Source: an optimization exercise on an open RTL-to-GDS flow (aim: small area). Production flows keep margins and buffers that such runs may drop.
Where RTL was checked, it was by simulation tests only, not by an equivalence proof against the original.
The series may have gaps, and a smaller design here may also do less where the tests do not look.
Only the layout flow was run in run 2; the RTL was not checked for function there.
Power and IR drop assume default switching activity.

**Run 1: flops by top-level scope**

Other sequential cells in the stronger grey, the rest of the logic in the fainter grey.
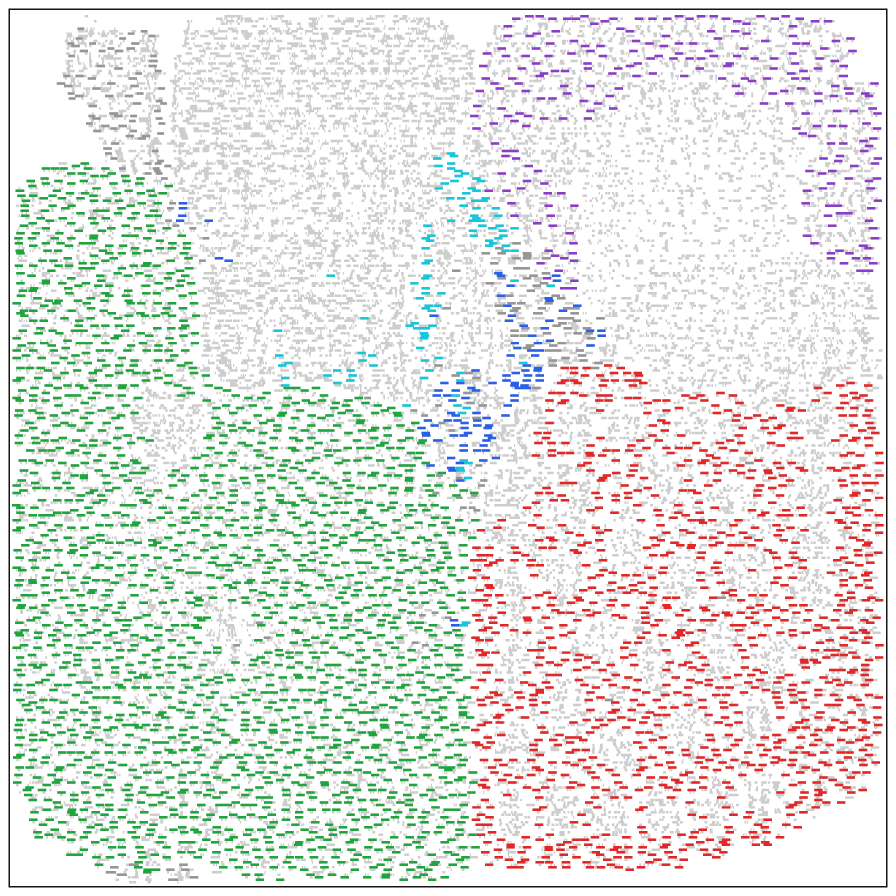
**Run 1: the worst timing path**

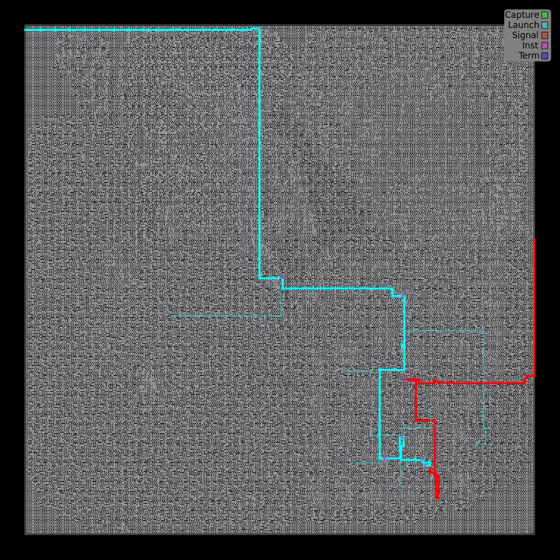
**Run 1: metal 3**

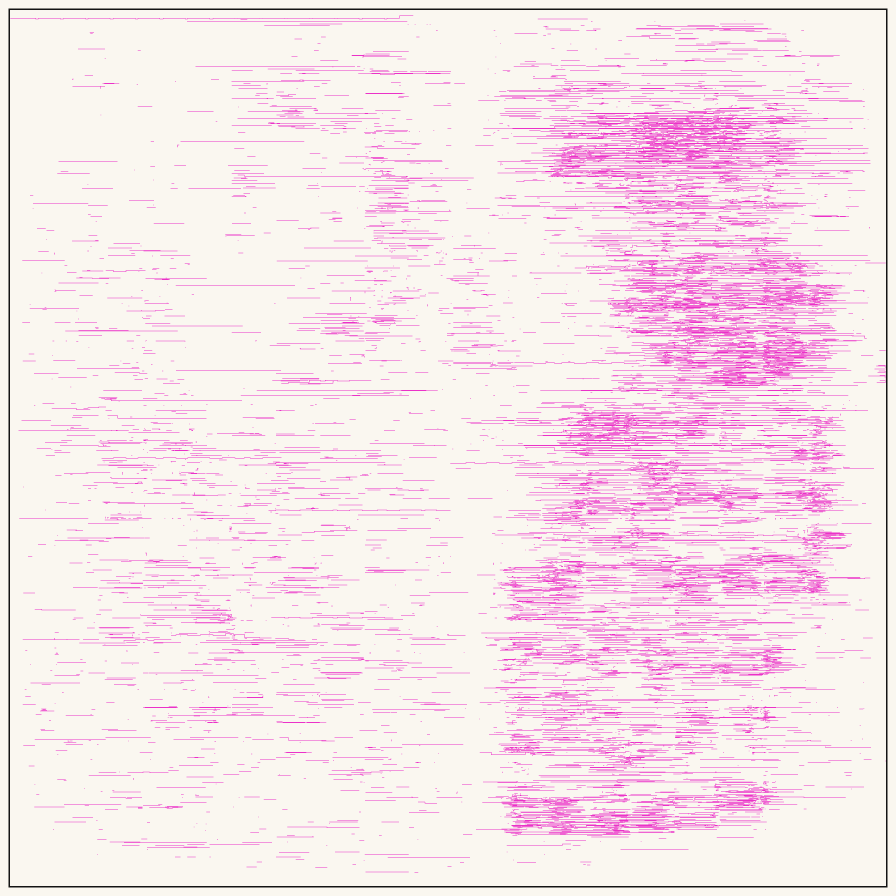
==> run.sh <==
#!/bin/bash
# synth_recipe.tcl (not shown) runs the flow's synth.tcl, then flattens the netlist and writes it again
# the make line also repeats each setting of config.mk as NAME=value (left out here)
make -C /OpenROAD-flow-scripts/flow DESIGN_CONFIG=/design/flow/config.mk WORK_HOME=/design/flow/orfs CLKGATE_MAP_FILE= SYNTH_SCRIPT=/design/flow/synth_recipe.tcl finish
==> constraint.sdc <==
create_clock -name core_clock -period 15.0 [get_ports {clk_i}]
set_input_delay 3.0000 -clock core_clock [delete_from_list [all_inputs] [get_ports {clk_i}]]
set_output_delay 3.0000 -clock core_clock [all_outputs]
set_load 0.01 [all_outputs]
==> design.v <==
module MUX32(
    data1_i    ,
    data2_i    ,
    select_i   ,
    data_o     
);
input [31:0] data1_i,data2_i;
input select_i;
output[31:0] data_o;
assign data_o = (select_i)? data2_i : data1_i ;
endmodule
module PC
(
    clk_i,
    start_i,
    pc_i,
    hazardpc_i,
    pc_o
);
input               clk_i;
input               start_i, hazardpc_i;
input   [31:0]      pc_i;
output  [31:0]      pc_o;
reg     [31:0]      pc_o;
reg     flag,flag_next;
always@(*)begin
    if(pc_i == 32'd248)flag_next = 1;
    else flag_next = flag;
end
always@(posedge clk_i or negedge start_i) begin
    if(~start_i) begin
        pc_o <= 32'b0;
        flag <= 0;
    end
    else begin
        flag <= flag_next;
        if(start_i & (!hazardpc_i))
            pc_o <= (flag)? 32'd248 : pc_i ;
        else
            pc_o <= pc_o;
    end
end
endmodule
module Adder
(
    data1_in,
    data2_in,
    data_o
);
input [31:0] data1_in,data2_in;
output [31:0] data_o;
assign data_o = data1_in + data2_in ;
endmodule
module Instruction_Memory
(
    clk,
    reset,
    addr_i, 
    instr_i,
    instr_o
);
integer i;
input               clk;
input               reset;
input   [31:0]      addr_i;
input   [7:0]       instr_i;
output  [31:0]      instr_o;
reg     [31:0]     memory  [0:63];    
reg     [1:0]      quad,quad_d1;
reg     [7:0]      instr_read;
reg     [5:0]      address_read;
reg                flag,flag_next;
reg     [1:0]      counter,counter_next;
reg     [5:0]      instr_wr_address,instr_wr_address_next;  
assign  instr_o = memory[addr_i[7:2]];  
always@(*)begin
    if(instr_i == 8'b1111_1110)flag_next = 1;
    else if (instr_i == 8'b1111_1111)flag_next = 0;
    else flag_next = flag;
    if(flag)counter_next = counter + 2'd1;
    else counter_next = counter;
    if(counter == 2'b11)instr_wr_address_next = instr_wr_address + 6'd1;
    else instr_wr_address_next = instr_wr_address;
end
always@(posedge clk or posedge reset)begin
    if(reset)begin
        for(i=0;i<64;i=i+1)begin
            memory[i] <= 0;
        end
        counter         <= 0;
        quad            <= 0;
        instr_read      <= 0;
        flag            <= 0;
        address_read    <= 0;
        instr_wr_address<=0;
    end
    else begin
        flag             <= flag_next;
        counter          <= counter_next;
        quad             <= (2'b11-counter);
        quad_d1          <= quad;
        instr_wr_address <= instr_wr_address_next;
        address_read     <= instr_wr_address;
        instr_read       <= instr_i;
        if(flag)begin
            case(quad)
            2'b00: memory[address_read][7:0]   <= (instr_read == 8'b1111_1111)?0:instr_read;
            2'b01: memory[address_read][15:8]  <= (instr_read == 8'b1111_1111)?0:instr_read;
            2'b10: memory[address_read][23:16] <= (instr_read == 8'b1111_1111)?0:instr_read;
            2'b11: memory[address_read][31:24] <= (instr_read == 8'b1111_1111)?0:instr_read;
            default: memory[address_read][7:0] <= (instr_read == 8'b1111_1111)?0:instr_read;
            endcase
        end
    end
end
endmodule
module ALU (data1_i, data2_i, ALUCtrl_i, data_o,Zero_o);
input [31:0] data1_i, data2_i;
input [2:0] ALUCtrl_i;
output reg[31:0] data_o;
output reg Zero_o;
parameter SUM = 3'b001;
parameter SUB = 3'b010;
parameter AND = 3'b011;
parameter OR  = 3'b100;
parameter XOR = 3'b101;
parameter MUL = 3'b110;
always@(*)begin
  Zero_o   = (data1_i - data2_i)?0:1;
case(ALUCtrl_i)
  SUM : begin
    data_o = data1_i + data2_i;
  end
  SUB : begin
    data_o = data1_i - data2_i;
  end
  AND : begin
    data_o = data1_i & data2_i;
  end
  OR : begin
    data_o = data1_i | data2_i;
  end
  XOR : begin
    data_o = data1_i ^ data2_i;
  end
  MUL : begin
    data_o = data1_i * data2_i;
  end
  default : begin
    data_o = data1_i;
  end
endcase
end
endmodule
module shift2 (
  input [31:0] data_i,
  output [31:0] data_o
);
assign data_o = {data_i[29:0],2'b00};
endmodule
module Sign_Extend(
    select_i,
    data0_i,
    data1_i,
    data_o     
);
input [11:0] data0_i,data1_i;
input select_i;
output[31:0] data_o;
assign data_o = (select_i)? {{20{data1_i[11]}},data1_i} : {{20{data0_i[11]}},data0_i} ; 
endmodule
module IF_ID(
	clk_i,
	start_i,
	pc_i,
	inst_i,
	hazard_i,
	flush_i,
	pcIm_i,
	pcIm_o,
	pc_o,
	inst_o
);
input	clk_i, hazard_i, flush_i, start_i;
input	[31:0]	inst_i, pc_i;
input 	[11:0]	pcIm_i;
output 	[11:0]	pcIm_o;
output	[31:0]	pc_o, inst_o;
reg [31:0]	pc_o, inst_o;
reg [11:0] 	pcIm_o;
always@(posedge clk_i) begin
	if(~start_i) begin
		pc_o <= 32'b0;
		inst_o <= 32'b0;
		pcIm_o <= 12'b0;
	end
	else if(flush_i) begin
		pc_o <= pc_i;
		inst_o <= 32'b0;   
		pcIm_o <= 12'b0;
	end
	else if(hazard_i) begin
		pc_o <= pc_i;
		inst_o <= inst_o;
		pcIm_o <= pcIm_i;
	end
	else begin
		pc_o <= pc_i;
		inst_o <= inst_i;
		pcIm_o <= pcIm_i;
	end
end
endmodule
module Control(
    Op_i       ,
    ALUOp_o    ,
    ALUSrc_o   ,
    RegWrite_o ,
    MemRd_o,
    MemWr_o,
    MemToReg_o,
    Branch_o,
    immSelect_o,
    Flush_o  
);
input [6:0]     Op_i;
output reg[1:0]     ALUOp_o;   
output  reg      ALUSrc_o, immSelect_o;
output  reg    RegWrite_o, MemRd_o, MemWr_o, MemToReg_o, Branch_o, Flush_o;
always@(*)begin
  case(Op_i)
  7'b0010011 : begin  
    ALUOp_o = 2'b11;
    ALUSrc_o = 1'b1;
    RegWrite_o = 1'b1;    
    MemRd_o = 1'b0;      
    MemWr_o = 1'b0;      
    MemToReg_o = 1'b0;       
    Branch_o = 1'b0;
    immSelect_o = 1'b0;
    Flush_o = 1'b0;
  end
  7'b0110011 : begin  
    ALUOp_o = 2'b10;
    ALUSrc_o = 1'b0;
    RegWrite_o = 1'b1;
    MemRd_o = 1'b0;
    MemWr_o = 1'b0;
    MemToReg_o = 1'b0;
    Branch_o = 1'b0;
    immSelect_o = 1'b0;
    Flush_o = 1'b0;
  end
  7'b1100011 : begin  
    ALUOp_o = 2'b01;
    ALUSrc_o = 1'b1;
    RegWrite_o = 1'b0;
    MemRd_o = 1'b0;
    MemWr_o = 1'b0;
    MemToReg_o = 1'b0;
    Branch_o = 1'b1;
    immSelect_o = 1'b0;
    Flush_o = 1'b1;
  end
  7'b0000011 : begin  
    ALUOp_o = 2'b00;
    ALUSrc_o = 1'b1;
    MemRd_o = 1'b1;
    MemToReg_o = 1'b1;
    RegWrite_o = 1'b1;
    MemWr_o = 1'b0;
    Branch_o = 1'b0;
    immSelect_o = 1'b0;
    Flush_o = 1'b0;
  end
  7'b0100011 : begin  
    ALUOp_o = 2'b00;
    ALUSrc_o = 1'b1;
    MemWr_o = 1'b1;
    RegWrite_o = 1'b0;
    MemRd_o = 1'b0;
    MemToReg_o = 1'b0;
    Branch_o = 1'b0;
    immSelect_o = 1'b1;
    Flush_o = 1'b0;
  end
  7'b1010111: begin  
    ALUOp_o = 2'b00;  
    ALUSrc_o = 1'b0;
    RegWrite_o = 1'b1;
    MemRd_o = 1'b0;
    MemWr_o = 1'b0;
    MemToReg_o = 1'b0;
    Branch_o = 1'b0;
    immSelect_o = 1'b0;
    Flush_o = 1'b0;
  end
  default : begin
    ALUOp_o = 2'b11;
    ALUSrc_o = 1'b1;
    RegWrite_o = 1'b0;
    MemRd_o = 1'b0;
    MemWr_o = 1'b0;
    MemToReg_o = 1'b0;
    Branch_o = 1'b0;
    immSelect_o = 1'b0;
    Flush_o = 1'b0;
  end
  endcase
end
endmodule
module Registers
(
    clk_i,
    reset,
    op_address,
    RSaddr_i,
    RTaddr_i,
    RDaddr_i, 
    RDdata_i,
    RegWrite_i,
    is_pos_i, 
    RSdata_o, 
    RTdata_o,
    reg_o,
    pos_o
);
integer i;
input               clk_i;
input               reset;
input   [4:0]       op_address;
input   [4:0]       RSaddr_i;
input   [4:0]       RTaddr_i;
input   [4:0]       RDaddr_i;
input   [31:0]      RDdata_i;
input               RegWrite_i;
input   [3:0]       is_pos_i;
output  [31:0]      RSdata_o; 
output  [31:0]      RTdata_o;
output  [31:0]      reg_o;
output  [3:0]       pos_o;
reg     [31:0]      register        [0:31];
reg     [3:0]       pos             [0:31];
assign  RSdata_o = register[RSaddr_i];
assign  RTdata_o = register[RTaddr_i];
assign  reg_o    = register[op_address];    
assign  pos_o    = pos[op_address];         
always@(negedge clk_i or posedge reset)begin
    if(reset) begin
        for(i=0;i<32;i=i+1) register[i] <= 0;
        for(i=0;i<32;i=i+1) pos[i]      <= 0;
    end  
    else  begin
        if(RegWrite_i)begin
            register[RDaddr_i] <= RDdata_i;
            pos[RDaddr_i]      <= is_pos_i;
        end
    end      
end
endmodule 
module ID_EX(
	clk_i,
	start_i,
	inst_i,
	pc_i,
	RDData0_i,
	RDData1_i,
	SignExtended_i,
	RegDst_i,
	ALUOp_i,
	ALUSrc_i,
	RegWrite_i,
	MemToReg_i,
	MemRead_i,
	MemWrite_i,
	inst_o,
	PC_branch_select_i,
	RSaddr_i,     
    RTaddr_i,
	pc_o,
	RDData0_o,
	RDData1_o,
	SignExtended_o,
	RegDst_o,
	ALUOp_o,
	ALUSrc_o,
	RegWrite_o,
	MemToReg_o,
	MemRead_o,
	MemWrite_o,
	PC_branch_select_o,
	RSaddr_o,
	RTaddr_o
);
input	clk_i, ALUSrc_i, RegWrite_i, MemToReg_i, MemRead_i, MemWrite_i, start_i; 
input	[31:0]	inst_i, pc_i, RDData0_i, RDData1_i, SignExtended_i;
input	[1:0]	ALUOp_i;
input 	[4:0]	RegDst_i,RSaddr_i,RTaddr_i;
input   PC_branch_select_i;
output	reg ALUSrc_o, RegWrite_o, MemToReg_o, MemRead_o, MemWrite_o;  
output	reg [31:0]	inst_o, pc_o, RDData0_o, RDData1_o, SignExtended_o;
output	reg [1:0]	ALUOp_o;
output 	reg [4:0]	RegDst_o, RSaddr_o, RTaddr_o;
output reg PC_branch_select_o;
always@(posedge clk_i or negedge start_i) begin
	if(~start_i) begin
		inst_o <= 0;
		pc_o <= 0 ;
		RDData0_o <= 0;
		RDData1_o <= 0;
		SignExtended_o <= 0;
		RegDst_o <= 0;
		ALUOp_o <= 0;
		ALUSrc_o <= 0;
		RegWrite_o <= 0;
		MemToReg_o <= 0;
		MemRead_o <= 0;
		MemWrite_o <= 0;
		PC_branch_select_o <=0;
		RSaddr_o <= 0;
		RTaddr_o <= 0;
	end
	else begin
		inst_o <= inst_i;
		pc_o <= pc_i ;
		RDData0_o <= RDData0_i;
		RDData1_o <= RDData1_i;
		SignExtended_o <= SignExtended_i;
		RegDst_o <= RegDst_i;
		ALUOp_o <= ALUOp_i;
		ALUSrc_o <= ALUSrc_i;
		RegWrite_o <= RegWrite_i;
		MemToReg_o <= MemToReg_i;
		MemRead_o <= MemRead_i;
		MemWrite_o <= MemWrite_i;
		PC_branch_select_o <= PC_branch_select_i;
		RSaddr_o <= RSaddr_i;
		RTaddr_o <= RTaddr_i;
	end
end
endmodule
module ALU_Control(
    funct_i    ,
    ALUOp_i    ,
    ALUCtrl_o 
);
input [9:0] funct_i; 
input [1:0] ALUOp_i; 
output reg[2:0] ALUCtrl_o;
always@(*)begin
  case(ALUOp_i)
    2'b11 : begin
        ALUCtrl_o = 3'b001; 
    end
    2'b10 : begin
        case(funct_i)
            10'b0000000000 : begin
                ALUCtrl_o = 3'b001; 
            end
            10'b0100000000 : begin
                ALUCtrl_o = 3'b010; 
            end
            10'b0000001000 : begin
                ALUCtrl_o = 3'b110; 
            end
            10'b0000000110 : begin
                ALUCtrl_o = 3'b100; 
            end
            10'b0000000111 : begin
                ALUCtrl_o = 3'b011; 
            end
            default : begin
                ALUCtrl_o = 3'b001;
            end
        endcase
    end
    2'b01 : begin  
    ALUCtrl_o = 3'b010; 
    end
    default : begin
        ALUCtrl_o = 3'b001;
    end
endcase
end
endmodule
module HazardDetect(
    IF_IDrs1_i,
    IF_IDrs2_i,
    ID_EXrd_i,
    ID_EX_MemRead_i,
    Hazard_o
);
input ID_EX_MemRead_i;
input [4:0] IF_IDrs1_i, IF_IDrs2_i, ID_EXrd_i;
output Hazard_o;
assign Hazard_o = ((ID_EX_MemRead_i && (ID_EXrd_i == IF_IDrs1_i || ID_EXrd_i == IF_IDrs2_i))? 1'b1 : 1'b0);
endmodule
module MUX_Control(
    Hazard_i, 
    RegDst_i,  
    ALUOp_i, 
    ALUSrc_i,  
    RegWrite_i, 
    MemToReg_i, 
    MemRead_i,
    MemWrite_i,
    Branch_i,
    RegDst_o,  
    ALUOp_o, 
    ALUSrc_o,  
    RegWrite_o, 
    MemToReg_o, 
    MemRead_o,
    MemWrite_o,  
    Branch_o 
);
input	[1:0]	ALUOp_i;
input 	[4:0]	RegDst_i;
input	Hazard_i, ALUSrc_i, RegWrite_i, MemToReg_i, MemRead_i, MemWrite_i, Branch_i; 
output	reg [1:0]	ALUOp_o;
output 	reg [4:0]	RegDst_o;
output	reg ALUSrc_o, RegWrite_o, MemToReg_o, MemRead_o, MemWrite_o, Branch_o; 
always@(*)begin
    case(Hazard_i)
    1'b1 : begin
        RegDst_o <= 4'b0000;  
        ALUOp_o <= 2'b00;
        ALUSrc_o <= 1'b0; 
        RegWrite_o <= 1'b0;
        MemToReg_o <= 1'b0;
        MemRead_o <= 1'b0;
        MemWrite_o <= 1'b0;
        Branch_o <= 1'b0;
    end
    1'b0 : begin
        RegDst_o <= RegDst_i;  
        ALUOp_o <= ALUOp_i;
        ALUSrc_o <= ALUSrc_i; 
        RegWrite_o <= RegWrite_i;
        MemToReg_o <= MemToReg_i;
        MemRead_o <= MemRead_i;
        MemWrite_o <= MemWrite_i;
        Branch_o <= Branch_i;
    end
    default : begin
        RegDst_o <= RegDst_i;  
        ALUOp_o <= ALUOp_i;
        ALUSrc_o <= ALUSrc_i; 
        RegWrite_o <= RegWrite_i;
        MemToReg_o <= MemToReg_i;
        MemRead_o <= MemRead_i;
        MemWrite_o <= MemWrite_i;
        Branch_o <= 1'b0;
    end
    endcase
end
endmodule
module ForwardingUnit (   
    EX_MEM_RegWrite_i,
    EX_MEM_RD_i,
    ID_EX_RS_i,
    ID_EX_RT_i,
    MEM_WB_RegWrite_i,
    MEM_WB_RD_i,
    ForwardA_o, 
    ForwardB_o
);
input			    EX_MEM_RegWrite_i, MEM_WB_RegWrite_i;
input	    [4:0]	ID_EX_RS_i, ID_EX_RT_i, EX_MEM_RD_i, MEM_WB_RD_i;
output reg	[1:0]	ForwardA_o, ForwardB_o;
always@(*)begin
    ForwardA_o = 2'b00;
    if(EX_MEM_RegWrite_i && (EX_MEM_RD_i != 5'b00000) && (EX_MEM_RD_i == ID_EX_RS_i))
        ForwardA_o = 2'b10;
    else if(MEM_WB_RegWrite_i && (MEM_WB_RD_i != 5'b00000) && MEM_WB_RD_i == ID_EX_RS_i)
        ForwardA_o = 2'b01;
    ForwardB_o = 2'b00;
    if(EX_MEM_RegWrite_i && (EX_MEM_RD_i != 5'b00000) && (EX_MEM_RD_i == ID_EX_RT_i)) 
        ForwardB_o = 2'b10;
    else if(MEM_WB_RegWrite_i && (MEM_WB_RD_i != 5'b00000) && MEM_WB_RD_i == ID_EX_RT_i)  
        ForwardB_o = 2'b01;
end
endmodule
module ForwardingMUX(
    select_i,
    data_i,
    EX_MEM_i,
    MEM_WB_i,
    data_o
);
input	[1:0]		select_i;
input	[31:0]		data_i, EX_MEM_i, MEM_WB_i;
output reg[31:0]	data_o;
always @(*) begin
	case(select_i)
        2'b00: data_o = data_i;
        2'b01: data_o = MEM_WB_i;
		2'b10: data_o = EX_MEM_i;	
        default : data_o = data_i;
	endcase
end
endmodule
module EX_MEM(
	clk_i,
	start_i,
	pc_i,
	zero_i,
	ALUResult_i,
    VALUResult_i,  
	RDData_i,
	RDaddr_i,
	RegWrite_i,
	MemToReg_i,
	MemRead_i,
	MemWrite_i,
	Branch_i,
	instr_i,
	instr_o,
	pc_o,
	zero_o,
	ALUResult_o,
    VALUResult_o,  
	RDData_o,
	RDaddr_o,
	RegWrite_o,
	MemToReg_o,
	MemRead_o,
	MemWrite_o,
	Branch_o  
);
input	clk_i, zero_i, RegWrite_i, MemToReg_i, MemRead_i, MemWrite_i, Branch_i, start_i;
input	[31:0]	pc_i, ALUResult_i, RDData_i, VALUResult_i;  
input	[4:0] RDaddr_i;
input 	[31:0] instr_i;
output reg [31:0] instr_o;
output reg 	zero_o, RegWrite_o, MemToReg_o, MemRead_o, MemWrite_o, Branch_o;
output reg [31:0]	pc_o, ALUResult_o, RDData_o, VALUResult_o;  
output reg[4:0] RDaddr_o;
always@(posedge clk_i or negedge start_i) begin
	if(~start_i) begin
		pc_o <= 0;
		zero_o <= 0;
		ALUResult_o <= 0;
        VALUResult_o <= 0;  
		RDData_o <= 0;
		RDaddr_o <= 0;
		RegWrite_o <= 0;
		MemToReg_o <= 0;
		MemRead_o <= 0;
		MemWrite_o <= 0;
		Branch_o <= 0;
		instr_o	<= 0;
	end
	else begin
		pc_o <= pc_i;
		zero_o <= zero_i;
		ALUResult_o <= ALUResult_i;
        VALUResult_o <= VALUResult_i;  
		RDData_o <= RDData_i;
		RDaddr_o <= RDaddr_i;
		RegWrite_o <= RegWrite_i;
		MemToReg_o <= MemToReg_i;
		MemRead_o <= MemRead_i;
		MemWrite_o <= MemWrite_i;
		Branch_o <= Branch_i;
		instr_o    <= instr_i;
	end
end
endmodule
module DataMemory(   
    input clk_i,
    input reset,
    input [4:0] op_addr,
    input [31:0] addr_i,
    input [31:0]  data_i,
    input MemWrite_i, 
    input MemRead_i,
    output [31:0] data_o,
    output [31:0] data_mem_o
);
integer i;
reg [7:0] memory [0:31];    
wire [31:0] op;
wire [4:0] a0, a1, a2, a3;
wire [4:0] o0, o1, o2, o3;
assign a0 = addr_i[4:0];
assign a1 = addr_i[4:0] + 5'd1;
assign a2 = addr_i[4:0] + 5'd2;
assign a3 = addr_i[4:0] + 5'd3;
assign o0 = op_addr;
assign o1 = op_addr + 5'd1;
assign o2 = op_addr + 5'd2;
assign o3 = op_addr + 5'd3;
assign op = {memory[a3], memory[a2], memory[a1], memory[a0]};
assign data_mem_o = { memory[o3], memory[o2],
                        memory[o1], memory[o0]};
assign data_o = (MemRead_i) ? op : 32'd0;
always @(posedge clk_i or posedge reset) begin
    if(reset)
        for(i=0;i<32;i=i+1) memory[i] <= 0;
    else if(MemWrite_i) begin
            memory[a3] <= data_i[31:24];
            memory[a2] <= data_i[23:16];
            memory[a1] <= data_i[15:8];
            memory[a0] <= data_i[7:0];
        end
end
endmodule
module MEM_WB(
	clk_i,
	start_i,
	ALUResult_i,
	RDData_i,
	RDaddr_i,
	RegWrite_i,
	MemToReg_i,
	DataMemReadData_i,
	ALUResult_o,
	RDData_o,
	RDaddr_o,
	RegWrite_o,
	MemToReg_o,
	DataMemReadData_o
);
input	clk_i, RegWrite_i, MemToReg_i, start_i;
input	[31:0]	ALUResult_i, RDData_i, DataMemReadData_i;
input	[4:0]	RDaddr_i;
output	 RegWrite_o, MemToReg_o;
output	[31:0]	ALUResult_o, RDData_o, DataMemReadData_o;
reg	 RegWrite_o, MemToReg_o;
reg	[31:0]	ALUResult_o, RDData_o, DataMemReadData_o;
output reg	[4:0]	RDaddr_o;
always@(posedge clk_i or negedge start_i) begin
	if(~start_i) begin
		ALUResult_o <= 0;
		RDData_o <= 0;
		RDaddr_o <= 0;
		RegWrite_o <= 0;
		MemToReg_o <= 0;
		DataMemReadData_o<=0;
	end
	else begin
		ALUResult_o <= ALUResult_i;
		RDData_o <= RDData_i;
		RDaddr_o <= RDaddr_i;
		RegWrite_o <= RegWrite_i;
		MemToReg_o <= MemToReg_i;
		DataMemReadData_o <= DataMemReadData_i;
	end
end
endmodule
module VALU (v1_i, v2_i, VALUCtrl_i, v_o, over);
    input signed[31:0] v1_i, v2_i; 
    input [2:0] VALUCtrl_i;  
    output reg [31:0] v_o;  
    output reg [3:0]  over; 
    reg signed[7:0] e1, e2, e3, e4;
    reg signed[7:0] b1,b2,b3,b4,b5,b6,b7,b8;
    wire [15:0]  a1,a2,a3,a4,a5,a6,a7,a8;
    reg signed[15:0]   s1,s2,s3,s4;
    assign a1 = {{8{v1_i[7]}} ,v1_i[7:0]};
    assign a2 = {{8{v2_i[7]}} ,v2_i[7:0]};
    assign a3 = {{8{v1_i[15]}},v1_i[15:8]};
    assign a4 = {{8{v2_i[15]}},v2_i[15:8]};
    assign a5 = {{8{v1_i[23]}},v1_i[23:16]};
    assign a6 = {{8{v2_i[23]}},v2_i[23:16]};
    assign a7 = {{8{v1_i[31]}},v1_i[31:24]};
    assign a8 = {{8{v2_i[31]}},v2_i[31:24]};
    parameter VSUM  = 3'b010;  
    parameter VSUB  = 3'b110;  
    parameter VDP   = 3'b001;  
    always @(*) begin
        over[0] = 0;
        over[1] = 0;
        over[2] = 0;
        over[3] = 0;
        b1 = v1_i[7:0];
        b2 = v2_i[7:0];
        b3 = v1_i[15:8];
        b4 = v2_i[15:8];
        b5 = v1_i[23:16];
        b6 = v2_i[23:16];
        b7 = v1_i[31:24];
        b8 = v2_i[31:24];
        e1 = 0; e2 = 0; e3 = 0; e4 = 0;
        s1 = 0; s2 = 0; s3 = 0; s4 = 0;
        case (VALUCtrl_i)
            VSUM: begin
                e1 = b1 + b2;
                e2 = b3 + b4;
                e3 = b5 + b6;
                e4 = b7 + b8;
                v_o = {e4,e3,e2,e1};
                if( ~v1_i[7]  & ~v2_i[7] )over[0] = 1;
                else over[0] = 0;
                if( ~v1_i[15] & ~v2_i[15] )over[1] = 1;
                else over[1] = 0;
                if( ~v1_i[23] & ~v2_i[23] )over[2] = 1;
                else over[2] = 0;
                if( ~v1_i[31] & ~v2_i[31] )over[3] = 1;
                else over[3] = 0;
            end
            VSUB: begin
                e1 = b1 - b2;
                e2 = b3 - b4;
                e3 = b5 - b6;
                e4 = b7 - b8;
                v_o = {e4,e3,e2,e1};
                if( ~v1_i[7]  & (v2_i[7]) )     over[0] = 1;
                else over[0] = 0;
                if( ~v1_i[15] & (v2_i[15]) )    over[1] = 1;
                else over[1] = 0;
                if( ~v1_i[23] & (v2_i[23]) )    over[2] = 1;
                else over[2] = 0;
                if( ~v1_i[31] & (v2_i[31]) )    over[3] = 1;
                else over[3] = 0;
            end
            VDP: begin
                s1  = a1 * a2 ;
                s2  = a3 * a4 ;
                s3  = a5 * a6 ;
                s4  = a7 * a8 ; 
                v_o = (s1+s2+s3+s4);
            end
            default: begin
                over[0] = 0;
                over[1] = 0;
                over[2] = 0;
                over[3] = 0;
                v_o = v1_i;
            end
        endcase
    end
endmodule
module VALU_ctrl(vfunct_i, VALUCtrl_o);
    input [9:0] vfunct_i;  
    output reg [2:0] VALUCtrl_o;
    always @(*) begin
        case (vfunct_i)
            10'b000000_1_001: begin
                VALUCtrl_o = 3'b010;  
            end 
            10'b010000_1_000: begin
                VALUCtrl_o = 3'b110;  
            end
            10'b000000_1_111: begin
                VALUCtrl_o = 3'b000;  
            end
            10'b000000_1_110: begin
                VALUCtrl_o = 3'b001;  
            end
            default: begin
                VALUCtrl_o = 3'b000;
            end
        endcase
    end
endmodule
module Branch(
    input [31:0] data1_i,
    input [31:0] data2_i,
    input [2:0] funct_i,      
    input isBranch_i,
    output isBranch_o  
);
    reg branch_select;
    always@(*)begin
        if(isBranch_i) begin
            case(funct_i)
                3'b000: begin
                    if(data1_i == data2_i)branch_select = 1;
                    else branch_select = 0;
                end
                3'b001: begin
                    if(data1_i != data2_i)branch_select = 1;
                    else branch_select = 0;
                end
                3'b100: begin
                    if(data1_i < data2_i)branch_select = 1;
                    else branch_select = 0;
                end
                3'b101: begin
                    if(data1_i >= data2_i)branch_select = 1;
                    else branch_select = 0;
                end
                3'b110: begin
                    if(data1_i < data2_i)branch_select = 1;
                    else branch_select = 0;
                end
                3'b111: begin
                    if(data1_i >= data2_i)branch_select = 1;
                    else branch_select = 0;
                end
                default: branch_select = 0;
            endcase
        end else begin
            branch_select = 0;
        end
    end
    assign isBranch_o = branch_select;
endmodule
module CPU(
    input           clk_i,
    input           DataOrReg,       
    input [4:0]     address,
    input [7:0]     instr_i,
    input           reset,
    input [1:0]     vout_addr,   
    output reg[7:0] value_o,
    output          is_positive,
    output reg[2:0] easter_egg
);
wire [3:0]  vector_signed_bits;
wire [31:0] op_selection;
wire [31:0] inst_addr,inst,aluData,RSD,RTD,signExData,MUXop;
wire [9:0]  ALUfunct_in;
wire [2:0]  alu_ctrl_wire;
wire [11:0] swIm;
wire        rst;
    wire [31:0] pcSelect_data_o;
    wire [31:0] addPC;               
    wire [31:0] AddSum_data_o;         
    reg         start_i;
    wire [11:0] pcIm;
    wire [31:0] IF_ID_pc_o;
    wire [11:0] IF_ID_pcIm_o;
    wire [31:0] IF_ID_inst_o;
    wire        HazardDetect_Hazard_o;
    wire [31:0] shiftLeft_data_o;
    wire [31:0] Registers_RSdata_o;
    wire [31:0] Registers_RTdata_o;
    wire [31:0] reg_o;
     wire [3:0] is_positive_line;
    wire isBranch;
    wire [4:0]  MEM_WB_RDaddr_o;
    wire [31:0] memToReg_data_o;
    wire        MEM_WB_RegWrite_o;
    wire [31:0] Sign_Extend_data_o;
    wire [31:0] PCImmExtend_data_o;
    wire [4:0]  MUX_Control_RegDst_o;
    wire [1:0]  MUX_Control_ALUOp_o;
    wire        MUX_Control_ALUSrc_o;
    wire        MUX_Control_RegWrite_o;
    wire        MUX_Control_MemToReg_o;
    wire        MUX_Control_MemRead_o;
    wire        MUX_Control_MemWrite_o;
    wire        MUX_Control_Branch_o;
    wire [1:0]  Control_ALUOp_o;
    wire        Control_ALUSrc_o;
    wire        Control_RegWrite_o;
    wire        Control_MemRd_o;
    wire        Control_MemWr_o;
    wire        Control_MemToReg_o;
    wire        Control_Branch_o;
    wire        Control_immSelect_o;
    wire        Control_Flush_o;
    wire [1:0]  ForwardingUnit_ForwardA_o;
    wire [1:0]  ForwardingUnit_ForwardB_o;
    wire [31:0] ForwardToData1_data_o;
    wire [31:0] ForwardToData2_data_o;
    wire [31:0] ID_EX_pc_o;
    wire [31:0] ID_EX_inst_o;
    wire [31:0] ID_EX_RDData0_o;
    wire [31:0] ID_EX_RDData1_o;
    wire [31:0] ID_EX_SignExtended_o;
    wire [4:0]  ID_EX_RegDst_o;
    wire        ID_EX_ALUSrc_o;
    wire [1:0]  ID_EX_ALUOp_o;
    wire        ID_EX_RegWrite_o;
    wire        ID_EX_MemToReg_o;
    wire        ID_EX_MemRead_o;
    wire        ID_EX_MemWrite_o;
    wire        ID_EX_PC_Branch_Select_o; 
    wire [4:0]  ID_EX_RSaddr_o;
    wire [4:0]  ID_EX_RTaddr_o;
    wire [31:0] Data_Memory_data_o;
    wire [31:0] data_mem_o;
    wire [31:0] MUX_ALUSrc_data_o;
    wire [2:0]  ALU_Control_ALUCtrl_o;
    wire        ALU_Zero_o;
    wire [31:0] ALU_data_o;
    wire [31:0] EX_MEM_instr_o;
    wire [31:0] EX_MEM_ALUResult_o;
    wire        EX_MEM_RegWrite_o;
    wire [4:0]  EX_MEM_RDaddr_o;
    wire [31:0] EX_MEM_RDData_o;
    wire        EX_MEM_MemWrite_o;
    wire        EX_MEM_MemRead_o;
    wire        EX_MEM_MemToReg_o;
    wire [31:0] MEM_WB_ALUResult_o;
    wire [31:0] MEM_WB_DataMemReadData_o;
    wire        MEM_WB_MemToReg_o;
    wire        PC_Branch_Select;
    wire [31:0] VALU_v_o, EX_MEM_VALUResult_o, aluToDM_data_o;  
    wire        toDataMemory;  
    wire [2:0]  VALU_Control_VALUCtrl_o;
reg         flag;
reg [3:0]   vector_signed [0:2];
reg         easter_flag, easter_flag_next;
reg [7:0]   egg1, egg2, egg3;
reg [2:0]   easter_counter, easter_counter_next;
assign ALUfunct_in      = {ID_EX_inst_o[31:25],ID_EX_inst_o[14:12]};
assign pcIm             = {inst[31],inst[7],inst[30:25],inst[11:8]};  
assign swIm             = {inst[31:25],inst[11:7]};   
assign rst              = reset;
assign toDataMemory     = (EX_MEM_instr_o[6:0] == 7'b1010111)? 1 : 0;  
assign is_positive      = is_positive_line[vout_addr];
always@(posedge clk_i or posedge reset )begin
    if(reset)begin
        flag             <= 0;
        start_i          <= 0;
        vector_signed[0] <= 0;
        vector_signed[1] <= 0;
        egg1             <= 8'b0000_1101; 
        egg2             <= 8'b0011_0110; 
        egg3             <= 8'b1001_1010; 
    end
    else begin
        vector_signed[0] <= vector_signed_bits;
        vector_signed[1] <= vector_signed[0];
        egg1             <= 8'b0000_1101; 
        egg2             <= 8'b0011_0110; 
        egg3             <= 8'b1001_1010; 
        if(flag)begin
            if(instr_i == 8'b1111_1111)begin
                flag    <= 0;
                start_i <= 1;
            end
            else begin
                flag    <= flag;
                start_i <= start_i;
            end
        end
        else begin
            if(instr_i == 8'b1111_1110)flag <= 1; 
            else begin 
                flag <= flag;
                start_i   <= start_i;
            end
        end
    end
end
always@(posedge clk_i or posedge reset )begin
    if(reset)begin
        easter_flag    <= 0;
        easter_counter <= 0;
    end
    else begin
        easter_flag    <= easter_flag_next;
        easter_counter <= easter_counter_next;
        if(easter_flag)begin
            easter_egg[0] <= egg1[(3'd7 - easter_counter)];
            easter_egg[1] <= egg2[(3'd7 - easter_counter)];
            easter_egg[2] <= egg3[(3'd7 - easter_counter)];
        end
        else begin
            easter_egg[0] <= 0;
            easter_egg[1] <= 0;
            easter_egg[2] <= 0;
        end
    end
end
always@(*)begin
    if(instr_i == 8'b1010_1010)     easter_flag_next <= 1;
    else if(easter_counter == 3'd7) easter_flag_next <= 0;
    else                            easter_flag_next <= easter_flag;
    if(easter_flag)easter_counter_next = easter_counter + 3'd1;
    else easter_counter_next = easter_counter;
end
always@(*)begin
    case(vout_addr)
        2'b00:value_o   = (DataOrReg)? reg_o[7:0]   : data_mem_o[7:0];
        2'b01:value_o   = (DataOrReg)? reg_o[15:8]  : data_mem_o[15:8];
        2'b10:value_o   = (DataOrReg)? reg_o[23:16] : data_mem_o[23:16];
        2'b11:value_o   = (DataOrReg)? reg_o[31:24] : data_mem_o[31:24];
    endcase
end
MUX32 u_pcSelect(
    .data1_i    (addPC),
    .data2_i    (AddSum_data_o),             
    .select_i   (PC_Branch_Select),          
    .data_o     (pcSelect_data_o)
);
PC u_PC(
    .clk_i      (clk_i),
    .start_i    (start_i),
    .pc_i       (pcSelect_data_o),
    .hazardpc_i (HazardDetect_Hazard_o),
    .pc_o       (inst_addr)
);
Adder u_Add_PC(
    .data1_in   (inst_addr),
    .data2_in   (32'd4),
    .data_o     (addPC)               
);
Instruction_Memory u_Instruction_Memory(
    .clk        (clk_i),
    .reset      (rst),
    .addr_i     (inst_addr), 
    .instr_i    (instr_i),         
    .instr_o    (inst)           
);
ALU u_AddSum(
    .data1_i    (IF_ID_pc_o),
    .data2_i    (shiftLeft_data_o),
    .ALUCtrl_i  (3'b001),
    .data_o     (AddSum_data_o),         
    .Zero_o     ()
);
shift2 u_shiftLeft(
    .data_i (PCImmExtend_data_o),
    .data_o(shiftLeft_data_o)
);
Sign_Extend u_PCImmExtend(      
    .select_i   (1'b0),
    .data0_i    (IF_ID_pcIm_o),
    .data1_i    (12'b0),
    .data_o     (PCImmExtend_data_o)   
);
IF_ID u_IF_ID(
    .clk_i      (clk_i),
    .start_i    (start_i),
    .pc_i       (inst_addr),
    .inst_i     (inst), 
    .hazard_i   (HazardDetect_Hazard_o),
    .flush_i    (Control_Flush_o),          
    .pcIm_i     (pcIm),
    .pcIm_o     (IF_ID_pcIm_o),      
    .pc_o       (IF_ID_pc_o),        
    .inst_o     (IF_ID_inst_o)       
);
Control u_Control(
    .Op_i       (IF_ID_inst_o[6:0]),
    .ALUOp_o    (Control_ALUOp_o),                
    .ALUSrc_o   (Control_ALUSrc_o),               
    .RegWrite_o (Control_RegWrite_o),             
    .MemRd_o    (Control_MemRd_o),                
    .MemWr_o    (Control_MemWr_o),                
    .MemToReg_o (Control_MemToReg_o),           
    .Branch_o   (Control_Branch_o),             
    .immSelect_o(Control_immSelect_o),           
    .Flush_o    (Control_Flush_o)                 
);
Registers u_Registers(
    .clk_i      (clk_i),
    .reset      (rst),
    .op_address (address),                       
    .RSaddr_i   (IF_ID_inst_o[19:15]),     
    .RTaddr_i   (IF_ID_inst_o[24:20]),     
    .RDaddr_i   (MEM_WB_RDaddr_o), 
    .RDdata_i   (memToReg_data_o),
    .RegWrite_i (MEM_WB_RegWrite_o), 
    .is_pos_i   (vector_signed[1]),
    .RSdata_o   (Registers_RSdata_o),                   
    .RTdata_o   (Registers_RTdata_o),                   
    .reg_o      (reg_o),
    .pos_o      (is_positive_line)
);
Branch u_Branch(
    .data1_i    (Registers_RSdata_o),
    .data2_i    (Registers_RTdata_o),
    .funct_i    (ALUfunct_in[2:0]),
    .isBranch_i (ID_EX_PC_Branch_Select_o),          
    .isBranch_o (isBranch)         
);
Sign_Extend u_Sign_Extend(
    .select_i   (Control_immSelect_o),  
    .data0_i    (IF_ID_inst_o[31:20]),
    .data1_i    ({IF_ID_inst_o[31:25], IF_ID_inst_o[11:7]}),
    .data_o     (Sign_Extend_data_o)    
);
ID_EX u_ID_EX(
    .clk_i              (clk_i),
    .start_i            (start_i),
    .inst_i             (IF_ID_inst_o),
    .pc_i               (IF_ID_pc_o),
    .RDData0_i          (Registers_RSdata_o),
    .RDData1_i          (Registers_RTdata_o),
    .SignExtended_i     (Sign_Extend_data_o),
    .RegDst_i           (MUX_Control_RegDst_o),
    .ALUOp_i            (MUX_Control_ALUOp_o),
    .ALUSrc_i           (MUX_Control_ALUSrc_o),
    .RegWrite_i         (MUX_Control_RegWrite_o),
    .MemToReg_i         (MUX_Control_MemToReg_o),
    .MemRead_i          (MUX_Control_MemRead_o),
    .MemWrite_i         (MUX_Control_MemWrite_o),
    .PC_branch_select_i (MUX_Control_Branch_o),
    .RSaddr_i           (IF_ID_inst_o[19:15]),     
    .RTaddr_i           (IF_ID_inst_o[24:20]),
    .inst_o             (ID_EX_inst_o),     
    .pc_o               (ID_EX_pc_o),              
    .RDData0_o          (ID_EX_RDData0_o),          
    .RDData1_o          (ID_EX_RDData1_o),          
    .SignExtended_o     (ID_EX_SignExtended_o),      
    .RegDst_o           (ID_EX_RegDst_o),          
    .ALUOp_o            (ID_EX_ALUOp_o),          
    .ALUSrc_o           (ID_EX_ALUSrc_o),          
    .RegWrite_o         (ID_EX_RegWrite_o),          
    .MemToReg_o         (ID_EX_MemToReg_o),          
    .MemRead_o          (ID_EX_MemRead_o),          
    .MemWrite_o         (ID_EX_MemWrite_o),          
    .PC_branch_select_o (ID_EX_PC_Branch_Select_o),          
    .RSaddr_o           (ID_EX_RSaddr_o),
    .RTaddr_o           (ID_EX_RTaddr_o)
);
MUX32 MUX_ALUSrc(
    .data1_i    (ForwardToData2_data_o),
    .data2_i    (ID_EX_SignExtended_o),
    .select_i   (ID_EX_ALUSrc_o),
    .data_o     (MUX_ALUSrc_data_o)
);
ALU_Control ALU_Control(
    .funct_i    (ALUfunct_in),
    .ALUOp_i    (ID_EX_ALUOp_o),
    .ALUCtrl_o  (ALU_Control_ALUCtrl_o)
);
ALU ALU(
    .data1_i    (ForwardToData1_data_o),
    .data2_i    (MUX_ALUSrc_data_o),
    .ALUCtrl_i  (ALU_Control_ALUCtrl_o),
    .data_o     (ALU_data_o),          
    .Zero_o     (ALU_Zero_o)           
);
HazardDetect u_HazardDetect(
    .IF_IDrs1_i         (IF_ID_inst_o[24:20]),
    .IF_IDrs2_i         (IF_ID_inst_o[19:15]),
    .ID_EXrd_i          (IF_ID_inst_o[19:15]),
    .ID_EX_MemRead_i    (ID_EX_MemRead_o),
    .Hazard_o           (HazardDetect_Hazard_o)
);
MUX_Control u_MUX_Control(
    .Hazard_i   (HazardDetect_Hazard_o), 
    .RegDst_i   (IF_ID_inst_o[11:7]),            
    .ALUOp_i    (Control_ALUOp_o), 
    .ALUSrc_i   (Control_ALUSrc_o),  
    .RegWrite_i (Control_RegWrite_o), 
    .MemToReg_i (Control_MemToReg_o), 
    .MemRead_i  (Control_MemRd_o),
    .MemWrite_i (Control_MemWr_o),
    .Branch_i   (Control_Branch_o),
    .RegDst_o   (MUX_Control_RegDst_o),  
    .ALUOp_o    (MUX_Control_ALUOp_o), 
    .ALUSrc_o   (MUX_Control_ALUSrc_o),  
    .RegWrite_o (MUX_Control_RegWrite_o), 
    .MemToReg_o (MUX_Control_MemToReg_o),  
    .MemRead_o  (MUX_Control_MemRead_o),
    .MemWrite_o (MUX_Control_MemWrite_o),
    .Branch_o   (MUX_Control_Branch_o)         
);
ForwardingUnit ForwardingUnit(
    .EX_MEM_RegWrite_i (EX_MEM_RegWrite_o),
    .EX_MEM_RD_i       (EX_MEM_RDaddr_o),
    .ID_EX_RS_i        (ID_EX_RSaddr_o),
    .ID_EX_RT_i        (ID_EX_RTaddr_o),
    .MEM_WB_RegWrite_i (MEM_WB_RegWrite_o),
    .MEM_WB_RD_i       (MEM_WB_RDaddr_o),
    .ForwardA_o        (ForwardingUnit_ForwardA_o),
    .ForwardB_o        (ForwardingUnit_ForwardB_o)
);
ForwardingMUX ForwardToData1(
    .select_i (ForwardingUnit_ForwardA_o),
    .data_i   (ID_EX_RDData0_o),
    .EX_MEM_i (EX_MEM_ALUResult_o),
    .MEM_WB_i (memToReg_data_o),
    .data_o   (ForwardToData1_data_o)
);
ForwardingMUX ForwardToData2(
    .select_i (ForwardingUnit_ForwardB_o),
    .data_i   (ID_EX_RDData1_o),
    .EX_MEM_i (EX_MEM_ALUResult_o),
    .MEM_WB_i (memToReg_data_o),
    .data_o   (ForwardToData2_data_o)
);
EX_MEM u_EX_MEM(
    .clk_i  (clk_i),
    .start_i    (start_i),
    .pc_i   (ID_EX_pc_o),
    .zero_i (ALU_Zero_o),
    .ALUResult_i    (ALU_data_o),
    .VALUResult_i (VALU_v_o),  
    .RDData_i   (ForwardToData2_data_o),         
    .RDaddr_i   (ID_EX_RegDst_o),                
    .RegWrite_i (ID_EX_RegWrite_o),
    .MemToReg_i (ID_EX_MemToReg_o),
    .MemRead_i  (ID_EX_MemRead_o),
    .MemWrite_i (ID_EX_MemWrite_o),
    .Branch_i  (isBranch),                       
    .instr_i(ID_EX_inst_o),
    .instr_o(EX_MEM_instr_o),
    .pc_o   (),
    .zero_o (),
    .ALUResult_o    (EX_MEM_ALUResult_o),
    .VALUResult_o (EX_MEM_VALUResult_o),  
    .RDData_o   (EX_MEM_RDData_o),              
    .RDaddr_o   (EX_MEM_RDaddr_o),              
    .RegWrite_o (EX_MEM_RegWrite_o),              
    .MemToReg_o (EX_MEM_MemToReg_o),              
    .MemRead_o  (EX_MEM_MemRead_o),              
    .MemWrite_o (EX_MEM_MemWrite_o),               
    .Branch_o  (PC_Branch_Select)              
);
DataMemory u_DataMemory(
    .clk_i      (clk_i),
    .reset      (rst),
    .op_addr    (address),
    .addr_i     (aluToDM_data_o),
    .data_i     (EX_MEM_RDData_o),
    .MemWrite_i (EX_MEM_MemWrite_o),
    .MemRead_i  (EX_MEM_MemRead_o),
    .data_o     (Data_Memory_data_o),
    .data_mem_o (data_mem_o)
);
MEM_WB u_MEM_WB(
    .clk_i  (clk_i),
    .start_i    (start_i),
    .ALUResult_i    (aluToDM_data_o),
    .RDData_i   (EX_MEM_RDData_o),
    .RDaddr_i   (EX_MEM_RDaddr_o),
    .RegWrite_i (EX_MEM_RegWrite_o),
    .MemToReg_i (EX_MEM_MemToReg_o),
    .DataMemReadData_i(Data_Memory_data_o),
    .ALUResult_o    (MEM_WB_ALUResult_o),
    .RDData_o   (),          
    .RDaddr_o   (MEM_WB_RDaddr_o),         
    .RegWrite_o (MEM_WB_RegWrite_o),          
    .MemToReg_o (MEM_WB_MemToReg_o),           
    .DataMemReadData_o(MEM_WB_DataMemReadData_o)
);
MUX32 memToReg(
    .data1_i    (MEM_WB_ALUResult_o),
    .data2_i    (MEM_WB_DataMemReadData_o),
    .select_i   (MEM_WB_MemToReg_o), 
    .data_o     (memToReg_data_o)
);
MUX32 aluToDM(  
    .data1_i(EX_MEM_ALUResult_o),
    .data2_i(EX_MEM_VALUResult_o),
    .select_i(toDataMemory),  
    .data_o(aluToDM_data_o)  
);
VALU VALU(  
    .v1_i(ForwardToData1_data_o),
    .v2_i(MUX_ALUSrc_data_o),
    .VALUCtrl_i(VALU_Control_VALUCtrl_o),
    .v_o(VALU_v_o),
    .over(vector_signed_bits)
);
VALU_ctrl VALU_Control(  
    .vfunct_i(ALUfunct_in),
    .VALUCtrl_o(VALU_Control_VALUCtrl_o)
);
endmodule
==> config.mk <==
export PLATFORM = sky130hd
export DESIGN_NAME = CPU
export DESIGN_NICKNAME = CPU
export VERILOG_FILES = /design/flow/design.v
export SDC_FILE = /design/flow/constraint.sdc
export NUM_CORES = 8
export LEC_CHECK = 0
export CAP_MARGIN = 20
export CORE_MARGIN = 2
export CORE_UTILIZATION = 25
export PLACE_DENSITY = 0.3
export SETUP_SLACK_MARGIN = 0.3
export SLEW_MARGIN = 20
==> impl_metrics.tcl, run 1 <==
set metrics [dict create \
    vias 224615 \
    place_congestion 1.029 \
    dp_slack_ns 0.7252 \
    die_w_um 954.6 \
    max_stage_delay_ns 0.64 \
    worst-path-buf-inv 1 \
    async_flop_share_pct 97.97 \
    fillers 95596 \
    clock-sinks 3898 \
    multi_input_area_um2 119300 \
    worstHoldPathCells 0 \
    p_comb_share_pct 19.0 \
    core-area_um2 901700 \
    rr_endpoint "u_EX_MEM.VALUResult_o[31]$_DFF_PN0_" \
    power_mw 30.43 \
    synth_fa_ha_area_share_pct 9.104 \
    final_cell_area_um2 265900 \
    multi_input_cells 17839 \
    hold_slack_ns 0.3160 \
    wire_per_inst_um 46.61 \
    syn_inst 25106 \
    synth_fp_nets 26328 \
    ir_worst_vdd_v 0.0001578 \
    grt-ovfl-total 0 \
    rr_worst_depth 49 \
    synthMuxAreaShare_pct 3.119 \
    status "complete, no violations" \
    final_common_cell "nand2_1" \
    grt_setup_unrepaired "yes" \
    numPortBuffers 29 \
    path_max_fanout 4 \
    drt-pass1-iter-count 9 \
    cts_max_level 6 \
    hold_start "u_ID_EX.RegDst_o[4]$_DFF_PN0_" \
    top_layer "met5" \
    clkPwrFrac_pct 44.0 \
    gr-usage-met3_pct 9.195 \
    m1WireLength_um 724600 \
    synth.top_cells.by_count "3887 x nand2_1, 2926 x o21ai_0, 2667 x dfrtp_1, 1974 x clkbuf_1, 1958 x nor2_1" \
    drt-initial-drc-count 31436 \
    path_cells "a221oi_1, o21ai_0, a221oi_1, nand4_1, o221ai_4, o21ai_0, mux4_2, dlygate4sd2_1" \
    clk_path_buf_depth 5 \
    crit_required_ns 12.00 \
    regMostFlops "u_Instruction_Memory.memory" \
    sh_seq_area_pct 36.55 \
    grtUsageMet1_pct 48.02 \
    slowest_stage "mux4_2" \
    dpl_cell_area_um2 247600 \
    cts_buffers 560 \
    layout-drive-gt1-share_pct 11.99 \
    fp.dieArea_um2 911300 \
    synthesis.area_um2 225900 \
    buf_share_pct 4.641 \
    p_leak_nw 114.4 \
    yosys_warnings 24 \
    slew_viol_final 0 \
    crit_end "value_o[4]" \
    rows 349 \
    power.switching_mw 10.20 \
    grt_use_total_pct 37.05 \
    syn_avg_cell_area_um2 8.999 \
    hold_viol 0 \
    hp-class "reg2reg" \
    p_comb_mw 5.78 \
    swShare_pct 33.52 \
    critPathCaptureType "output pin" \
    yosys-top-cells-area "dfrtp_1 30%, dfrtn_1 13%, fa_1 6.5%" \
    yosysMostFrequentCell "nand2_1" \
    first_global_vias 215005 \
    reg.largest.list "u_Instruction_Memory.memory (2048), u_Registers.register (1024), u_DataMemory.memory (256)" \
    dp_cells 36243 \
    nNonClkBuffers 1474 \
    wl_met3_um 140600 \
    worst_slew_pin_slew_ns 1.314 \
    clock_skew_ns 0.1281 \
    r2r_slack_ns 1.04 \
    utilization_pct 29.49 \
    r2r_start "u_MEM_WB.RDaddr_o[1]$_DFF_PN0_" \
    p_int_mw 20.23 \
    synth-seq-cells 3898 \
    ios 30 \
    antennaDiodeCount 166 \
    area_share_clock_buf_inv_pct 6.623 \
    seq_area_um2 97200 \
    root_buffer "clkbuf_16" \
    use_met2_pct 56.22 \
    dp_hpwl_um 1168000 \
    critPathLaunch "u_Registers.register[15][20]$_DFFE_NP0P_" \
    crit_type "reg2out" \
    synth_top_family_by_area "compound AO/OA/AOI/OAI gates" \
    inv_count 1104 \
    yosysUniqueCellTypes 102 \
]
Back to the opening pictures, 'flops by top-level scope':
u_DataMemory: shown in purple, flops 256. u_Instruction_Memory: shown in green, flops 2073. u_ID_EX: shown in blue, flops 108, where middle. u_Registers: shown in red, flops 1152. u_EX_MEM: shown in cyan, flops 112.

Back to the opening pictures, 'the worst timing path':
setup tns final: 0 ns
worst setup margin: 0.3022 ns
non-filler cells in the finished layout: 37350

Back to the opening pictures, 'metal 3':
2892 nets have wire on it. The longest straight run is 298 um. The wires run mostly horizontal. The layer carries 141 mm of wire. The layer holds 8.1% of the routed length.

--- run 2 (changed files replaced; the others as in run 1) ---
==> design.v <==
module CPU(
    input           clk_i,
    input           DataOrReg,
    input [4:0]     address,
    input [7:0]     instr_i,
    input           reset,
    input [1:0]     vout_addr,
    output reg[7:0] value_o,
    output          is_positive,
    output reg[2:0] easter_egg
);
localparam C_OTH = 3'd0, C_ADDI = 3'd1, C_R = 3'd2, C_BR = 3'd3,
           C_LW  = 3'd4, C_SW   = 3'd5, C_VEC = 3'd6;
reg        flag;
reg        start_i;
reg [1:0]  ld_cnt;
reg [5:0]  ld_wa;
reg [1:0]  ld_quad;
reg [5:0]  ld_ar;
reg [7:0]  ld_byte;
always @(posedge clk_i or posedge reset) begin
    if (reset) begin
        flag    <= 1'b0;
        start_i <= 1'b0;
        ld_cnt  <= 2'd0;
        ld_wa   <= 6'd0;
    end else begin
        flag   <= (instr_i == 8'hFE) | (flag & (instr_i != 8'hFF));
        if (flag & (instr_i == 8'hFF)) start_i <= 1'b1;
        ld_cnt <= ld_cnt + {1'b0, flag};
        if (ld_cnt == 2'd3) ld_wa <= ld_wa + 6'd1;
    end
end
always @(posedge clk_i) begin
    ld_quad <= ~ld_cnt;
    ld_ar   <= ld_wa;
    ld_byte <= instr_i;
end
localparam [7:0] EGG1 = 8'b0000_1101, EGG2 = 8'b0011_0110, EGG3 = 8'b1001_1010;
reg       e_flag;
reg [2:0] e_cnt;
always @(posedge clk_i or posedge reset) begin
    if (reset) begin
        e_flag <= 1'b0;
        e_cnt  <= 3'd0;
    end else begin
        e_flag <= (instr_i == 8'hAA) | (e_flag & (e_cnt != 3'd7));
        if (e_flag) e_cnt <= e_cnt + 3'd1;
    end
end
always @(posedge clk_i) begin
    easter_egg <= e_flag ? {EGG3[~e_cnt], EGG2[~e_cnt], EGG1[~e_cnt]} : 3'b000;
end
function [2:0] op_class(input [6:0] op);
    case (op)
        7'b0010011: op_class = C_ADDI;
        7'b0110011: op_class = C_R;
        7'b1100011: op_class = C_BR;
        7'b0000011: op_class = C_LW;
        7'b0100011: op_class = C_SW;
        7'b1010111: op_class = C_VEC;
        default:    op_class = C_OTH;
    endcase
endfunction
reg  [27:0] im   [0:63];
reg  [63:0] im_v;
wire [3:0]  ld_lane = 4'b0001 << ld_quad;
wire [27:0] im_wd = { ld_lane[3] ? ld_byte : 8'd0,
                      ld_lane[2] ? ld_byte : 8'd0,
                      ld_lane[1] ? ld_byte : 8'd0,
                      ld_lane[0] ? {ld_byte[7], op_class(ld_byte[6:0])} : 4'd0 };
genvar gw;
generate
for (gw = 0; gw < 64; gw = gw + 1) begin : g_im
    wire sel = flag & (ld_ar == gw);
    always @(posedge clk_i) begin
        if (sel & (ld_lane[3] | ~im_v[gw])) im[gw][27:20] <= im_wd[27:20];
        if (sel & (ld_lane[2] | ~im_v[gw])) im[gw][19:12] <= im_wd[19:12];
        if (sel & (ld_lane[1] | ~im_v[gw])) im[gw][11:4]  <= im_wd[11:4];
        if (sel & (ld_lane[0] | ~im_v[gw])) im[gw][3:0]   <= im_wd[3:0];
    end
    always @(posedge clk_i or posedge reset) begin
        if (reset)    im_v[gw] <= 1'b0;
        else if (sel) im_v[gw] <= 1'b1;
    end
end
endgenerate
reg  [31:2] pc;
reg         pc_flag;
reg  [27:0] id_inst;
reg  [31:2] id_pc;
reg  [11:0] id_pcim;
reg         ex_regwrite, ex_memread, ex_memwrite, ex_branch;
reg  [31:0] ex_a, ex_b;
reg  [11:0] ex_imm;
reg  [4:0]  ex_rd;
reg         ex_alusrc;
reg         ex_sub, ex_mul, ex_or, ex_and;
reg  [1:0]  ex_vc;           
reg         ex_vec;
reg  [1:0]  ex_fa, ex_fb;    
reg         mem_regwrite, mem_memread, mem_memwrite, mem_branch;
reg  [31:0] mem_alu, mem_res, mem_sd;
reg  [4:0]  mem_rd;
reg         wb_regwrite;
reg  [31:0] wb_data;
reg  [4:0]  wb_rd;
reg  [3:0]  vs0, vs1;
wire        hazard = ex_memread;
wire [5:0]  f_idx  = pc[7:2];
wire [27:0] f_inst = im_v[f_idx] ? im[f_idx] : 28'd0;
wire [11:0] f_pcim = {f_inst[27], f_inst[3], f_inst[26:21], f_inst[7:4]};
wire [31:2] pc_target = id_pc + {{18{id_pcim[11]}}, id_pcim};
wire [31:2] pc_next   = mem_branch ? pc_target : (pc + 30'd1);
always @(posedge clk_i or negedge start_i) begin
    if (~start_i) begin
        pc      <= 30'd0;
        pc_flag <= 1'b0;
    end else begin
        pc_flag <= pc_flag | (pc_next == 30'd62);
        if (~hazard) pc <= pc_flag ? 30'd62 : pc_next;
    end
end
wire [2:0] id_cls = id_inst[2:0];
wire       flush  = (id_cls == C_BR);
always @(posedge clk_i) begin
    if (~start_i | flush) id_inst <= 28'd0;
    else if (~hazard)     id_inst <= f_inst;
    id_pc   <= pc;
    id_pcim <= f_pcim;
end
wire [4:0] id_rs1  = id_inst[15:11];
wire [4:0] id_rs2  = id_inst[20:16];
wire [4:0] id_rdn  = {id_inst[7:4], id_inst[3]};
wire [2:0] id_f3   = id_inst[10:8];
wire [6:0] id_f7   = id_inst[27:21];
wire [9:0] id_fn   = {id_f7, id_f3};
wire c_addi = (id_cls == C_ADDI);
wire c_r    = (id_cls == C_R);
wire c_lw   = (id_cls == C_LW);
wire c_sw   = (id_cls == C_SW);
wire c_vec  = (id_cls == C_VEC);
wire id_regwrite = c_addi | c_r | c_lw | c_vec;
wire id_brtaken  = flush & ((id_f3 == 3'b000) | (id_f3 == 3'b101) | (id_f3 == 3'b111));
wire [11:0] id_imm = c_sw ? {id_inst[27:21], id_rdn} : id_inst[27:16];
reg  [31:0] rf [0:31];
reg  [3:0]  pf [0:31];
reg  [31:0] rf_v;
wire [31:0] id_a = rf_v[id_rs1] ? rf[id_rs1] : 32'd0;
wire [31:0] id_b = rf_v[id_rs2] ? rf[id_rs2] : 32'd0;
wire fa_mem = ex_regwrite  & (ex_rd  != 5'd0) & (ex_rd  == id_rs1);
wire fa_wb  = mem_regwrite & (mem_rd != 5'd0) & (mem_rd == id_rs1);
wire fb_mem = ex_regwrite  & (ex_rd  != 5'd0) & (ex_rd  == id_rs2);
wire fb_wb  = mem_regwrite & (mem_rd != 5'd0) & (mem_rd == id_rs2);
always @(posedge clk_i or negedge start_i) begin
    if (~start_i) begin
        ex_regwrite <= 1'b0;
        ex_memread  <= 1'b0;
        ex_memwrite <= 1'b0;
        ex_branch   <= 1'b0;
    end else begin
        ex_regwrite <= ~hazard & id_regwrite;
        ex_memread  <= ~hazard & c_lw;
        ex_memwrite <= ~hazard & c_sw;
        ex_branch   <= ~hazard & id_brtaken;
    end
end
always @(posedge clk_i) begin
    ex_a      <= id_a;
    ex_b      <= id_b;
    ex_imm    <= id_imm;
    ex_rd     <= id_rdn;
    ex_alusrc <= ~(c_r | c_vec);
    ex_sub    <= c_r & (id_fn == 10'b0100000_000);
    ex_mul    <= c_r & (id_fn == 10'b0000001_000);
    ex_or     <= c_r & (id_fn == 10'b0000000_110);
    ex_and    <= c_r & (id_fn == 10'b0000000_111);
    ex_vc     <= (id_fn == 10'b0000001_001) ? 2'd1 :
                 (id_fn == 10'b0100001_000) ? 2'd2 :
                 (id_fn == 10'b0000001_110) ? 2'd3 : 2'd0;
    ex_vec    <= c_vec;
    ex_fa     <= fa_mem ? 2'd2 : fa_wb ? 2'd1 : 2'd0;
    ex_fb     <= fb_mem ? 2'd2 : fb_wb ? 2'd1 : 2'd0;
end
wire [31:0] fwd_a = ex_fa[1] ? mem_alu : ex_fa[0] ? wb_data : ex_a;
wire [31:0] fwd_b = ex_fb[1] ? mem_alu : ex_fb[0] ? wb_data : ex_b;
wire [31:0] opb   = ex_alusrc ? {{20{ex_imm[11]}}, ex_imm} : fwd_b;
wire [31:0] alu_sum = ex_sub ? (fwd_a - opb) : (fwd_a + opb);
wire [31:0] alu_mul = fwd_a * opb;
wire [31:0] alu_out = ex_mul ? alu_mul :
                      ex_or  ? (fwd_a | opb) :
                      ex_and ? (fwd_a & opb) : alu_sum;
wire signed [7:0]  sa0 = fwd_a[7:0],   sa1 = fwd_a[15:8],  sa2 = fwd_a[23:16], sa3 = fwd_a[31:24];
wire signed [7:0]  sb0 = opb[7:0],     sb1 = opb[15:8],    sb2 = opb[23:16],   sb3 = opb[31:24];
wire signed [15:0] dp0 = sa0 * sb0;
wire signed [15:0] dp1 = sa1 * sb1;
wire signed [15:0] dp2 = sa2 * sb2;
wire signed [15:0] dp3 = sa3 * sb3;
wire signed [31:0] vdp = dp0 + dp1 + dp2 + dp3;
reg  [31:0] valu;
reg  [3:0]  over;
always @(*) begin
    over = 4'd0;
    case (ex_vc)
        2'd1: begin
            valu = {fwd_a[31:24] + opb[31:24], fwd_a[23:16] + opb[23:16],
                    fwd_a[15:8]  + opb[15:8],  fwd_a[7:0]   + opb[7:0]};
            over = ~{fwd_a[31], fwd_a[23], fwd_a[15], fwd_a[7]} &
                   ~{opb[31],   opb[23],   opb[15],   opb[7]};
        end
        2'd2: begin
            valu = {fwd_a[31:24] - opb[31:24], fwd_a[23:16] - opb[23:16],
                    fwd_a[15:8]  - opb[15:8],  fwd_a[7:0]   - opb[7:0]};
            over = ~{fwd_a[31], fwd_a[23], fwd_a[15], fwd_a[7]} &
                    {opb[31],   opb[23],   opb[15],   opb[7]};
        end
        2'd3:    valu = vdp;
        default: valu = fwd_a;
    endcase
end
always @(posedge clk_i) begin
    vs0 <= over;
    vs1 <= vs0;
end
always @(posedge clk_i or negedge start_i) begin
    if (~start_i) begin
        mem_regwrite <= 1'b0;
        mem_memread  <= 1'b0;
        mem_memwrite <= 1'b0;
        mem_branch   <= 1'b0;
    end else begin
        mem_regwrite <= ex_regwrite;
        mem_memread  <= ex_memread;
        mem_memwrite <= ex_memwrite;
        mem_branch   <= ex_branch;
    end
end
always @(posedge clk_i) begin
    mem_alu <= alu_out;
    mem_res <= ex_vec ? valu : alu_out;
    mem_sd  <= fwd_b;
    mem_rd  <= ex_rd;
end
reg  [7:0] dm [0:31];
wire [4:0] da  = mem_res[4:0];
wire [1:0] dr  = da[1:0];
wire [2:0] dw  = da[4:2];
wire [2:0] dw1 = dw + 3'd1;
wire [31:0] sd_rot = (dr == 2'd0) ? mem_sd :
                     (dr == 2'd1) ? {mem_sd[23:0], mem_sd[31:24]} :
                     (dr == 2'd2) ? {mem_sd[15:0], mem_sd[31:16]} :
                                    {mem_sd[7:0],  mem_sd[31:8]};
genvar gb;
generate
for (gb = 0; gb < 32; gb = gb + 1) begin : g_dm
    localparam [1:0] LJ = gb % 4;
    localparam [2:0] WJ = gb / 4;
    wire we = mem_memwrite & ((LJ >= dr) ? (dw == WJ) : (dw1 == WJ));
    always @(posedge clk_i or posedge reset) begin
        if (reset)   dm[gb] <= 8'd0;
        else if (we) dm[gb] <= sd_rot[8*LJ +: 8];
    end
end
endgenerate
wire [7:0] ln0 = dm[{(2'd0 < dr) ? dw1 : dw, 2'd0}];
wire [7:0] ln1 = dm[{(2'd1 < dr) ? dw1 : dw, 2'd1}];
wire [7:0] ln2 = dm[{(2'd2 < dr) ? dw1 : dw, 2'd2}];
wire [7:0] ln3 = dm[{dw, 2'd3}];
wire [31:0] lanes = {ln3, ln2, ln1, ln0};
wire [31:0] ld_data = (dr == 2'd0) ? lanes :
                      (dr == 2'd1) ? {lanes[7:0],  lanes[31:8]} :
                      (dr == 2'd2) ? {lanes[15:0], lanes[31:16]} :
                                     {lanes[23:0], lanes[31:24]};
always @(posedge clk_i or negedge start_i) begin
    if (~start_i) wb_regwrite <= 1'b0;
    else          wb_regwrite <= mem_regwrite;
end
always @(posedge clk_i) begin
    wb_data <= mem_memread ? ld_data : mem_res;
    wb_rd   <= mem_rd;
end
genvar gr;
generate
for (gr = 0; gr < 32; gr = gr + 1) begin : g_rf
    wire we = wb_regwrite & (wb_rd == gr);
    always @(negedge clk_i) begin
        if (we) begin
            rf[gr] <= wb_data;
            pf[gr] <= vs1;
        end
    end
    always @(negedge clk_i or posedge reset) begin
        if (reset)   rf_v[gr] <= 1'b0;
        else if (we) rf_v[gr] <= 1'b1;
    end
end
endgenerate
wire [31:0] ro_reg  = rf[address];
wire [7:0]  ro_rb   = rf_v[address] ? ro_reg[8*vout_addr +: 8] : 8'd0;
wire [3:0]  ro_pf   = pf[address];
assign is_positive  = rf_v[address] & ro_pf[vout_addr];
wire [4:0]  ro_da   = address + {3'd0, vout_addr};
wire [7:0]  ro_db   = dm[ro_da];
always @(*) begin
    value_o = DataOrReg ? ro_rb : ro_db;
end
endmodule
==> run 2 against run 1 <==
Effect of this change: largest cell class is now sequential cells; cell count is 30% lower; hold slack worse by 0.036 ns; sequential share of layout area is 11 points higher; sequential power hardly changed.
==> impl_metrics.tcl, run 2 <==
set metrics [dict create \
    status "complete, no violations" \
    finalSetupViolCount 0 \
    drt-pass1-iter-count 13 \
    grt_use_total_pct 32.03 \
    dp_slack_ns 1.110 \
    synth-simple-area-share_pct 7.594 \
    grt_antenna_before_repair 167 \
    finalSetupTns_ns 0 \
    wl_met3_um 101800 \
    rr_worst_depth 31 \
    layout-drive-gt1-share_pct 14.41 \
    core-area_um2 730400 \
    nNetsFinal 17127 \
    synthesis.area_um2 183100 \
    place_congestion 0.9446 \
    r2r_slack_ns 3.58 \
    syn_avg_cell_area_um2 12.77 \
    yosys_warnings 5 \
    hold_slack_ns 0.2796 \
    p_comb_mw 1.12 \
    cts_buffers 452 \
    ir_worst_vdd_v 0.0001251 \
    clk_pin_slew_ns 0.06 \
    synth_fa_ha_area_share_pct 10.36 \
    numPortBuffers 29 \
    critPathLaunch "rf[8][31]$_DFFE_NP_" \
    dp_hpwl_um 798700 \
    cts_setup_buffers 0 \
    nNonClkBuffers 960 \
    drcViolationCount 0 \
    cp_top_family "compound AO/OA/AOI/OAI gates" \
    m1WireLength_um 490600 \
    path_max_fanout 3 \
    synth-seq-cells 3678 \
    wire_per_inst_um 46.84 \
    reg.largest.list "im (1792), rf (1024), dm (256)" \
    top_usage_layer "met2" \
    regMostFlops "im" \
    dpl_cell_area_um2 201800 \
    p_clk_mw 12.6 \
    grtUsageMet1_pct 40.60 \
    vias 155288 \
    inv_count 1020 \
    die_w_um 859.9 \
    p_per_area_nw_per_um2 114.1 \
    multi_input_area_um2 73110 \
    sh_seq_area_pct 47.50 \
    seq_power_share_pct 45.5 \
    clock-sinks 3678 \
    seq_cells 3678 \
    critPathCaptureType "output pin" \
    start_util_pct 25.07 \
    crit_required_ns 12.00 \
    p_leak_nw 86.26 \
    yosysTopAreaCell "edfxtp_1" \
    grt_max_degree 67 \
    clk_path_buf_depth 4 \
    grt_pass1_wl_um 1570000 \
    clkPwrFrac_pct 50.1 \
    seq_area_um2 105200 \
    cap_violations 0 \
    slew_headroom_pct 13.11 \
    dominant_cells "sequential cells" \
    buf_share_pct 3.511 \
    tritoncts "built" \
    multi_input_cells 8770 \
    worstSetupPathDepth 9 \
    slew_viol_final 0 \
    worst-path-buf-inv 2 \
    dp_cells 24067 \
    yosys.area.top_type_share_pct 48.27 \
    top_layer "met5" \
    syn_inst 14344 \
    yosysMostFrequentCell "edfxtp_1" \
    grt-ovfl-total 0 \
    largest_reg_flops 1792 \
    p_int_mw 18.41 \
    synth_top_family_by_area "compound AO/OA/AOI/OAI gates" \
    postRouteAntennaNets 0 \
    fillers 74001 \
    ios 30 \
    ys.flop_type "edfxtp_1" \
    rows 314 \
    final_common_cell "edfxtp_1" \
    insertion_delay_ns 1.09 \
    crit_arrival_ns 11.73 \
    tap_cells 9638 \
    area_share_clock_buf_inv_pct 8.668 \
    hold_end "vs1[1]$_DFF_P_" \
    clock_skew_ns 0.1483 \
    power_mw 25.25 \
    synthMuxAreaShare_pct 2.964 \
    final_cell_area_um2 221400 \
    post_cts_resized 5 \
    worstSetupStartpointType "flop" \
    routed_wirelength_um 1224000 \
    rr_endpoint "mem_res[31]$_DFF_P_" \
    hp-class "reg2reg" \
    r2r_start "ex_fb[0]$_SDFF_PP0_" \
    synth.top_cells.by_count "2944 x edfxtp_1, 997 x a22oi_1, 997 x inv_1, 942 x nor2_1, 904 x nand2_1" \
    p_comb_share_pct 4.4 \
    async_flop_share_pct 11.04 \
    hold_start "vs0[1]$_SDFF_PN0_" \
    hold_viol 0 \
    root_buffer "clkbuf_16" \
    power.switching_mw 6.837 \
    gr-usage-met3_pct 7.817 \
    area_delta_synth_final_pct 20.88 \
    worstHoldPathCells 0 \
    yosysUniqueCellTypes 100 \
    synth_xor_area_share_pct 1.381 \
    swShare_pct 27.08 \
    first_global_vias 152508 \
    path_cells "a22o_1, a221oi_1, nand3_1, nor3_2, nor3_1, o32ai_2, buf_4, o32ai_1, clkdlybuf4s50_1" \
    fp.dieArea_um2 739400 \
    slowest_stage "clkdlybuf4s50_1" \
    max_stage_delay_ns 0.56 \
    ys_seq_area_share_pct 57.41 \
    worst_slew_pin_slew_ns 1.299 \
    final_cell_mix "2944 x edfxtp_1, 2165 x inv_1, 997 x a22oi_1" \
    clkbuf_count 561 \
    crit_type "reg2out" \
    synth_compound_area_share_pct 16.36 \
    cts_max_level 5 \
    cts_hold_buf 0 \
    synth_fp_nets 15437 \
    fp.dieH_um 859.9 \
    yosys-top-cells-area "edfxtp_1 48%, fa_1 8.0%, dfrtp_1 5.1%" \
    p_seq_mw 11.5 \
    crit_end "value_o[7]" \
    drt-initial-drc-count 24991 \
    use_met2_pct 51.38 \
    synth-edff-count 2944 \
    antennaDiodeCount 98 \
    grt_setup_unrepaired "yes" \
]
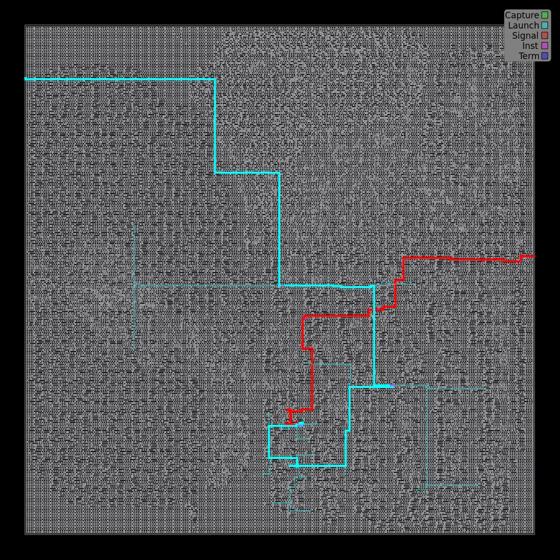
**Above:** run 2 (the worst timing path).
Final Core Density: 30.31%
non-filler cells in the finished layout: 26137
worst setup margin: 0.2665 ns

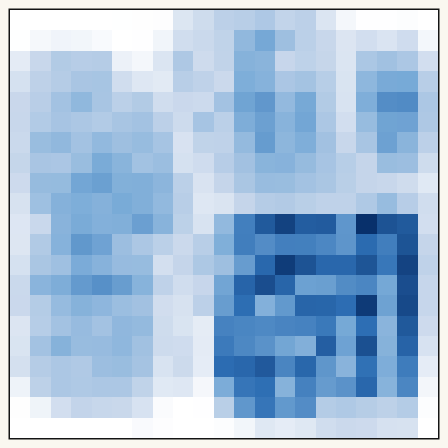
**Above:** run 2 (signal metal coverage by tile).
21 x 21 tiles, from white (low) to dark blue (high), scaled to the fullest tile. Values are wire area over tile area, all layers added.
6.8% of the tiles are nearly empty. The mean over all tiles is 0.28. The fullest tile reaches 0.75.

--- run 3: outline of the changes from run 2 ---
design.v: 307 -> 2488 lines; modules unchanged: 0
  mul32_cs: new, 1462 lines
  vdp_cs: new, 730 lines
  CPU: edited, 307 -> 296 lines
==> module CPU as of run 3 <==
module CPU(
    input           clk_i,
    input           DataOrReg,
    input [4:0]     address,
    input [7:0]     instr_i,
    input           reset,
    input [1:0]     vout_addr,
    output reg[7:0] value_o,
    output          is_positive,
    output reg[2:0] easter_egg
);
localparam C_OTH = 3'd0, C_ADDI = 3'd1, C_R = 3'd2, C_BR = 3'd3,
           C_LW  = 3'd4, C_SW   = 3'd5, C_VEC = 3'd6;
reg        flag;
reg        start_i;
reg [1:0]  ld_cnt;
reg [5:0]  ld_wa;
reg [1:0]  ld_quad;
reg [5:0]  ld_ar;
reg [7:0]  ld_byte;
always @(posedge clk_i or posedge reset) begin
    if (reset) begin
        flag    <= 1'b0;
        start_i <= 1'b0;
        ld_cnt  <= 2'd0;
        ld_wa   <= 6'd0;
    end else begin
        flag   <= (instr_i == 8'hFE) | (flag & (instr_i != 8'hFF));
        if (flag & (instr_i == 8'hFF)) start_i <= 1'b1;
        ld_cnt <= ld_cnt + {1'b0, flag};
        if (ld_cnt == 2'd3) ld_wa <= ld_wa + 6'd1;
    end
end
always @(posedge clk_i) begin
    ld_quad <= ~ld_cnt;
    ld_ar   <= ld_wa;
    ld_byte <= instr_i;
end
localparam [7:0] EGG1 = 8'b0000_1101, EGG2 = 8'b0011_0110, EGG3 = 8'b1001_1010;
reg       e_flag;
reg [2:0] e_cnt;
always @(posedge clk_i or posedge reset) begin
    if (reset) begin
        e_flag <= 1'b0;
        e_cnt  <= 3'd0;
    end else begin
        e_flag <= (instr_i == 8'hAA) | (e_flag & (e_cnt != 3'd7));
        if (e_flag) e_cnt <= e_cnt + 3'd1;
    end
end
always @(posedge clk_i) begin
    easter_egg <= e_flag ? {EGG3[~e_cnt], EGG2[~e_cnt], EGG1[~e_cnt]} : 3'b000;
end
function [2:0] op_class(input [6:0] op);
    case (op)
        7'b0010011: op_class = C_ADDI;
        7'b0110011: op_class = C_R;
        7'b1100011: op_class = C_BR;
        7'b0000011: op_class = C_LW;
        7'b0100011: op_class = C_SW;
        7'b1010111: op_class = C_VEC;
        default:    op_class = C_OTH;
    endcase
endfunction
reg  [27:0] im   [0:63];
reg  [63:0] im_v;
wire [3:0]  ld_lane = 4'b0001 << ld_quad;
wire [27:0] im_wd = { ld_lane[3] ? ld_byte : 8'd0,
                      ld_lane[2] ? ld_byte : 8'd0,
                      ld_lane[1] ? ld_byte : 8'd0,
                      ld_lane[0] ? {ld_byte[7], op_class(ld_byte[6:0])} : 4'd0 };
genvar gw;
generate
for (gw = 0; gw < 64; gw = gw + 1) begin : g_im
    wire sel = flag & (ld_ar == gw);
    always @(posedge clk_i) begin
        if (sel & (ld_lane[3] | ~im_v[gw])) im[gw][27:20] <= im_wd[27:20];
        if (sel & (ld_lane[2] | ~im_v[gw])) im[gw][19:12] <= im_wd[19:12];
        if (sel & (ld_lane[1] | ~im_v[gw])) im[gw][11:4]  <= im_wd[11:4];
        if (sel & (ld_lane[0] | ~im_v[gw])) im[gw][3:0]   <= im_wd[3:0];
    end
    always @(posedge clk_i or posedge reset) begin
        if (reset)    im_v[gw] <= 1'b0;
        else if (sel) im_v[gw] <= 1'b1;
    end
end
endgenerate
reg  [31:2] pc;
reg         pc_flag;
reg  [27:0] id_inst;
reg  [12:0] id_off;          
reg         ex_regwrite, ex_memread, ex_memwrite, ex_branch;
reg  [31:0] ex_a, ex_b;
reg  [11:0] ex_imm;
reg  [4:0]  ex_rd;
reg         ex_alusrc;
reg         ex_sub, ex_mul, ex_or, ex_and;
reg  [1:0]  ex_vc;           
reg         ex_vec;
reg  [1:0]  ex_fa, ex_fb;    
reg         mem_regwrite, mem_memread, mem_memwrite, mem_branch;
reg  [31:0] mem_alu, mem_res;    
reg  [4:0]  mem_rd;
reg         wb_regwrite;
reg  [31:0] wb_data;
reg  [4:0]  wb_rd;
reg  [3:0]  vs0, vs1;
wire        hazard = ex_memread;
wire [5:0]  f_idx  = pc[7:2];
wire [27:0] f_inst = im_v[f_idx] ? im[f_idx] : 28'd0;
wire [11:0] f_pcim = {f_inst[27], f_inst[3], f_inst[26:21], f_inst[7:4]};
wire [12:0] f_off  = {f_pcim[11], f_pcim} - 13'd1;
wire [31:2] pc_target = pc + {{17{id_off[12]}}, id_off};
wire [31:2] pc_next   = mem_branch ? pc_target : (pc + 30'd1);
always @(posedge clk_i or negedge start_i) begin
    if (~start_i) begin
        pc      <= 30'd0;
        pc_flag <= 1'b0;
    end else begin
        pc_flag <= pc_flag | (pc_next == 30'd62);
        if (~hazard) pc <= pc_flag ? 30'd62 : pc_next;
    end
end
wire [2:0] id_cls = id_inst[2:0];
wire       flush  = (id_cls == C_BR);
always @(posedge clk_i) begin
    if (~start_i | flush) id_inst <= 28'd0;
    else if (~hazard)     id_inst <= f_inst;
    id_off  <= f_off;
end
wire [4:0] id_rs1  = id_inst[15:11];
wire [4:0] id_rs2  = id_inst[20:16];
wire [4:0] id_rdn  = {id_inst[7:4], id_inst[3]};
wire [2:0] id_f3   = id_inst[10:8];
wire [6:0] id_f7   = id_inst[27:21];
wire [9:0] id_fn   = {id_f7, id_f3};
wire c_addi = (id_cls == C_ADDI);
wire c_r    = (id_cls == C_R);
wire c_lw   = (id_cls == C_LW);
wire c_sw   = (id_cls == C_SW);
wire c_vec  = (id_cls == C_VEC);
wire id_regwrite = c_addi | c_r | c_lw | c_vec;
wire id_brtaken  = flush & ((id_f3 == 3'b000) | (id_f3 == 3'b101) | (id_f3 == 3'b111));
wire [11:0] id_imm = c_sw ? {id_inst[27:21], id_rdn} : id_inst[27:16];
reg  [31:0] rf [0:31];
reg  [3:0]  pf [0:31];
reg  [31:0] rf_v;
wire [31:0] id_a = rf_v[id_rs1] ? rf[id_rs1] : 32'd0;
wire [31:0] id_b = rf_v[id_rs2] ? rf[id_rs2] : 32'd0;
wire fa_mem = ex_regwrite  & (ex_rd  != 5'd0) & (ex_rd  == id_rs1);
wire fa_wb  = mem_regwrite & (mem_rd != 5'd0) & (mem_rd == id_rs1);
wire fb_mem = ex_regwrite  & (ex_rd  != 5'd0) & (ex_rd  == id_rs2);
wire fb_wb  = mem_regwrite & (mem_rd != 5'd0) & (mem_rd == id_rs2);
always @(posedge clk_i or negedge start_i) begin
    if (~start_i) begin
        ex_regwrite <= 1'b0;
        ex_memread  <= 1'b0;
        ex_memwrite <= 1'b0;
        ex_branch   <= 1'b0;
    end else begin
        ex_regwrite <= ~hazard & id_regwrite;
        ex_memread  <= ~hazard & c_lw;
        ex_memwrite <= ~hazard & c_sw;
        ex_branch   <= ~hazard & id_brtaken;
    end
end
always @(posedge clk_i) begin
    ex_a      <= id_a;
    ex_b      <= id_b;
    ex_imm    <= id_imm;
    ex_rd     <= id_rdn;
    ex_alusrc <= ~(c_r | c_vec);
    ex_sub    <= c_r & (id_fn == 10'b0100000_000);
    ex_mul    <= c_r & (id_fn == 10'b0000001_000);
    ex_or     <= c_r & (id_fn == 10'b0000000_110);
    ex_and    <= c_r & (id_fn == 10'b0000000_111);
    ex_vc     <= (id_fn == 10'b0000001_001) ? 2'd1 :
                 (id_fn == 10'b0100001_000) ? 2'd2 :
                 (id_fn == 10'b0000001_110) ? 2'd3 : 2'd0;
    ex_vec    <= c_vec;
    ex_fa     <= fa_mem ? 2'd2 : fa_wb ? 2'd1 : 2'd0;
    ex_fb     <= fb_mem ? 2'd2 : fb_wb ? 2'd1 : 2'd0;
end
wire [31:0] fwd_a = ex_fa[1] ? mem_alu : ex_fa[0] ? wb_data : ex_a;
wire [31:0] fwd_b = ex_fb[1] ? mem_alu : ex_fb[0] ? wb_data : ex_b;
wire [31:0] opb   = ex_alusrc ? {{20{ex_imm[11]}}, ex_imm} : fwd_b;
wire [31:0] mul_s0, mul_s1;
mul32_cs u_mul(.a(fwd_a), .b(opb), .s0(mul_s0), .s1(mul_s1));
wire [31:0] add_x   = ex_mul ? mul_s0 : fwd_a;
wire [31:0] add_y   = ex_mul ? mul_s1 : (opb ^ {32{ex_sub}});
wire [31:0] add_out = add_x + add_y + {31'd0, ex_sub};
wire [31:0] alu_out = ex_or  ? (fwd_a | opb) :
                      ex_and ? (fwd_a & opb) : add_out;
wire [17:0] vdp_s0, vdp_s1;
vdp_cs u_vdp(.a(fwd_a), .b(opb), .s0(vdp_s0), .s1(vdp_s1));
wire [17:0] vdp_sum = vdp_s0 + vdp_s1;
wire [31:0] vdp = {{15{~vdp_sum[17]}}, vdp_sum[16:0]};
wire        vsub = ex_vc[1];
wire [31:0] opbv = opb ^ {32{vsub}};
wire [31:0] vlane = {fwd_a[31:24] + opbv[31:24] + {7'd0, vsub},
                     fwd_a[23:16] + opbv[23:16] + {7'd0, vsub},
                     fwd_a[15:8]  + opbv[15:8]  + {7'd0, vsub},
                     fwd_a[7:0]   + opbv[7:0]   + {7'd0, vsub}};
wire [3:0]  sa = {fwd_a[31], fwd_a[23], fwd_a[15], fwd_a[7]};
wire [3:0]  sb = {opb[31],   opb[23],   opb[15],   opb[7]};
wire [3:0]  over = (ex_vc == 2'd1) ? (~sa & ~sb) :
                   (ex_vc == 2'd2) ? (~sa &  sb) : 4'd0;
wire [31:0] valu = (ex_vc == 2'd3) ? vdp :
                   (ex_vc == 2'd0) ? fwd_a : vlane;
always @(posedge clk_i) begin
    vs0 <= over;
    vs1 <= vs0;
end
always @(posedge clk_i or negedge start_i) begin
    if (~start_i) begin
        mem_regwrite <= 1'b0;
        mem_memread  <= 1'b0;
        mem_memwrite <= 1'b0;
        mem_branch   <= 1'b0;
    end else begin
        mem_regwrite <= ex_regwrite;
        mem_memread  <= ex_memread;
        mem_memwrite <= ex_memwrite;
        mem_branch   <= ex_branch;
    end
end
always @(posedge clk_i) begin
    mem_alu <= ex_memwrite ? fwd_b : alu_out;
    mem_res <= ex_vec ? valu : alu_out;
    mem_rd  <= ex_rd;
end
reg  [7:0] dm [0:31];
wire [4:0] da  = mem_res[4:0];
wire [1:0] dr  = da[1:0];
wire [2:0] dw  = da[4:2];
wire [2:0] dw1 = dw + 3'd1;
wire [31:0] mem_sd = mem_alu;
wire [31:0] sd_rot = (dr == 2'd0) ? mem_sd :
                     (dr == 2'd1) ? {mem_sd[23:0], mem_sd[31:24]} :
                     (dr == 2'd2) ? {mem_sd[15:0], mem_sd[31:16]} :
                                    {mem_sd[7:0],  mem_sd[31:8]};
genvar gb;
generate
for (gb = 0; gb < 32; gb = gb + 1) begin : g_dm
    localparam [1:0] LJ = gb % 4;
    localparam [2:0] WJ = gb / 4;
    wire we = mem_memwrite & ((LJ >= dr) ? (dw == WJ) : (dw1 == WJ));
    always @(posedge clk_i or posedge reset) begin
        if (reset)   dm[gb] <= 8'd0;
        else if (we) dm[gb] <= sd_rot[8*LJ +: 8];
    end
end
endgenerate
wire [7:0] ln0 = dm[{(2'd0 < dr) ? dw1 : dw, 2'd0}];
wire [7:0] ln1 = dm[{(2'd1 < dr) ? dw1 : dw, 2'd1}];
wire [7:0] ln2 = dm[{(2'd2 < dr) ? dw1 : dw, 2'd2}];
wire [7:0] ln3 = dm[{dw, 2'd3}];
wire [31:0] lanes = {ln3, ln2, ln1, ln0};
wire [31:0] ld_data = (dr == 2'd0) ? lanes :
                      (dr == 2'd1) ? {lanes[7:0],  lanes[31:8]} :
                      (dr == 2'd2) ? {lanes[15:0], lanes[31:16]} :
                                     {lanes[23:0], lanes[31:24]};
always @(posedge clk_i or negedge start_i) begin
    if (~start_i) wb_regwrite <= 1'b0;
    else          wb_regwrite <= mem_regwrite;
end
always @(posedge clk_i) begin
    wb_data <= mem_memread ? ld_data : mem_res;
    wb_rd   <= mem_rd;
end
genvar gr;
generate
for (gr = 0; gr < 32; gr = gr + 1) begin : g_rf
    wire we = wb_regwrite & (wb_rd == gr);
    always @(negedge clk_i) begin
        if (we) begin
            rf[gr] <= wb_data;
            pf[gr] <= vs1;
        end
    end
    always @(negedge clk_i or posedge reset) begin
        if (reset)   rf_v[gr] <= 1'b0;
        else if (we) rf_v[gr] <= 1'b1;
    end
end
endgenerate
wire [31:0] ro_reg  = rf[address];
wire [7:0]  ro_rb   = rf_v[address] ? ro_reg[8*vout_addr +: 8] : 8'd0;
wire [3:0]  ro_pf   = pf[address];
assign is_positive  = rf_v[address] & ro_pf[vout_addr];
wire [4:0]  ro_da   = address + {3'd0, vout_addr};
wire [7:0]  ro_db   = dm[ro_da];
always @(*) begin
    value_o = DataOrReg ? ro_rb : ro_db;
end
endmodule
--- a/config.mk
+++ b/config.mk
@@ -8,6 +8,6 @@
 export CAP_MARGIN = 20
 export CORE_MARGIN = 2
-export CORE_UTILIZATION = 25
-export PLACE_DENSITY = 0.3
-export SETUP_SLACK_MARGIN = 0.3
+export CORE_UTILIZATION = 45
+export PLACE_DENSITY = 0.55
+export SETUP_SLACK_MARGIN = 0.2
 export SLEW_MARGIN = 20
==> run 3 against run 2 <==
Effect of this change: count of clock-buffer cells in the layout shrank 99; largest cell class unchanged; register-to-register slack gained 0.44 ns; clock skew down 0.020 ns; die area decreased by 47%; routed wire length down 19%; utilization rose by 23 points; the layout now fails its checks (antenna rules); sequential cell count shrank 61; final area is 7.1% lower; highest routed layer unchanged; largest power group unchanged; critical path depth decreased by 1; worst setup slack got worse by 0.17 ns; combinational power up 5%; global-route usage increased by 17 points.
==> impl_metrics.tcl, run 3 <==
set metrics [dict create \
    core-area_um2 388500 \
    status "failed layout checks" \
    clkbuf_count 462 \
    root_buffer "clkbuf_16" \
    p_clk_mw 11.7 \
    postRouteAntennaNets 1 \
    seq_area_um2 103900 \
    cts_hold_buf 0 \
    synth_top_family_by_area "compound AO/OA/AOI/OAI gates" \
    tritoncts "built" \
    ys_seq_area_share_pct 59.29 \
    cts_buffers 397 \
    buf_share_pct 3.099 \
    dominant_cells "sequential cells" \
    multi_input_cells 8406 \
    first_global_vias 145413 \
    final_common_cell "edfxtp_1" \
    ys.flop_type "edfxtp_1" \
    dp_hpwl_um 631600 \
    multi_input_area_um2 67920 \
    p_seq_mw 11.4 \
    rr_endpoint "rf[27][20]$_DFFE_NP_" \
    grt_antenna_before_repair 88 \
    top_usage_layer "met2" \
    wire_per_inst_um 48.01 \
    antennaDiodeCount 113 \
    p_per_area_nw_per_um2 118.3 \
    finalSetupTns_ns 0 \
    seq_cells 3617 \
    path_cells "a22o_1, a221oi_1, nand4_1, o32ai_1, o21ai_1, o211ai_1, o21ai_0, clkdlybuf4s50_1" \
    sh_seq_area_pct 50.55 \
    ios 30 \
    dpl_cell_area_um2 187200 \
    place_congestion 1.035 \
    r2r_start "wb_rd[2]$_DFF_P_" \
    crit_end "value_o[5]" \
    clk_pin_slew_ns 0.06 \
    yosysTopAreaCell "edfxtp_1" \
    start_util_pct 45.11 \
    cts_max_level 5 \
    area_delta_synth_final_pct 17.33 \
    synth_fp_nets 14394 \
    hold_slack_ns 0.3537 \
    hold_viol 0 \
    area_share_clock_buf_inv_pct 8.700 \
    worstHoldPathCells 0 \
    rr_worst_depth 3 \
    rows 229 \
    clkPwrFrac_pct 48.3 \
    syn_avg_cell_area_um2 12.89 \
    worst-path-buf-inv 1 \
    grt-ovfl-total 0 \
    yosys_warnings 5 \
    cap_violations 0 \
    synth-seq-cells 3617 \
    dp_cells 18744 \
    finalSetupViolCount 0 \
    violations "antenna rules" \
    path_max_fanout 3 \
    drt-initial-drc-count 32552 \
    power_mw 24.34 \
    grtUsageMet1_pct 59.59 \
    utilization_pct 52.93 \
    regMostFlops "im" \
    clock-sinks 3617 \
    wl_met3_um 149300 \
    fp.dieArea_um2 394500 \
    grt_use_total_pct 49.09 \
    drt-pass1-iter-count 13 \
    synth-simple-area-share_pct 7.606 \
    nNetsFinal 15906 \
    final_cell_mix "2944 x edfxtp_1, 1887 x inv_1, 1356 x a22oi_1" \
    yosysMostFrequentCell "edfxtp_1" \
    post_cts_resized 6 \
    insertion_delay_ns 1.03 \
    maxPowerGroup "the clock network" \
    layout-drive-gt1-share_pct 14.35 \
    hold_end "mem_branch$_DFF_PN0_" \
    die_w_um 628.1 \
    synthesis.area_um2 175300 \
    synth_xor_area_share_pct 1.291 \
    fp.dieH_um 628.1 \
    r2r_slack_ns 4.02 \
    fillers 33533 \
    p_leak_nw 77.39 \
    p_comb_share_pct 4.9 \
    synth.top_cells.by_count "2944 x edfxtp_1, 1356 x a22oi_1, 975 x nor2_1, 903 x nand2_1, 713 x inv_1" \
    synth_compound_area_share_pct 16.83 \
    crit_arrival_ns 11.91 \
    dp_slack_ns 0.9316 \
    clock_skew_ns 0.1280 \
    use_met2_pct 70.20 \
    final_cell_area_um2 205600 \
    synth_fa_ha_area_share_pct 8.285 \
    slowest_stage "o211ai_1" \
    numPortBuffers 29 \
    synthMuxAreaShare_pct 3.295 \
    seq_power_share_pct 46.9 \
    syn_inst 13592 \
    cts_setup_buffers 0 \
    reg.largest.list "im (1792), rf (1024), dm (256)" \
    nNonClkBuffers 803 \
    p_int_mw 17.85 \
    crit_type "reg2out" \
    yosysUniqueCellTypes 96 \
    hold_start "ex_branch$_DFF_PN0_" \
    grt_max_degree 164 \
    p_comb_mw 1.18 \
    ir_worst_vdd_v 0.0003403 \
    crit_required_ns 12.00 \
    yosys.area.top_type_share_pct 50.44 \
    fin_cells 20753 \
    critPathLaunch "rf[12][5]$_DFFE_NP_" \
    yosys-top-cells-area "edfxtp_1 50%, fa_1 7.1%, a22oi_1 5.8%" \
    top_layer "met5" \
    clk_path_buf_depth 4 \
    viasPerCell 7.403 \
    tap_cells 5197 \
    grt_setup_unrepaired "no" \
    multi_input_area_share_pct 33.03 \
    critPathCaptureType "output pin" \
    slew_viol_final 0 \
    m1WireLength_um 336500 \
    met2WireLength_um 411600 \
    largest_reg_flops 1792 \
    worstSetupStartpointType "flop" \
    synth-edff-count 2944 \
    power.switching_mw 6.490 \
    worst_slack_ns 0.09373 \
    async_flop_share_pct 11.22 \
    cp_top_family "compound AO/OA/AOI/OAI gates" \
    slew_headroom_pct 8.182 \
    grt_pass1_wl_um 1304000 \
    swShare_pct 26.67 \
    hp-class "reg2reg" \
    worst_slew_pin_slew_ns 1.373 \
    worstSetupPathDepth 8 \
    drcViolationCount 0 \
    inv_count 727 \
    max_stage_delay_ns 0.70 \
]
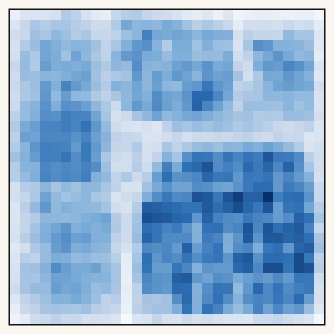
**Above:** run 3 (signal metal coverage by tile).
(0.5 px per um) 31 x 31 tiles, from white (low) to dark blue (high), scaled to the fullest tile. Values are wire area over tile area, all layers added.
The fullest tile reaches 1.0. The densest ninth of the die: bottom right. The mean over all tiles is 0.47. 41% of the tiles are over half the peak.

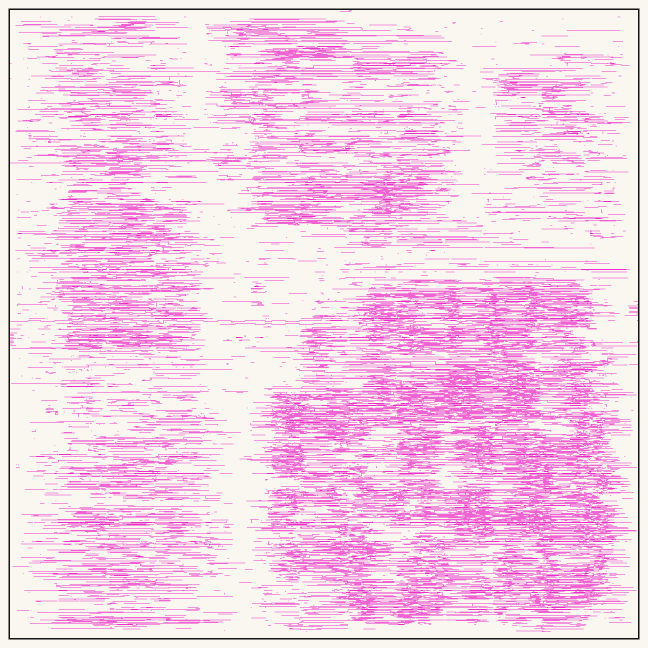
**Above:** run 3 (metal 3).
(1 px per um)
GR Layer Usage met3: 19.37%
vias: 153630
routed wire length: 996400 um

==> run 4, diff against run 3 <==
--- a/design.v
+++ b/design.v
@@ -2203,6 +2203,40 @@
 );
 localparam C_OTH = 3'd0, C_ADDI = 3'd1, C_R = 3'd2, C_BR = 3'd3,
            C_LW  = 3'd4, C_SW   = 3'd5, C_VEC = 3'd6;
+function [29:0] inc30(input [29:0] x);
+    integer i; reg c;
+    begin
+        c = 1'b1;
+        for (i = 0; i < 30; i = i + 1) begin inc30[i] = x[i] ^ c; c = x[i] & c; end
+    end
+endfunction
+function [29:0] add30(input [29:0] x, input [29:0] y);
+    integer i; reg c;
+    begin
+        c = 1'b0;
+        for (i = 0; i < 30; i = i + 1) begin
+            add30[i] = x[i] ^ y[i] ^ c;
+            c = (x[i] & y[i]) | (x[i] & c) | (y[i] & c);
+        end
+    end
+endfunction
+function [7:0] add8(input [7:0] x, input [7:0] y, input ci);
+    integer i; reg c;
+    begin
+        c = ci;
+        for (i = 0; i < 8; i = i + 1) begin
+            add8[i] = x[i] ^ y[i] ^ c;
+            c = (x[i] & y[i]) | (x[i] & c) | (y[i] & c);
+        end
+    end
+endfunction
+function [12:0] dec13(input [12:0] x);
+    integer i; reg b;
+    begin
+        b = 1'b1;
+        for (i = 0; i < 13; i = i + 1) begin dec13[i] = x[i] ^ b; b = ~x[i] & b; end
+    end
+endfunction
 reg        flag;
 reg        start_i;
 reg [1:0]  ld_cnt;
@@ -2301,9 +2335,9 @@
 wire [5:0]  f_idx  = pc[7:2];
 wire [27:0] f_inst = im_v[f_idx] ? im[f_idx] : 28'd0;
 wire [11:0] f_pcim = {f_inst[27], f_inst[3], f_inst[26:21], f_inst[7:4]};
-wire [12:0] f_off  = {f_pcim[11], f_pcim} - 13'd1;
-wire [31:2] pc_target = pc + {{17{id_off[12]}}, id_off};
-wire [31:2] pc_next   = mem_branch ? pc_target : (pc + 30'd1);
+wire [12:0] f_off  = dec13({f_pcim[11], f_pcim});
+wire [31:2] pc_target = add30(pc, {{17{id_off[12]}}, id_off});
+wire [31:2] pc_next   = mem_branch ? pc_target : inc30(pc);
 always @(posedge clk_i or negedge start_i) begin
     if (~start_i) begin
         pc      <= 30'd0;
@@ -2389,10 +2423,10 @@
 wire [31:0] vdp = {{15{~vdp_sum[17]}}, vdp_sum[16:0]};
 wire        vsub = ex_vc[1];
 wire [31:0] opbv = opb ^ {32{vsub}};
-wire [31:0] vlane = {fwd_a[31:24] + opbv[31:24] + {7'd0, vsub},
-                     fwd_a[23:16] + opbv[23:16] + {7'd0, vsub},
-                     fwd_a[15:8]  + opbv[15:8]  + {7'd0, vsub},
-                     fwd_a[7:0]   + opbv[7:0]   + {7'd0, vsub}};
+wire [31:0] vlane = {add8(fwd_a[31:24], opbv[31:24], vsub),
+                     add8(fwd_a[23:16], opbv[23:16], vsub),
+                     add8(fwd_a[15:8],  opbv[15:8],  vsub),
+                     add8(fwd_a[7:0],   opbv[7:0],   vsub)};
 wire [3:0]  sa = {fwd_a[31], fwd_a[23], fwd_a[15], fwd_a[7]};
 wire [3:0]  sb = {opb[31],   opb[23],   opb[15],   opb[7]};
 wire [3:0]  over = (ex_vc == 2'd1) ? (~sa & ~sb) :
==> config.mk (replaced) <==
export PLATFORM = sky130hd
export DESIGN_NAME = CPU
export DESIGN_NICKNAME = CPU
export VERILOG_FILES = /design/flow/design.v
export SDC_FILE = /design/flow/constraint.sdc
export NUM_CORES = 8
export LEC_CHECK = 0
export CAP_MARGIN = 30
export CORE_MARGIN = 2
export CORE_UTILIZATION = 30
export CTS_CLUSTER_DIAMETER = 80
export CTS_CLUSTER_SIZE = 18
export PLACE_DENSITY = 0.36
export SETUP_SLACK_MARGIN = 0.5
export SLEW_MARGIN = 30
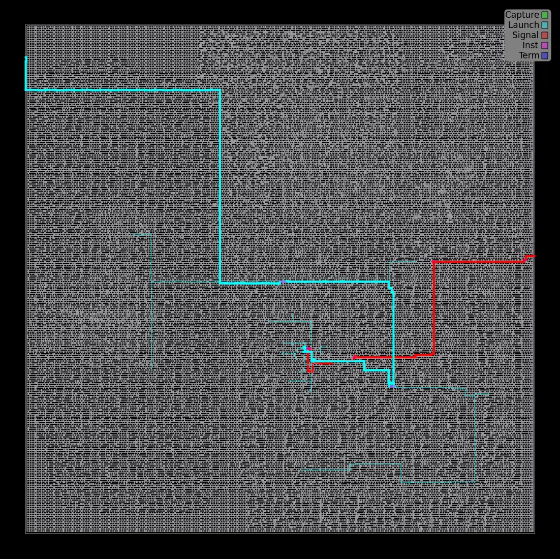
**Above:** run 4 (the worst timing path).
non-filler cells in the finished layout: 22834
worst setup margin: 0.4314 ns
Final Core Density: 35.46%

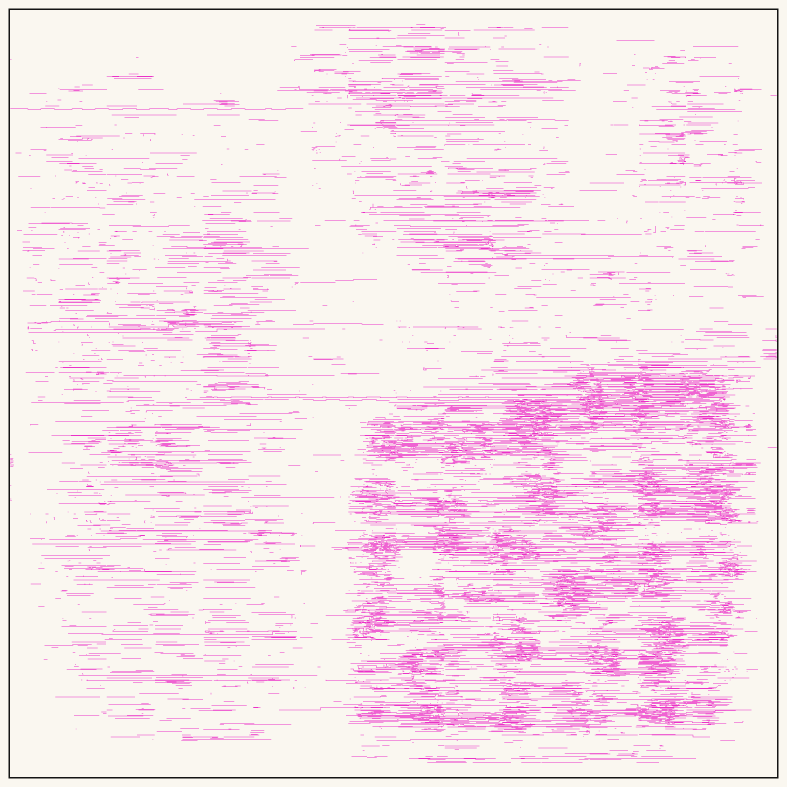
**Above:** run 4 (metal 3).
(1 px per um)
GR Layer Usage met3: 9.524%
vias: 146662
routed wire length: 1102000 um

==> run 4 against run 3 <==
Effect of this change: the run now finishes clean; die area up 49%; global-route usage down 13 points; non-clock buffer count is 119 higher; clock power fell by 15%; utilization is 17 points lower; final area about the same; critical path depth is the same; count of clock-buffer cells in the layout decreased by 139; area after synthesis fell by 0.38%; first-iteration DRC count is 25% lower; critical path type unchanged.
==> impl_metrics.tcl, run 4 <==
set metrics [dict create \
    crit_arrival_ns 11.57 \
    path_max_fanout 3 \
    cts_hold_buf 0 \
    final_common_cell "edfxtp_1" \
    tap_cells 7755 \
    top_layer "met5" \
    slowest_stage "clkdlybuf4s50_1" \
    slew_headroom_pct 19.94 \
    final_cell_mix "2944 x edfxtp_1, 1897 x inv_1, 997 x a22oi_1" \
    fp.dieH_um 766.9 \
    die_w_um 766.9 \
    cts_max_level 5 \
    area_share_clock_buf_inv_pct 6.944 \
    clk_pin_slew_ns 0.08 \
    finalSetupTns_ns 0 \
    grt_pass1_wl_um 1422000 \
    multi_input_cells 8045 \
    p_int_mw 16.00 \
    multi_input_area_share_pct 32.66 \
    core-area_um2 580500 \
    synth-edff-count 2944 \
    yosys.area.top_type_share_pct 50.63 \
    synthMuxAreaShare_pct 3.494 \
    synth-seq-cells 3617 \
    viasPerCell 6.423 \
    ir_worst_vdd_v 0.0001064 \
    postRouteAntennaNets 0 \
    insertion_delay_ns 1.00 \
    multi_input_area_um2 67230 \
    p_seq_mw 11.3 \
    swShare_pct 28.45 \
    power.switching_mw 6.365 \
    yosysUniqueCellTypes 86 \
    max_stage_delay_ns 0.57 \
    p_per_area_nw_per_um2 108.7 \
    numPortBuffers 29 \
    hold_slack_ns 0.3543 \
    hold_viol 0 \
    slew_viol_final 0 \
    final_cell_area_um2 205800 \
    seq_cells 3617 \
    synth_top_family_by_area "compound AO/OA/AOI/OAI gates" \
    critPathLaunch "rf[31][8]$_DFFE_NP_" \
    yosys-top-cells-area "edfxtp_1 51%, fa_1 7.8%, dfrtp_1 5.4%" \
    critPathCaptureType "output pin" \
    seq_area_um2 104000 \
    inv_count 757 \
    hold_end "mem_branch$_DFF_PN0_" \
    wire_per_inst_um 48.27 \
    ys_seq_area_share_pct 59.51 \
    fillers 56804 \
    grt_use_total_pct 36.28 \
    rr_worst_depth 32 \
    use_met2_pct 57.08 \
    regMostFlops "im" \
    synth-simple-area-share_pct 7.292 \
    power_mw 22.37 \
    dominant_cells "sequential cells" \
    clk_path_buf_depth 4 \
    grt_antenna_before_repair 77 \
    antennaDiodeCount 84 \
    synth_fp_nets 14110 \
    nNetsFinal 15631 \
    grt_max_degree 84 \
    layout-drive-gt1-share_pct 14.68 \
    clkPwrFrac_pct 44.5 \
    drt-pass1-iter-count 9 \
    first_global_vias 142969 \
    synth.top_cells.by_count "2944 x edfxtp_1, 1047 x nor2_1, 997 x a22oi_1, 773 x a221oi_1, 750 x a22o_1" \
    clkbuf_count 323 \
    crit_type "reg2out" \
    buf_share_pct 3.690 \
    rows 280 \
    worstSetupStartpointType "flop" \
    clock-sinks 3617 \
    area_delta_synth_final_pct 17.90 \
    post_cts_resized 34 \
    grt-ovfl-total 0 \
    top_usage_layer "met2" \
    m1WireLength_um 417200 \
    fp.dieArea_um2 588100 \
    drcViolationCount 0 \
    place_congestion 0.9765 \
    p_clk_mw 9.95 \
    hold_start "ex_branch$_DFF_PN0_" \
    root_buffer "clkbuf_16" \
    crit_end "value_o[0]" \
    ys.flop_type "edfxtp_1" \
    dpl_cell_area_um2 190900 \
    met2WireLength_um 498900 \
    yosysMostFrequentCell "edfxtp_1" \
    dp_slack_ns 0.5703 \
    cap_violations 0 \
    syn_inst 13269 \
    worst_slew_pin_slew_ns 1.201 \
    crit_required_ns 12.00 \
    ios 30 \
    largest_reg_flops 1792 \
    worstHoldPathCells 0 \
    tritoncts "built" \
    worstSetupPathDepth 8 \
    rr_endpoint "pc_flag$_DFF_PN0_" \
    cts_setup_buffers 0 \
    async_flop_share_pct 11.22 \
    dp_cells 21086 \
    r2r_start "pc[4]$_DFFE_PN0N_" \
    synthesis.area_um2 174600 \
    drt-initial-drc-count 24542 \
    reg.largest.list "im (1792), rf (1024), dm (256)" \
    hp-class "reg2reg" \
    worst-path-buf-inv 1 \
    wl_met3_um 106600 \
    yosys_warnings 5 \
    grtUsageMet1_pct 44.87 \
    maxPowerGroup "sequential cells" \
    yosysTopAreaCell "edfxtp_1" \
    path_cells "a22o_1, a221oi_1, nand4_1, nor3_1, nor2_1, nor3_4, o32ai_2, clkdlybuf4s50_1" \
    clock_skew_ns 0.1057 \
    synth_xor_area_share_pct 1.033 \
    status "complete, no violations" \
    p_leak_nw 75.55 \
    finalSetupViolCount 0 \
    r2r_slack_ns 1.90 \
    synth_compound_area_share_pct 16.34 \
    grt_setup_unrepaired "no" \
    seq_power_share_pct 50.5 \
    cts_buffers 295 \
    p_comb_mw 1.12 \
    sh_seq_area_pct 50.50 \
    start_util_pct 30.08 \
    syn_avg_cell_area_um2 13.16 \
    nNonClkBuffers 922 \
    cp_top_family "simple AND/OR/NAND/NOR gates" \
    synth_fa_ha_area_share_pct 8.820 \
    dp_hpwl_um 711000 \
    p_comb_share_pct 5.0 \
]

==> notes/layouts.md <==
Pictures saved along the way, in no particular order.

Register map, names as in the netlist.
(a)
(1 px per um) Other sequential cells in the stronger grey, the rest of the logic in the fainter grey.
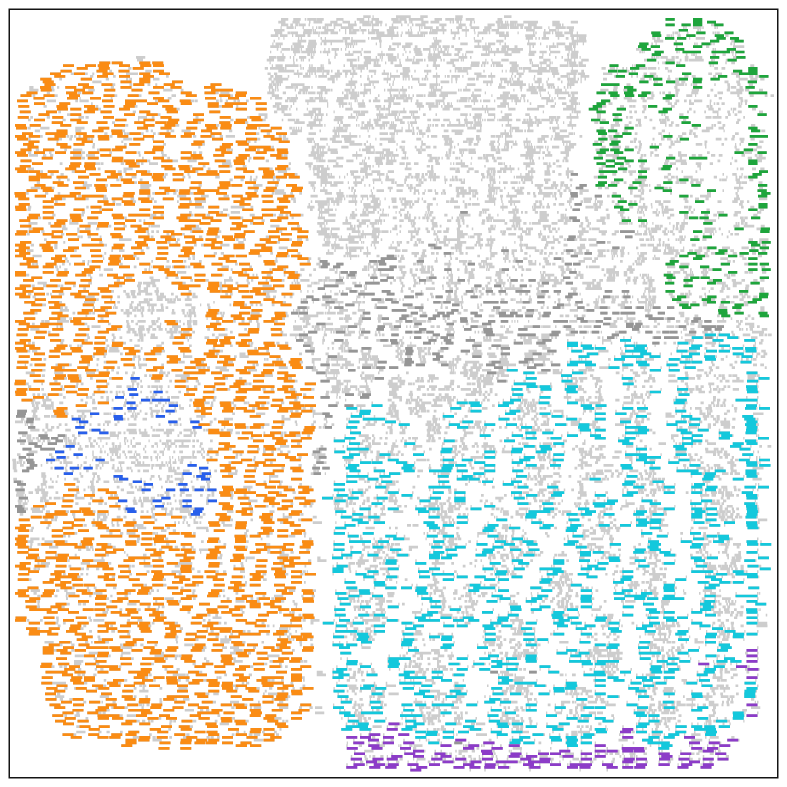
(b)
(1 px per um) Other sequential cells in the stronger grey, the rest of the logic in the fainter grey.
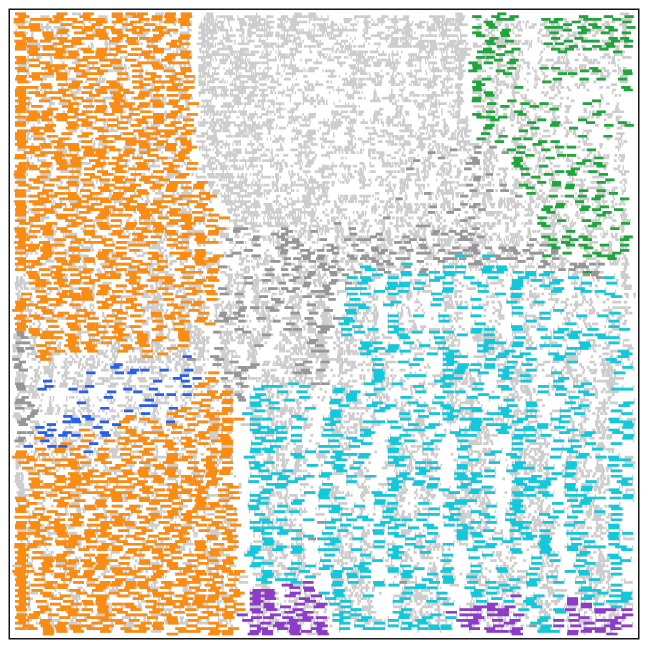
(c)
Other sequential cells in the stronger grey, the rest of the logic in the fainter grey.
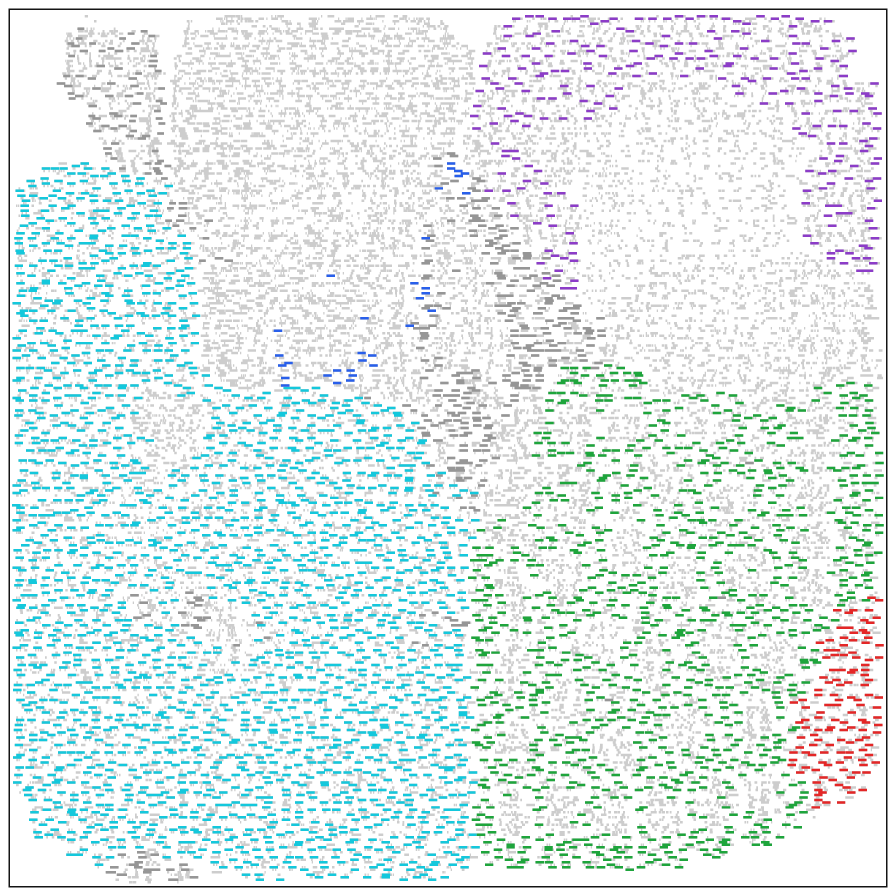
(a): run 4
(b): run 3
(c): run 1

Key to (c):
u_Registers.register: shown in green, flops 1024. u_EX_MEM.VALUResult_o: shown in blue, flops 32. u_Instruction_Memory.memory: shown in cyan, flops 2048. u_DataMemory.memory: shown in purple, flops 256. u_Registers.pos: shown in red, flops 128, where bottom right.


==> gallery <==
Port wiring.
(1 px per um)
picture 1
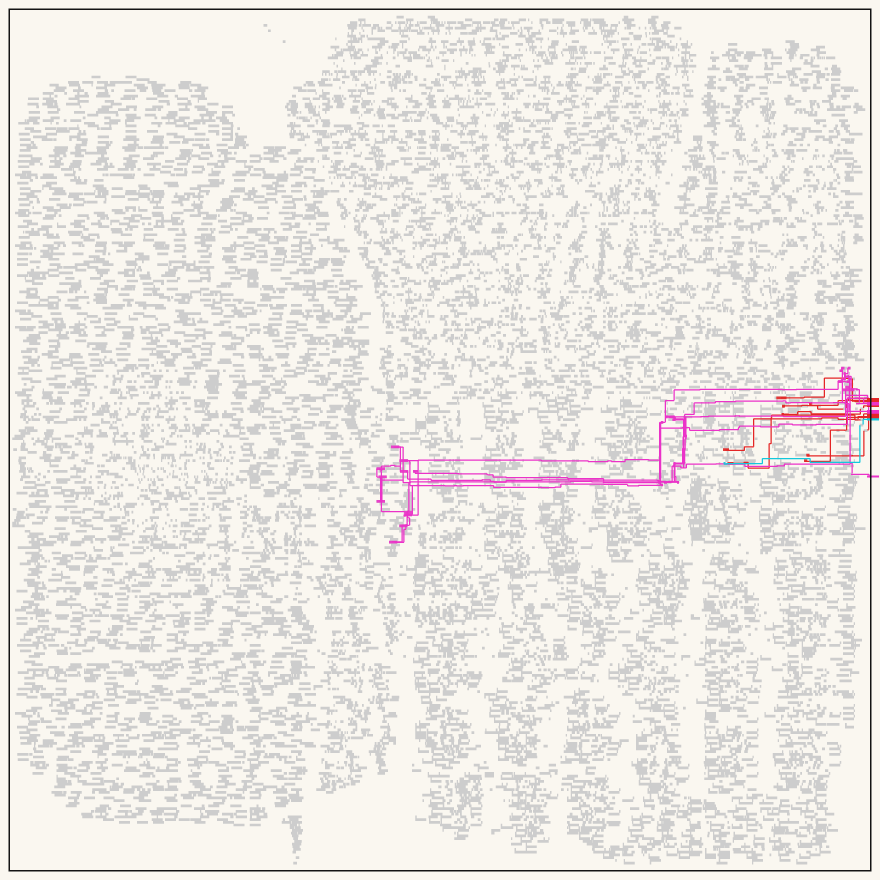
picture 2
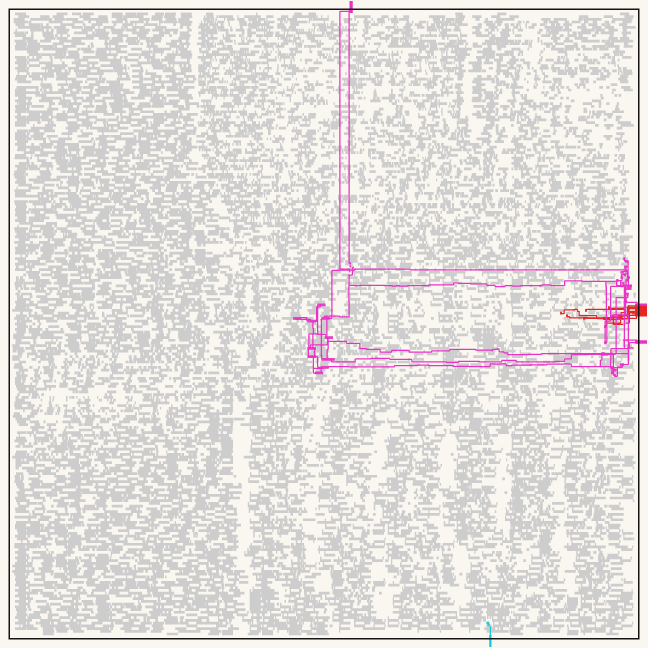
run 2: picture 1
run 3: picture 2

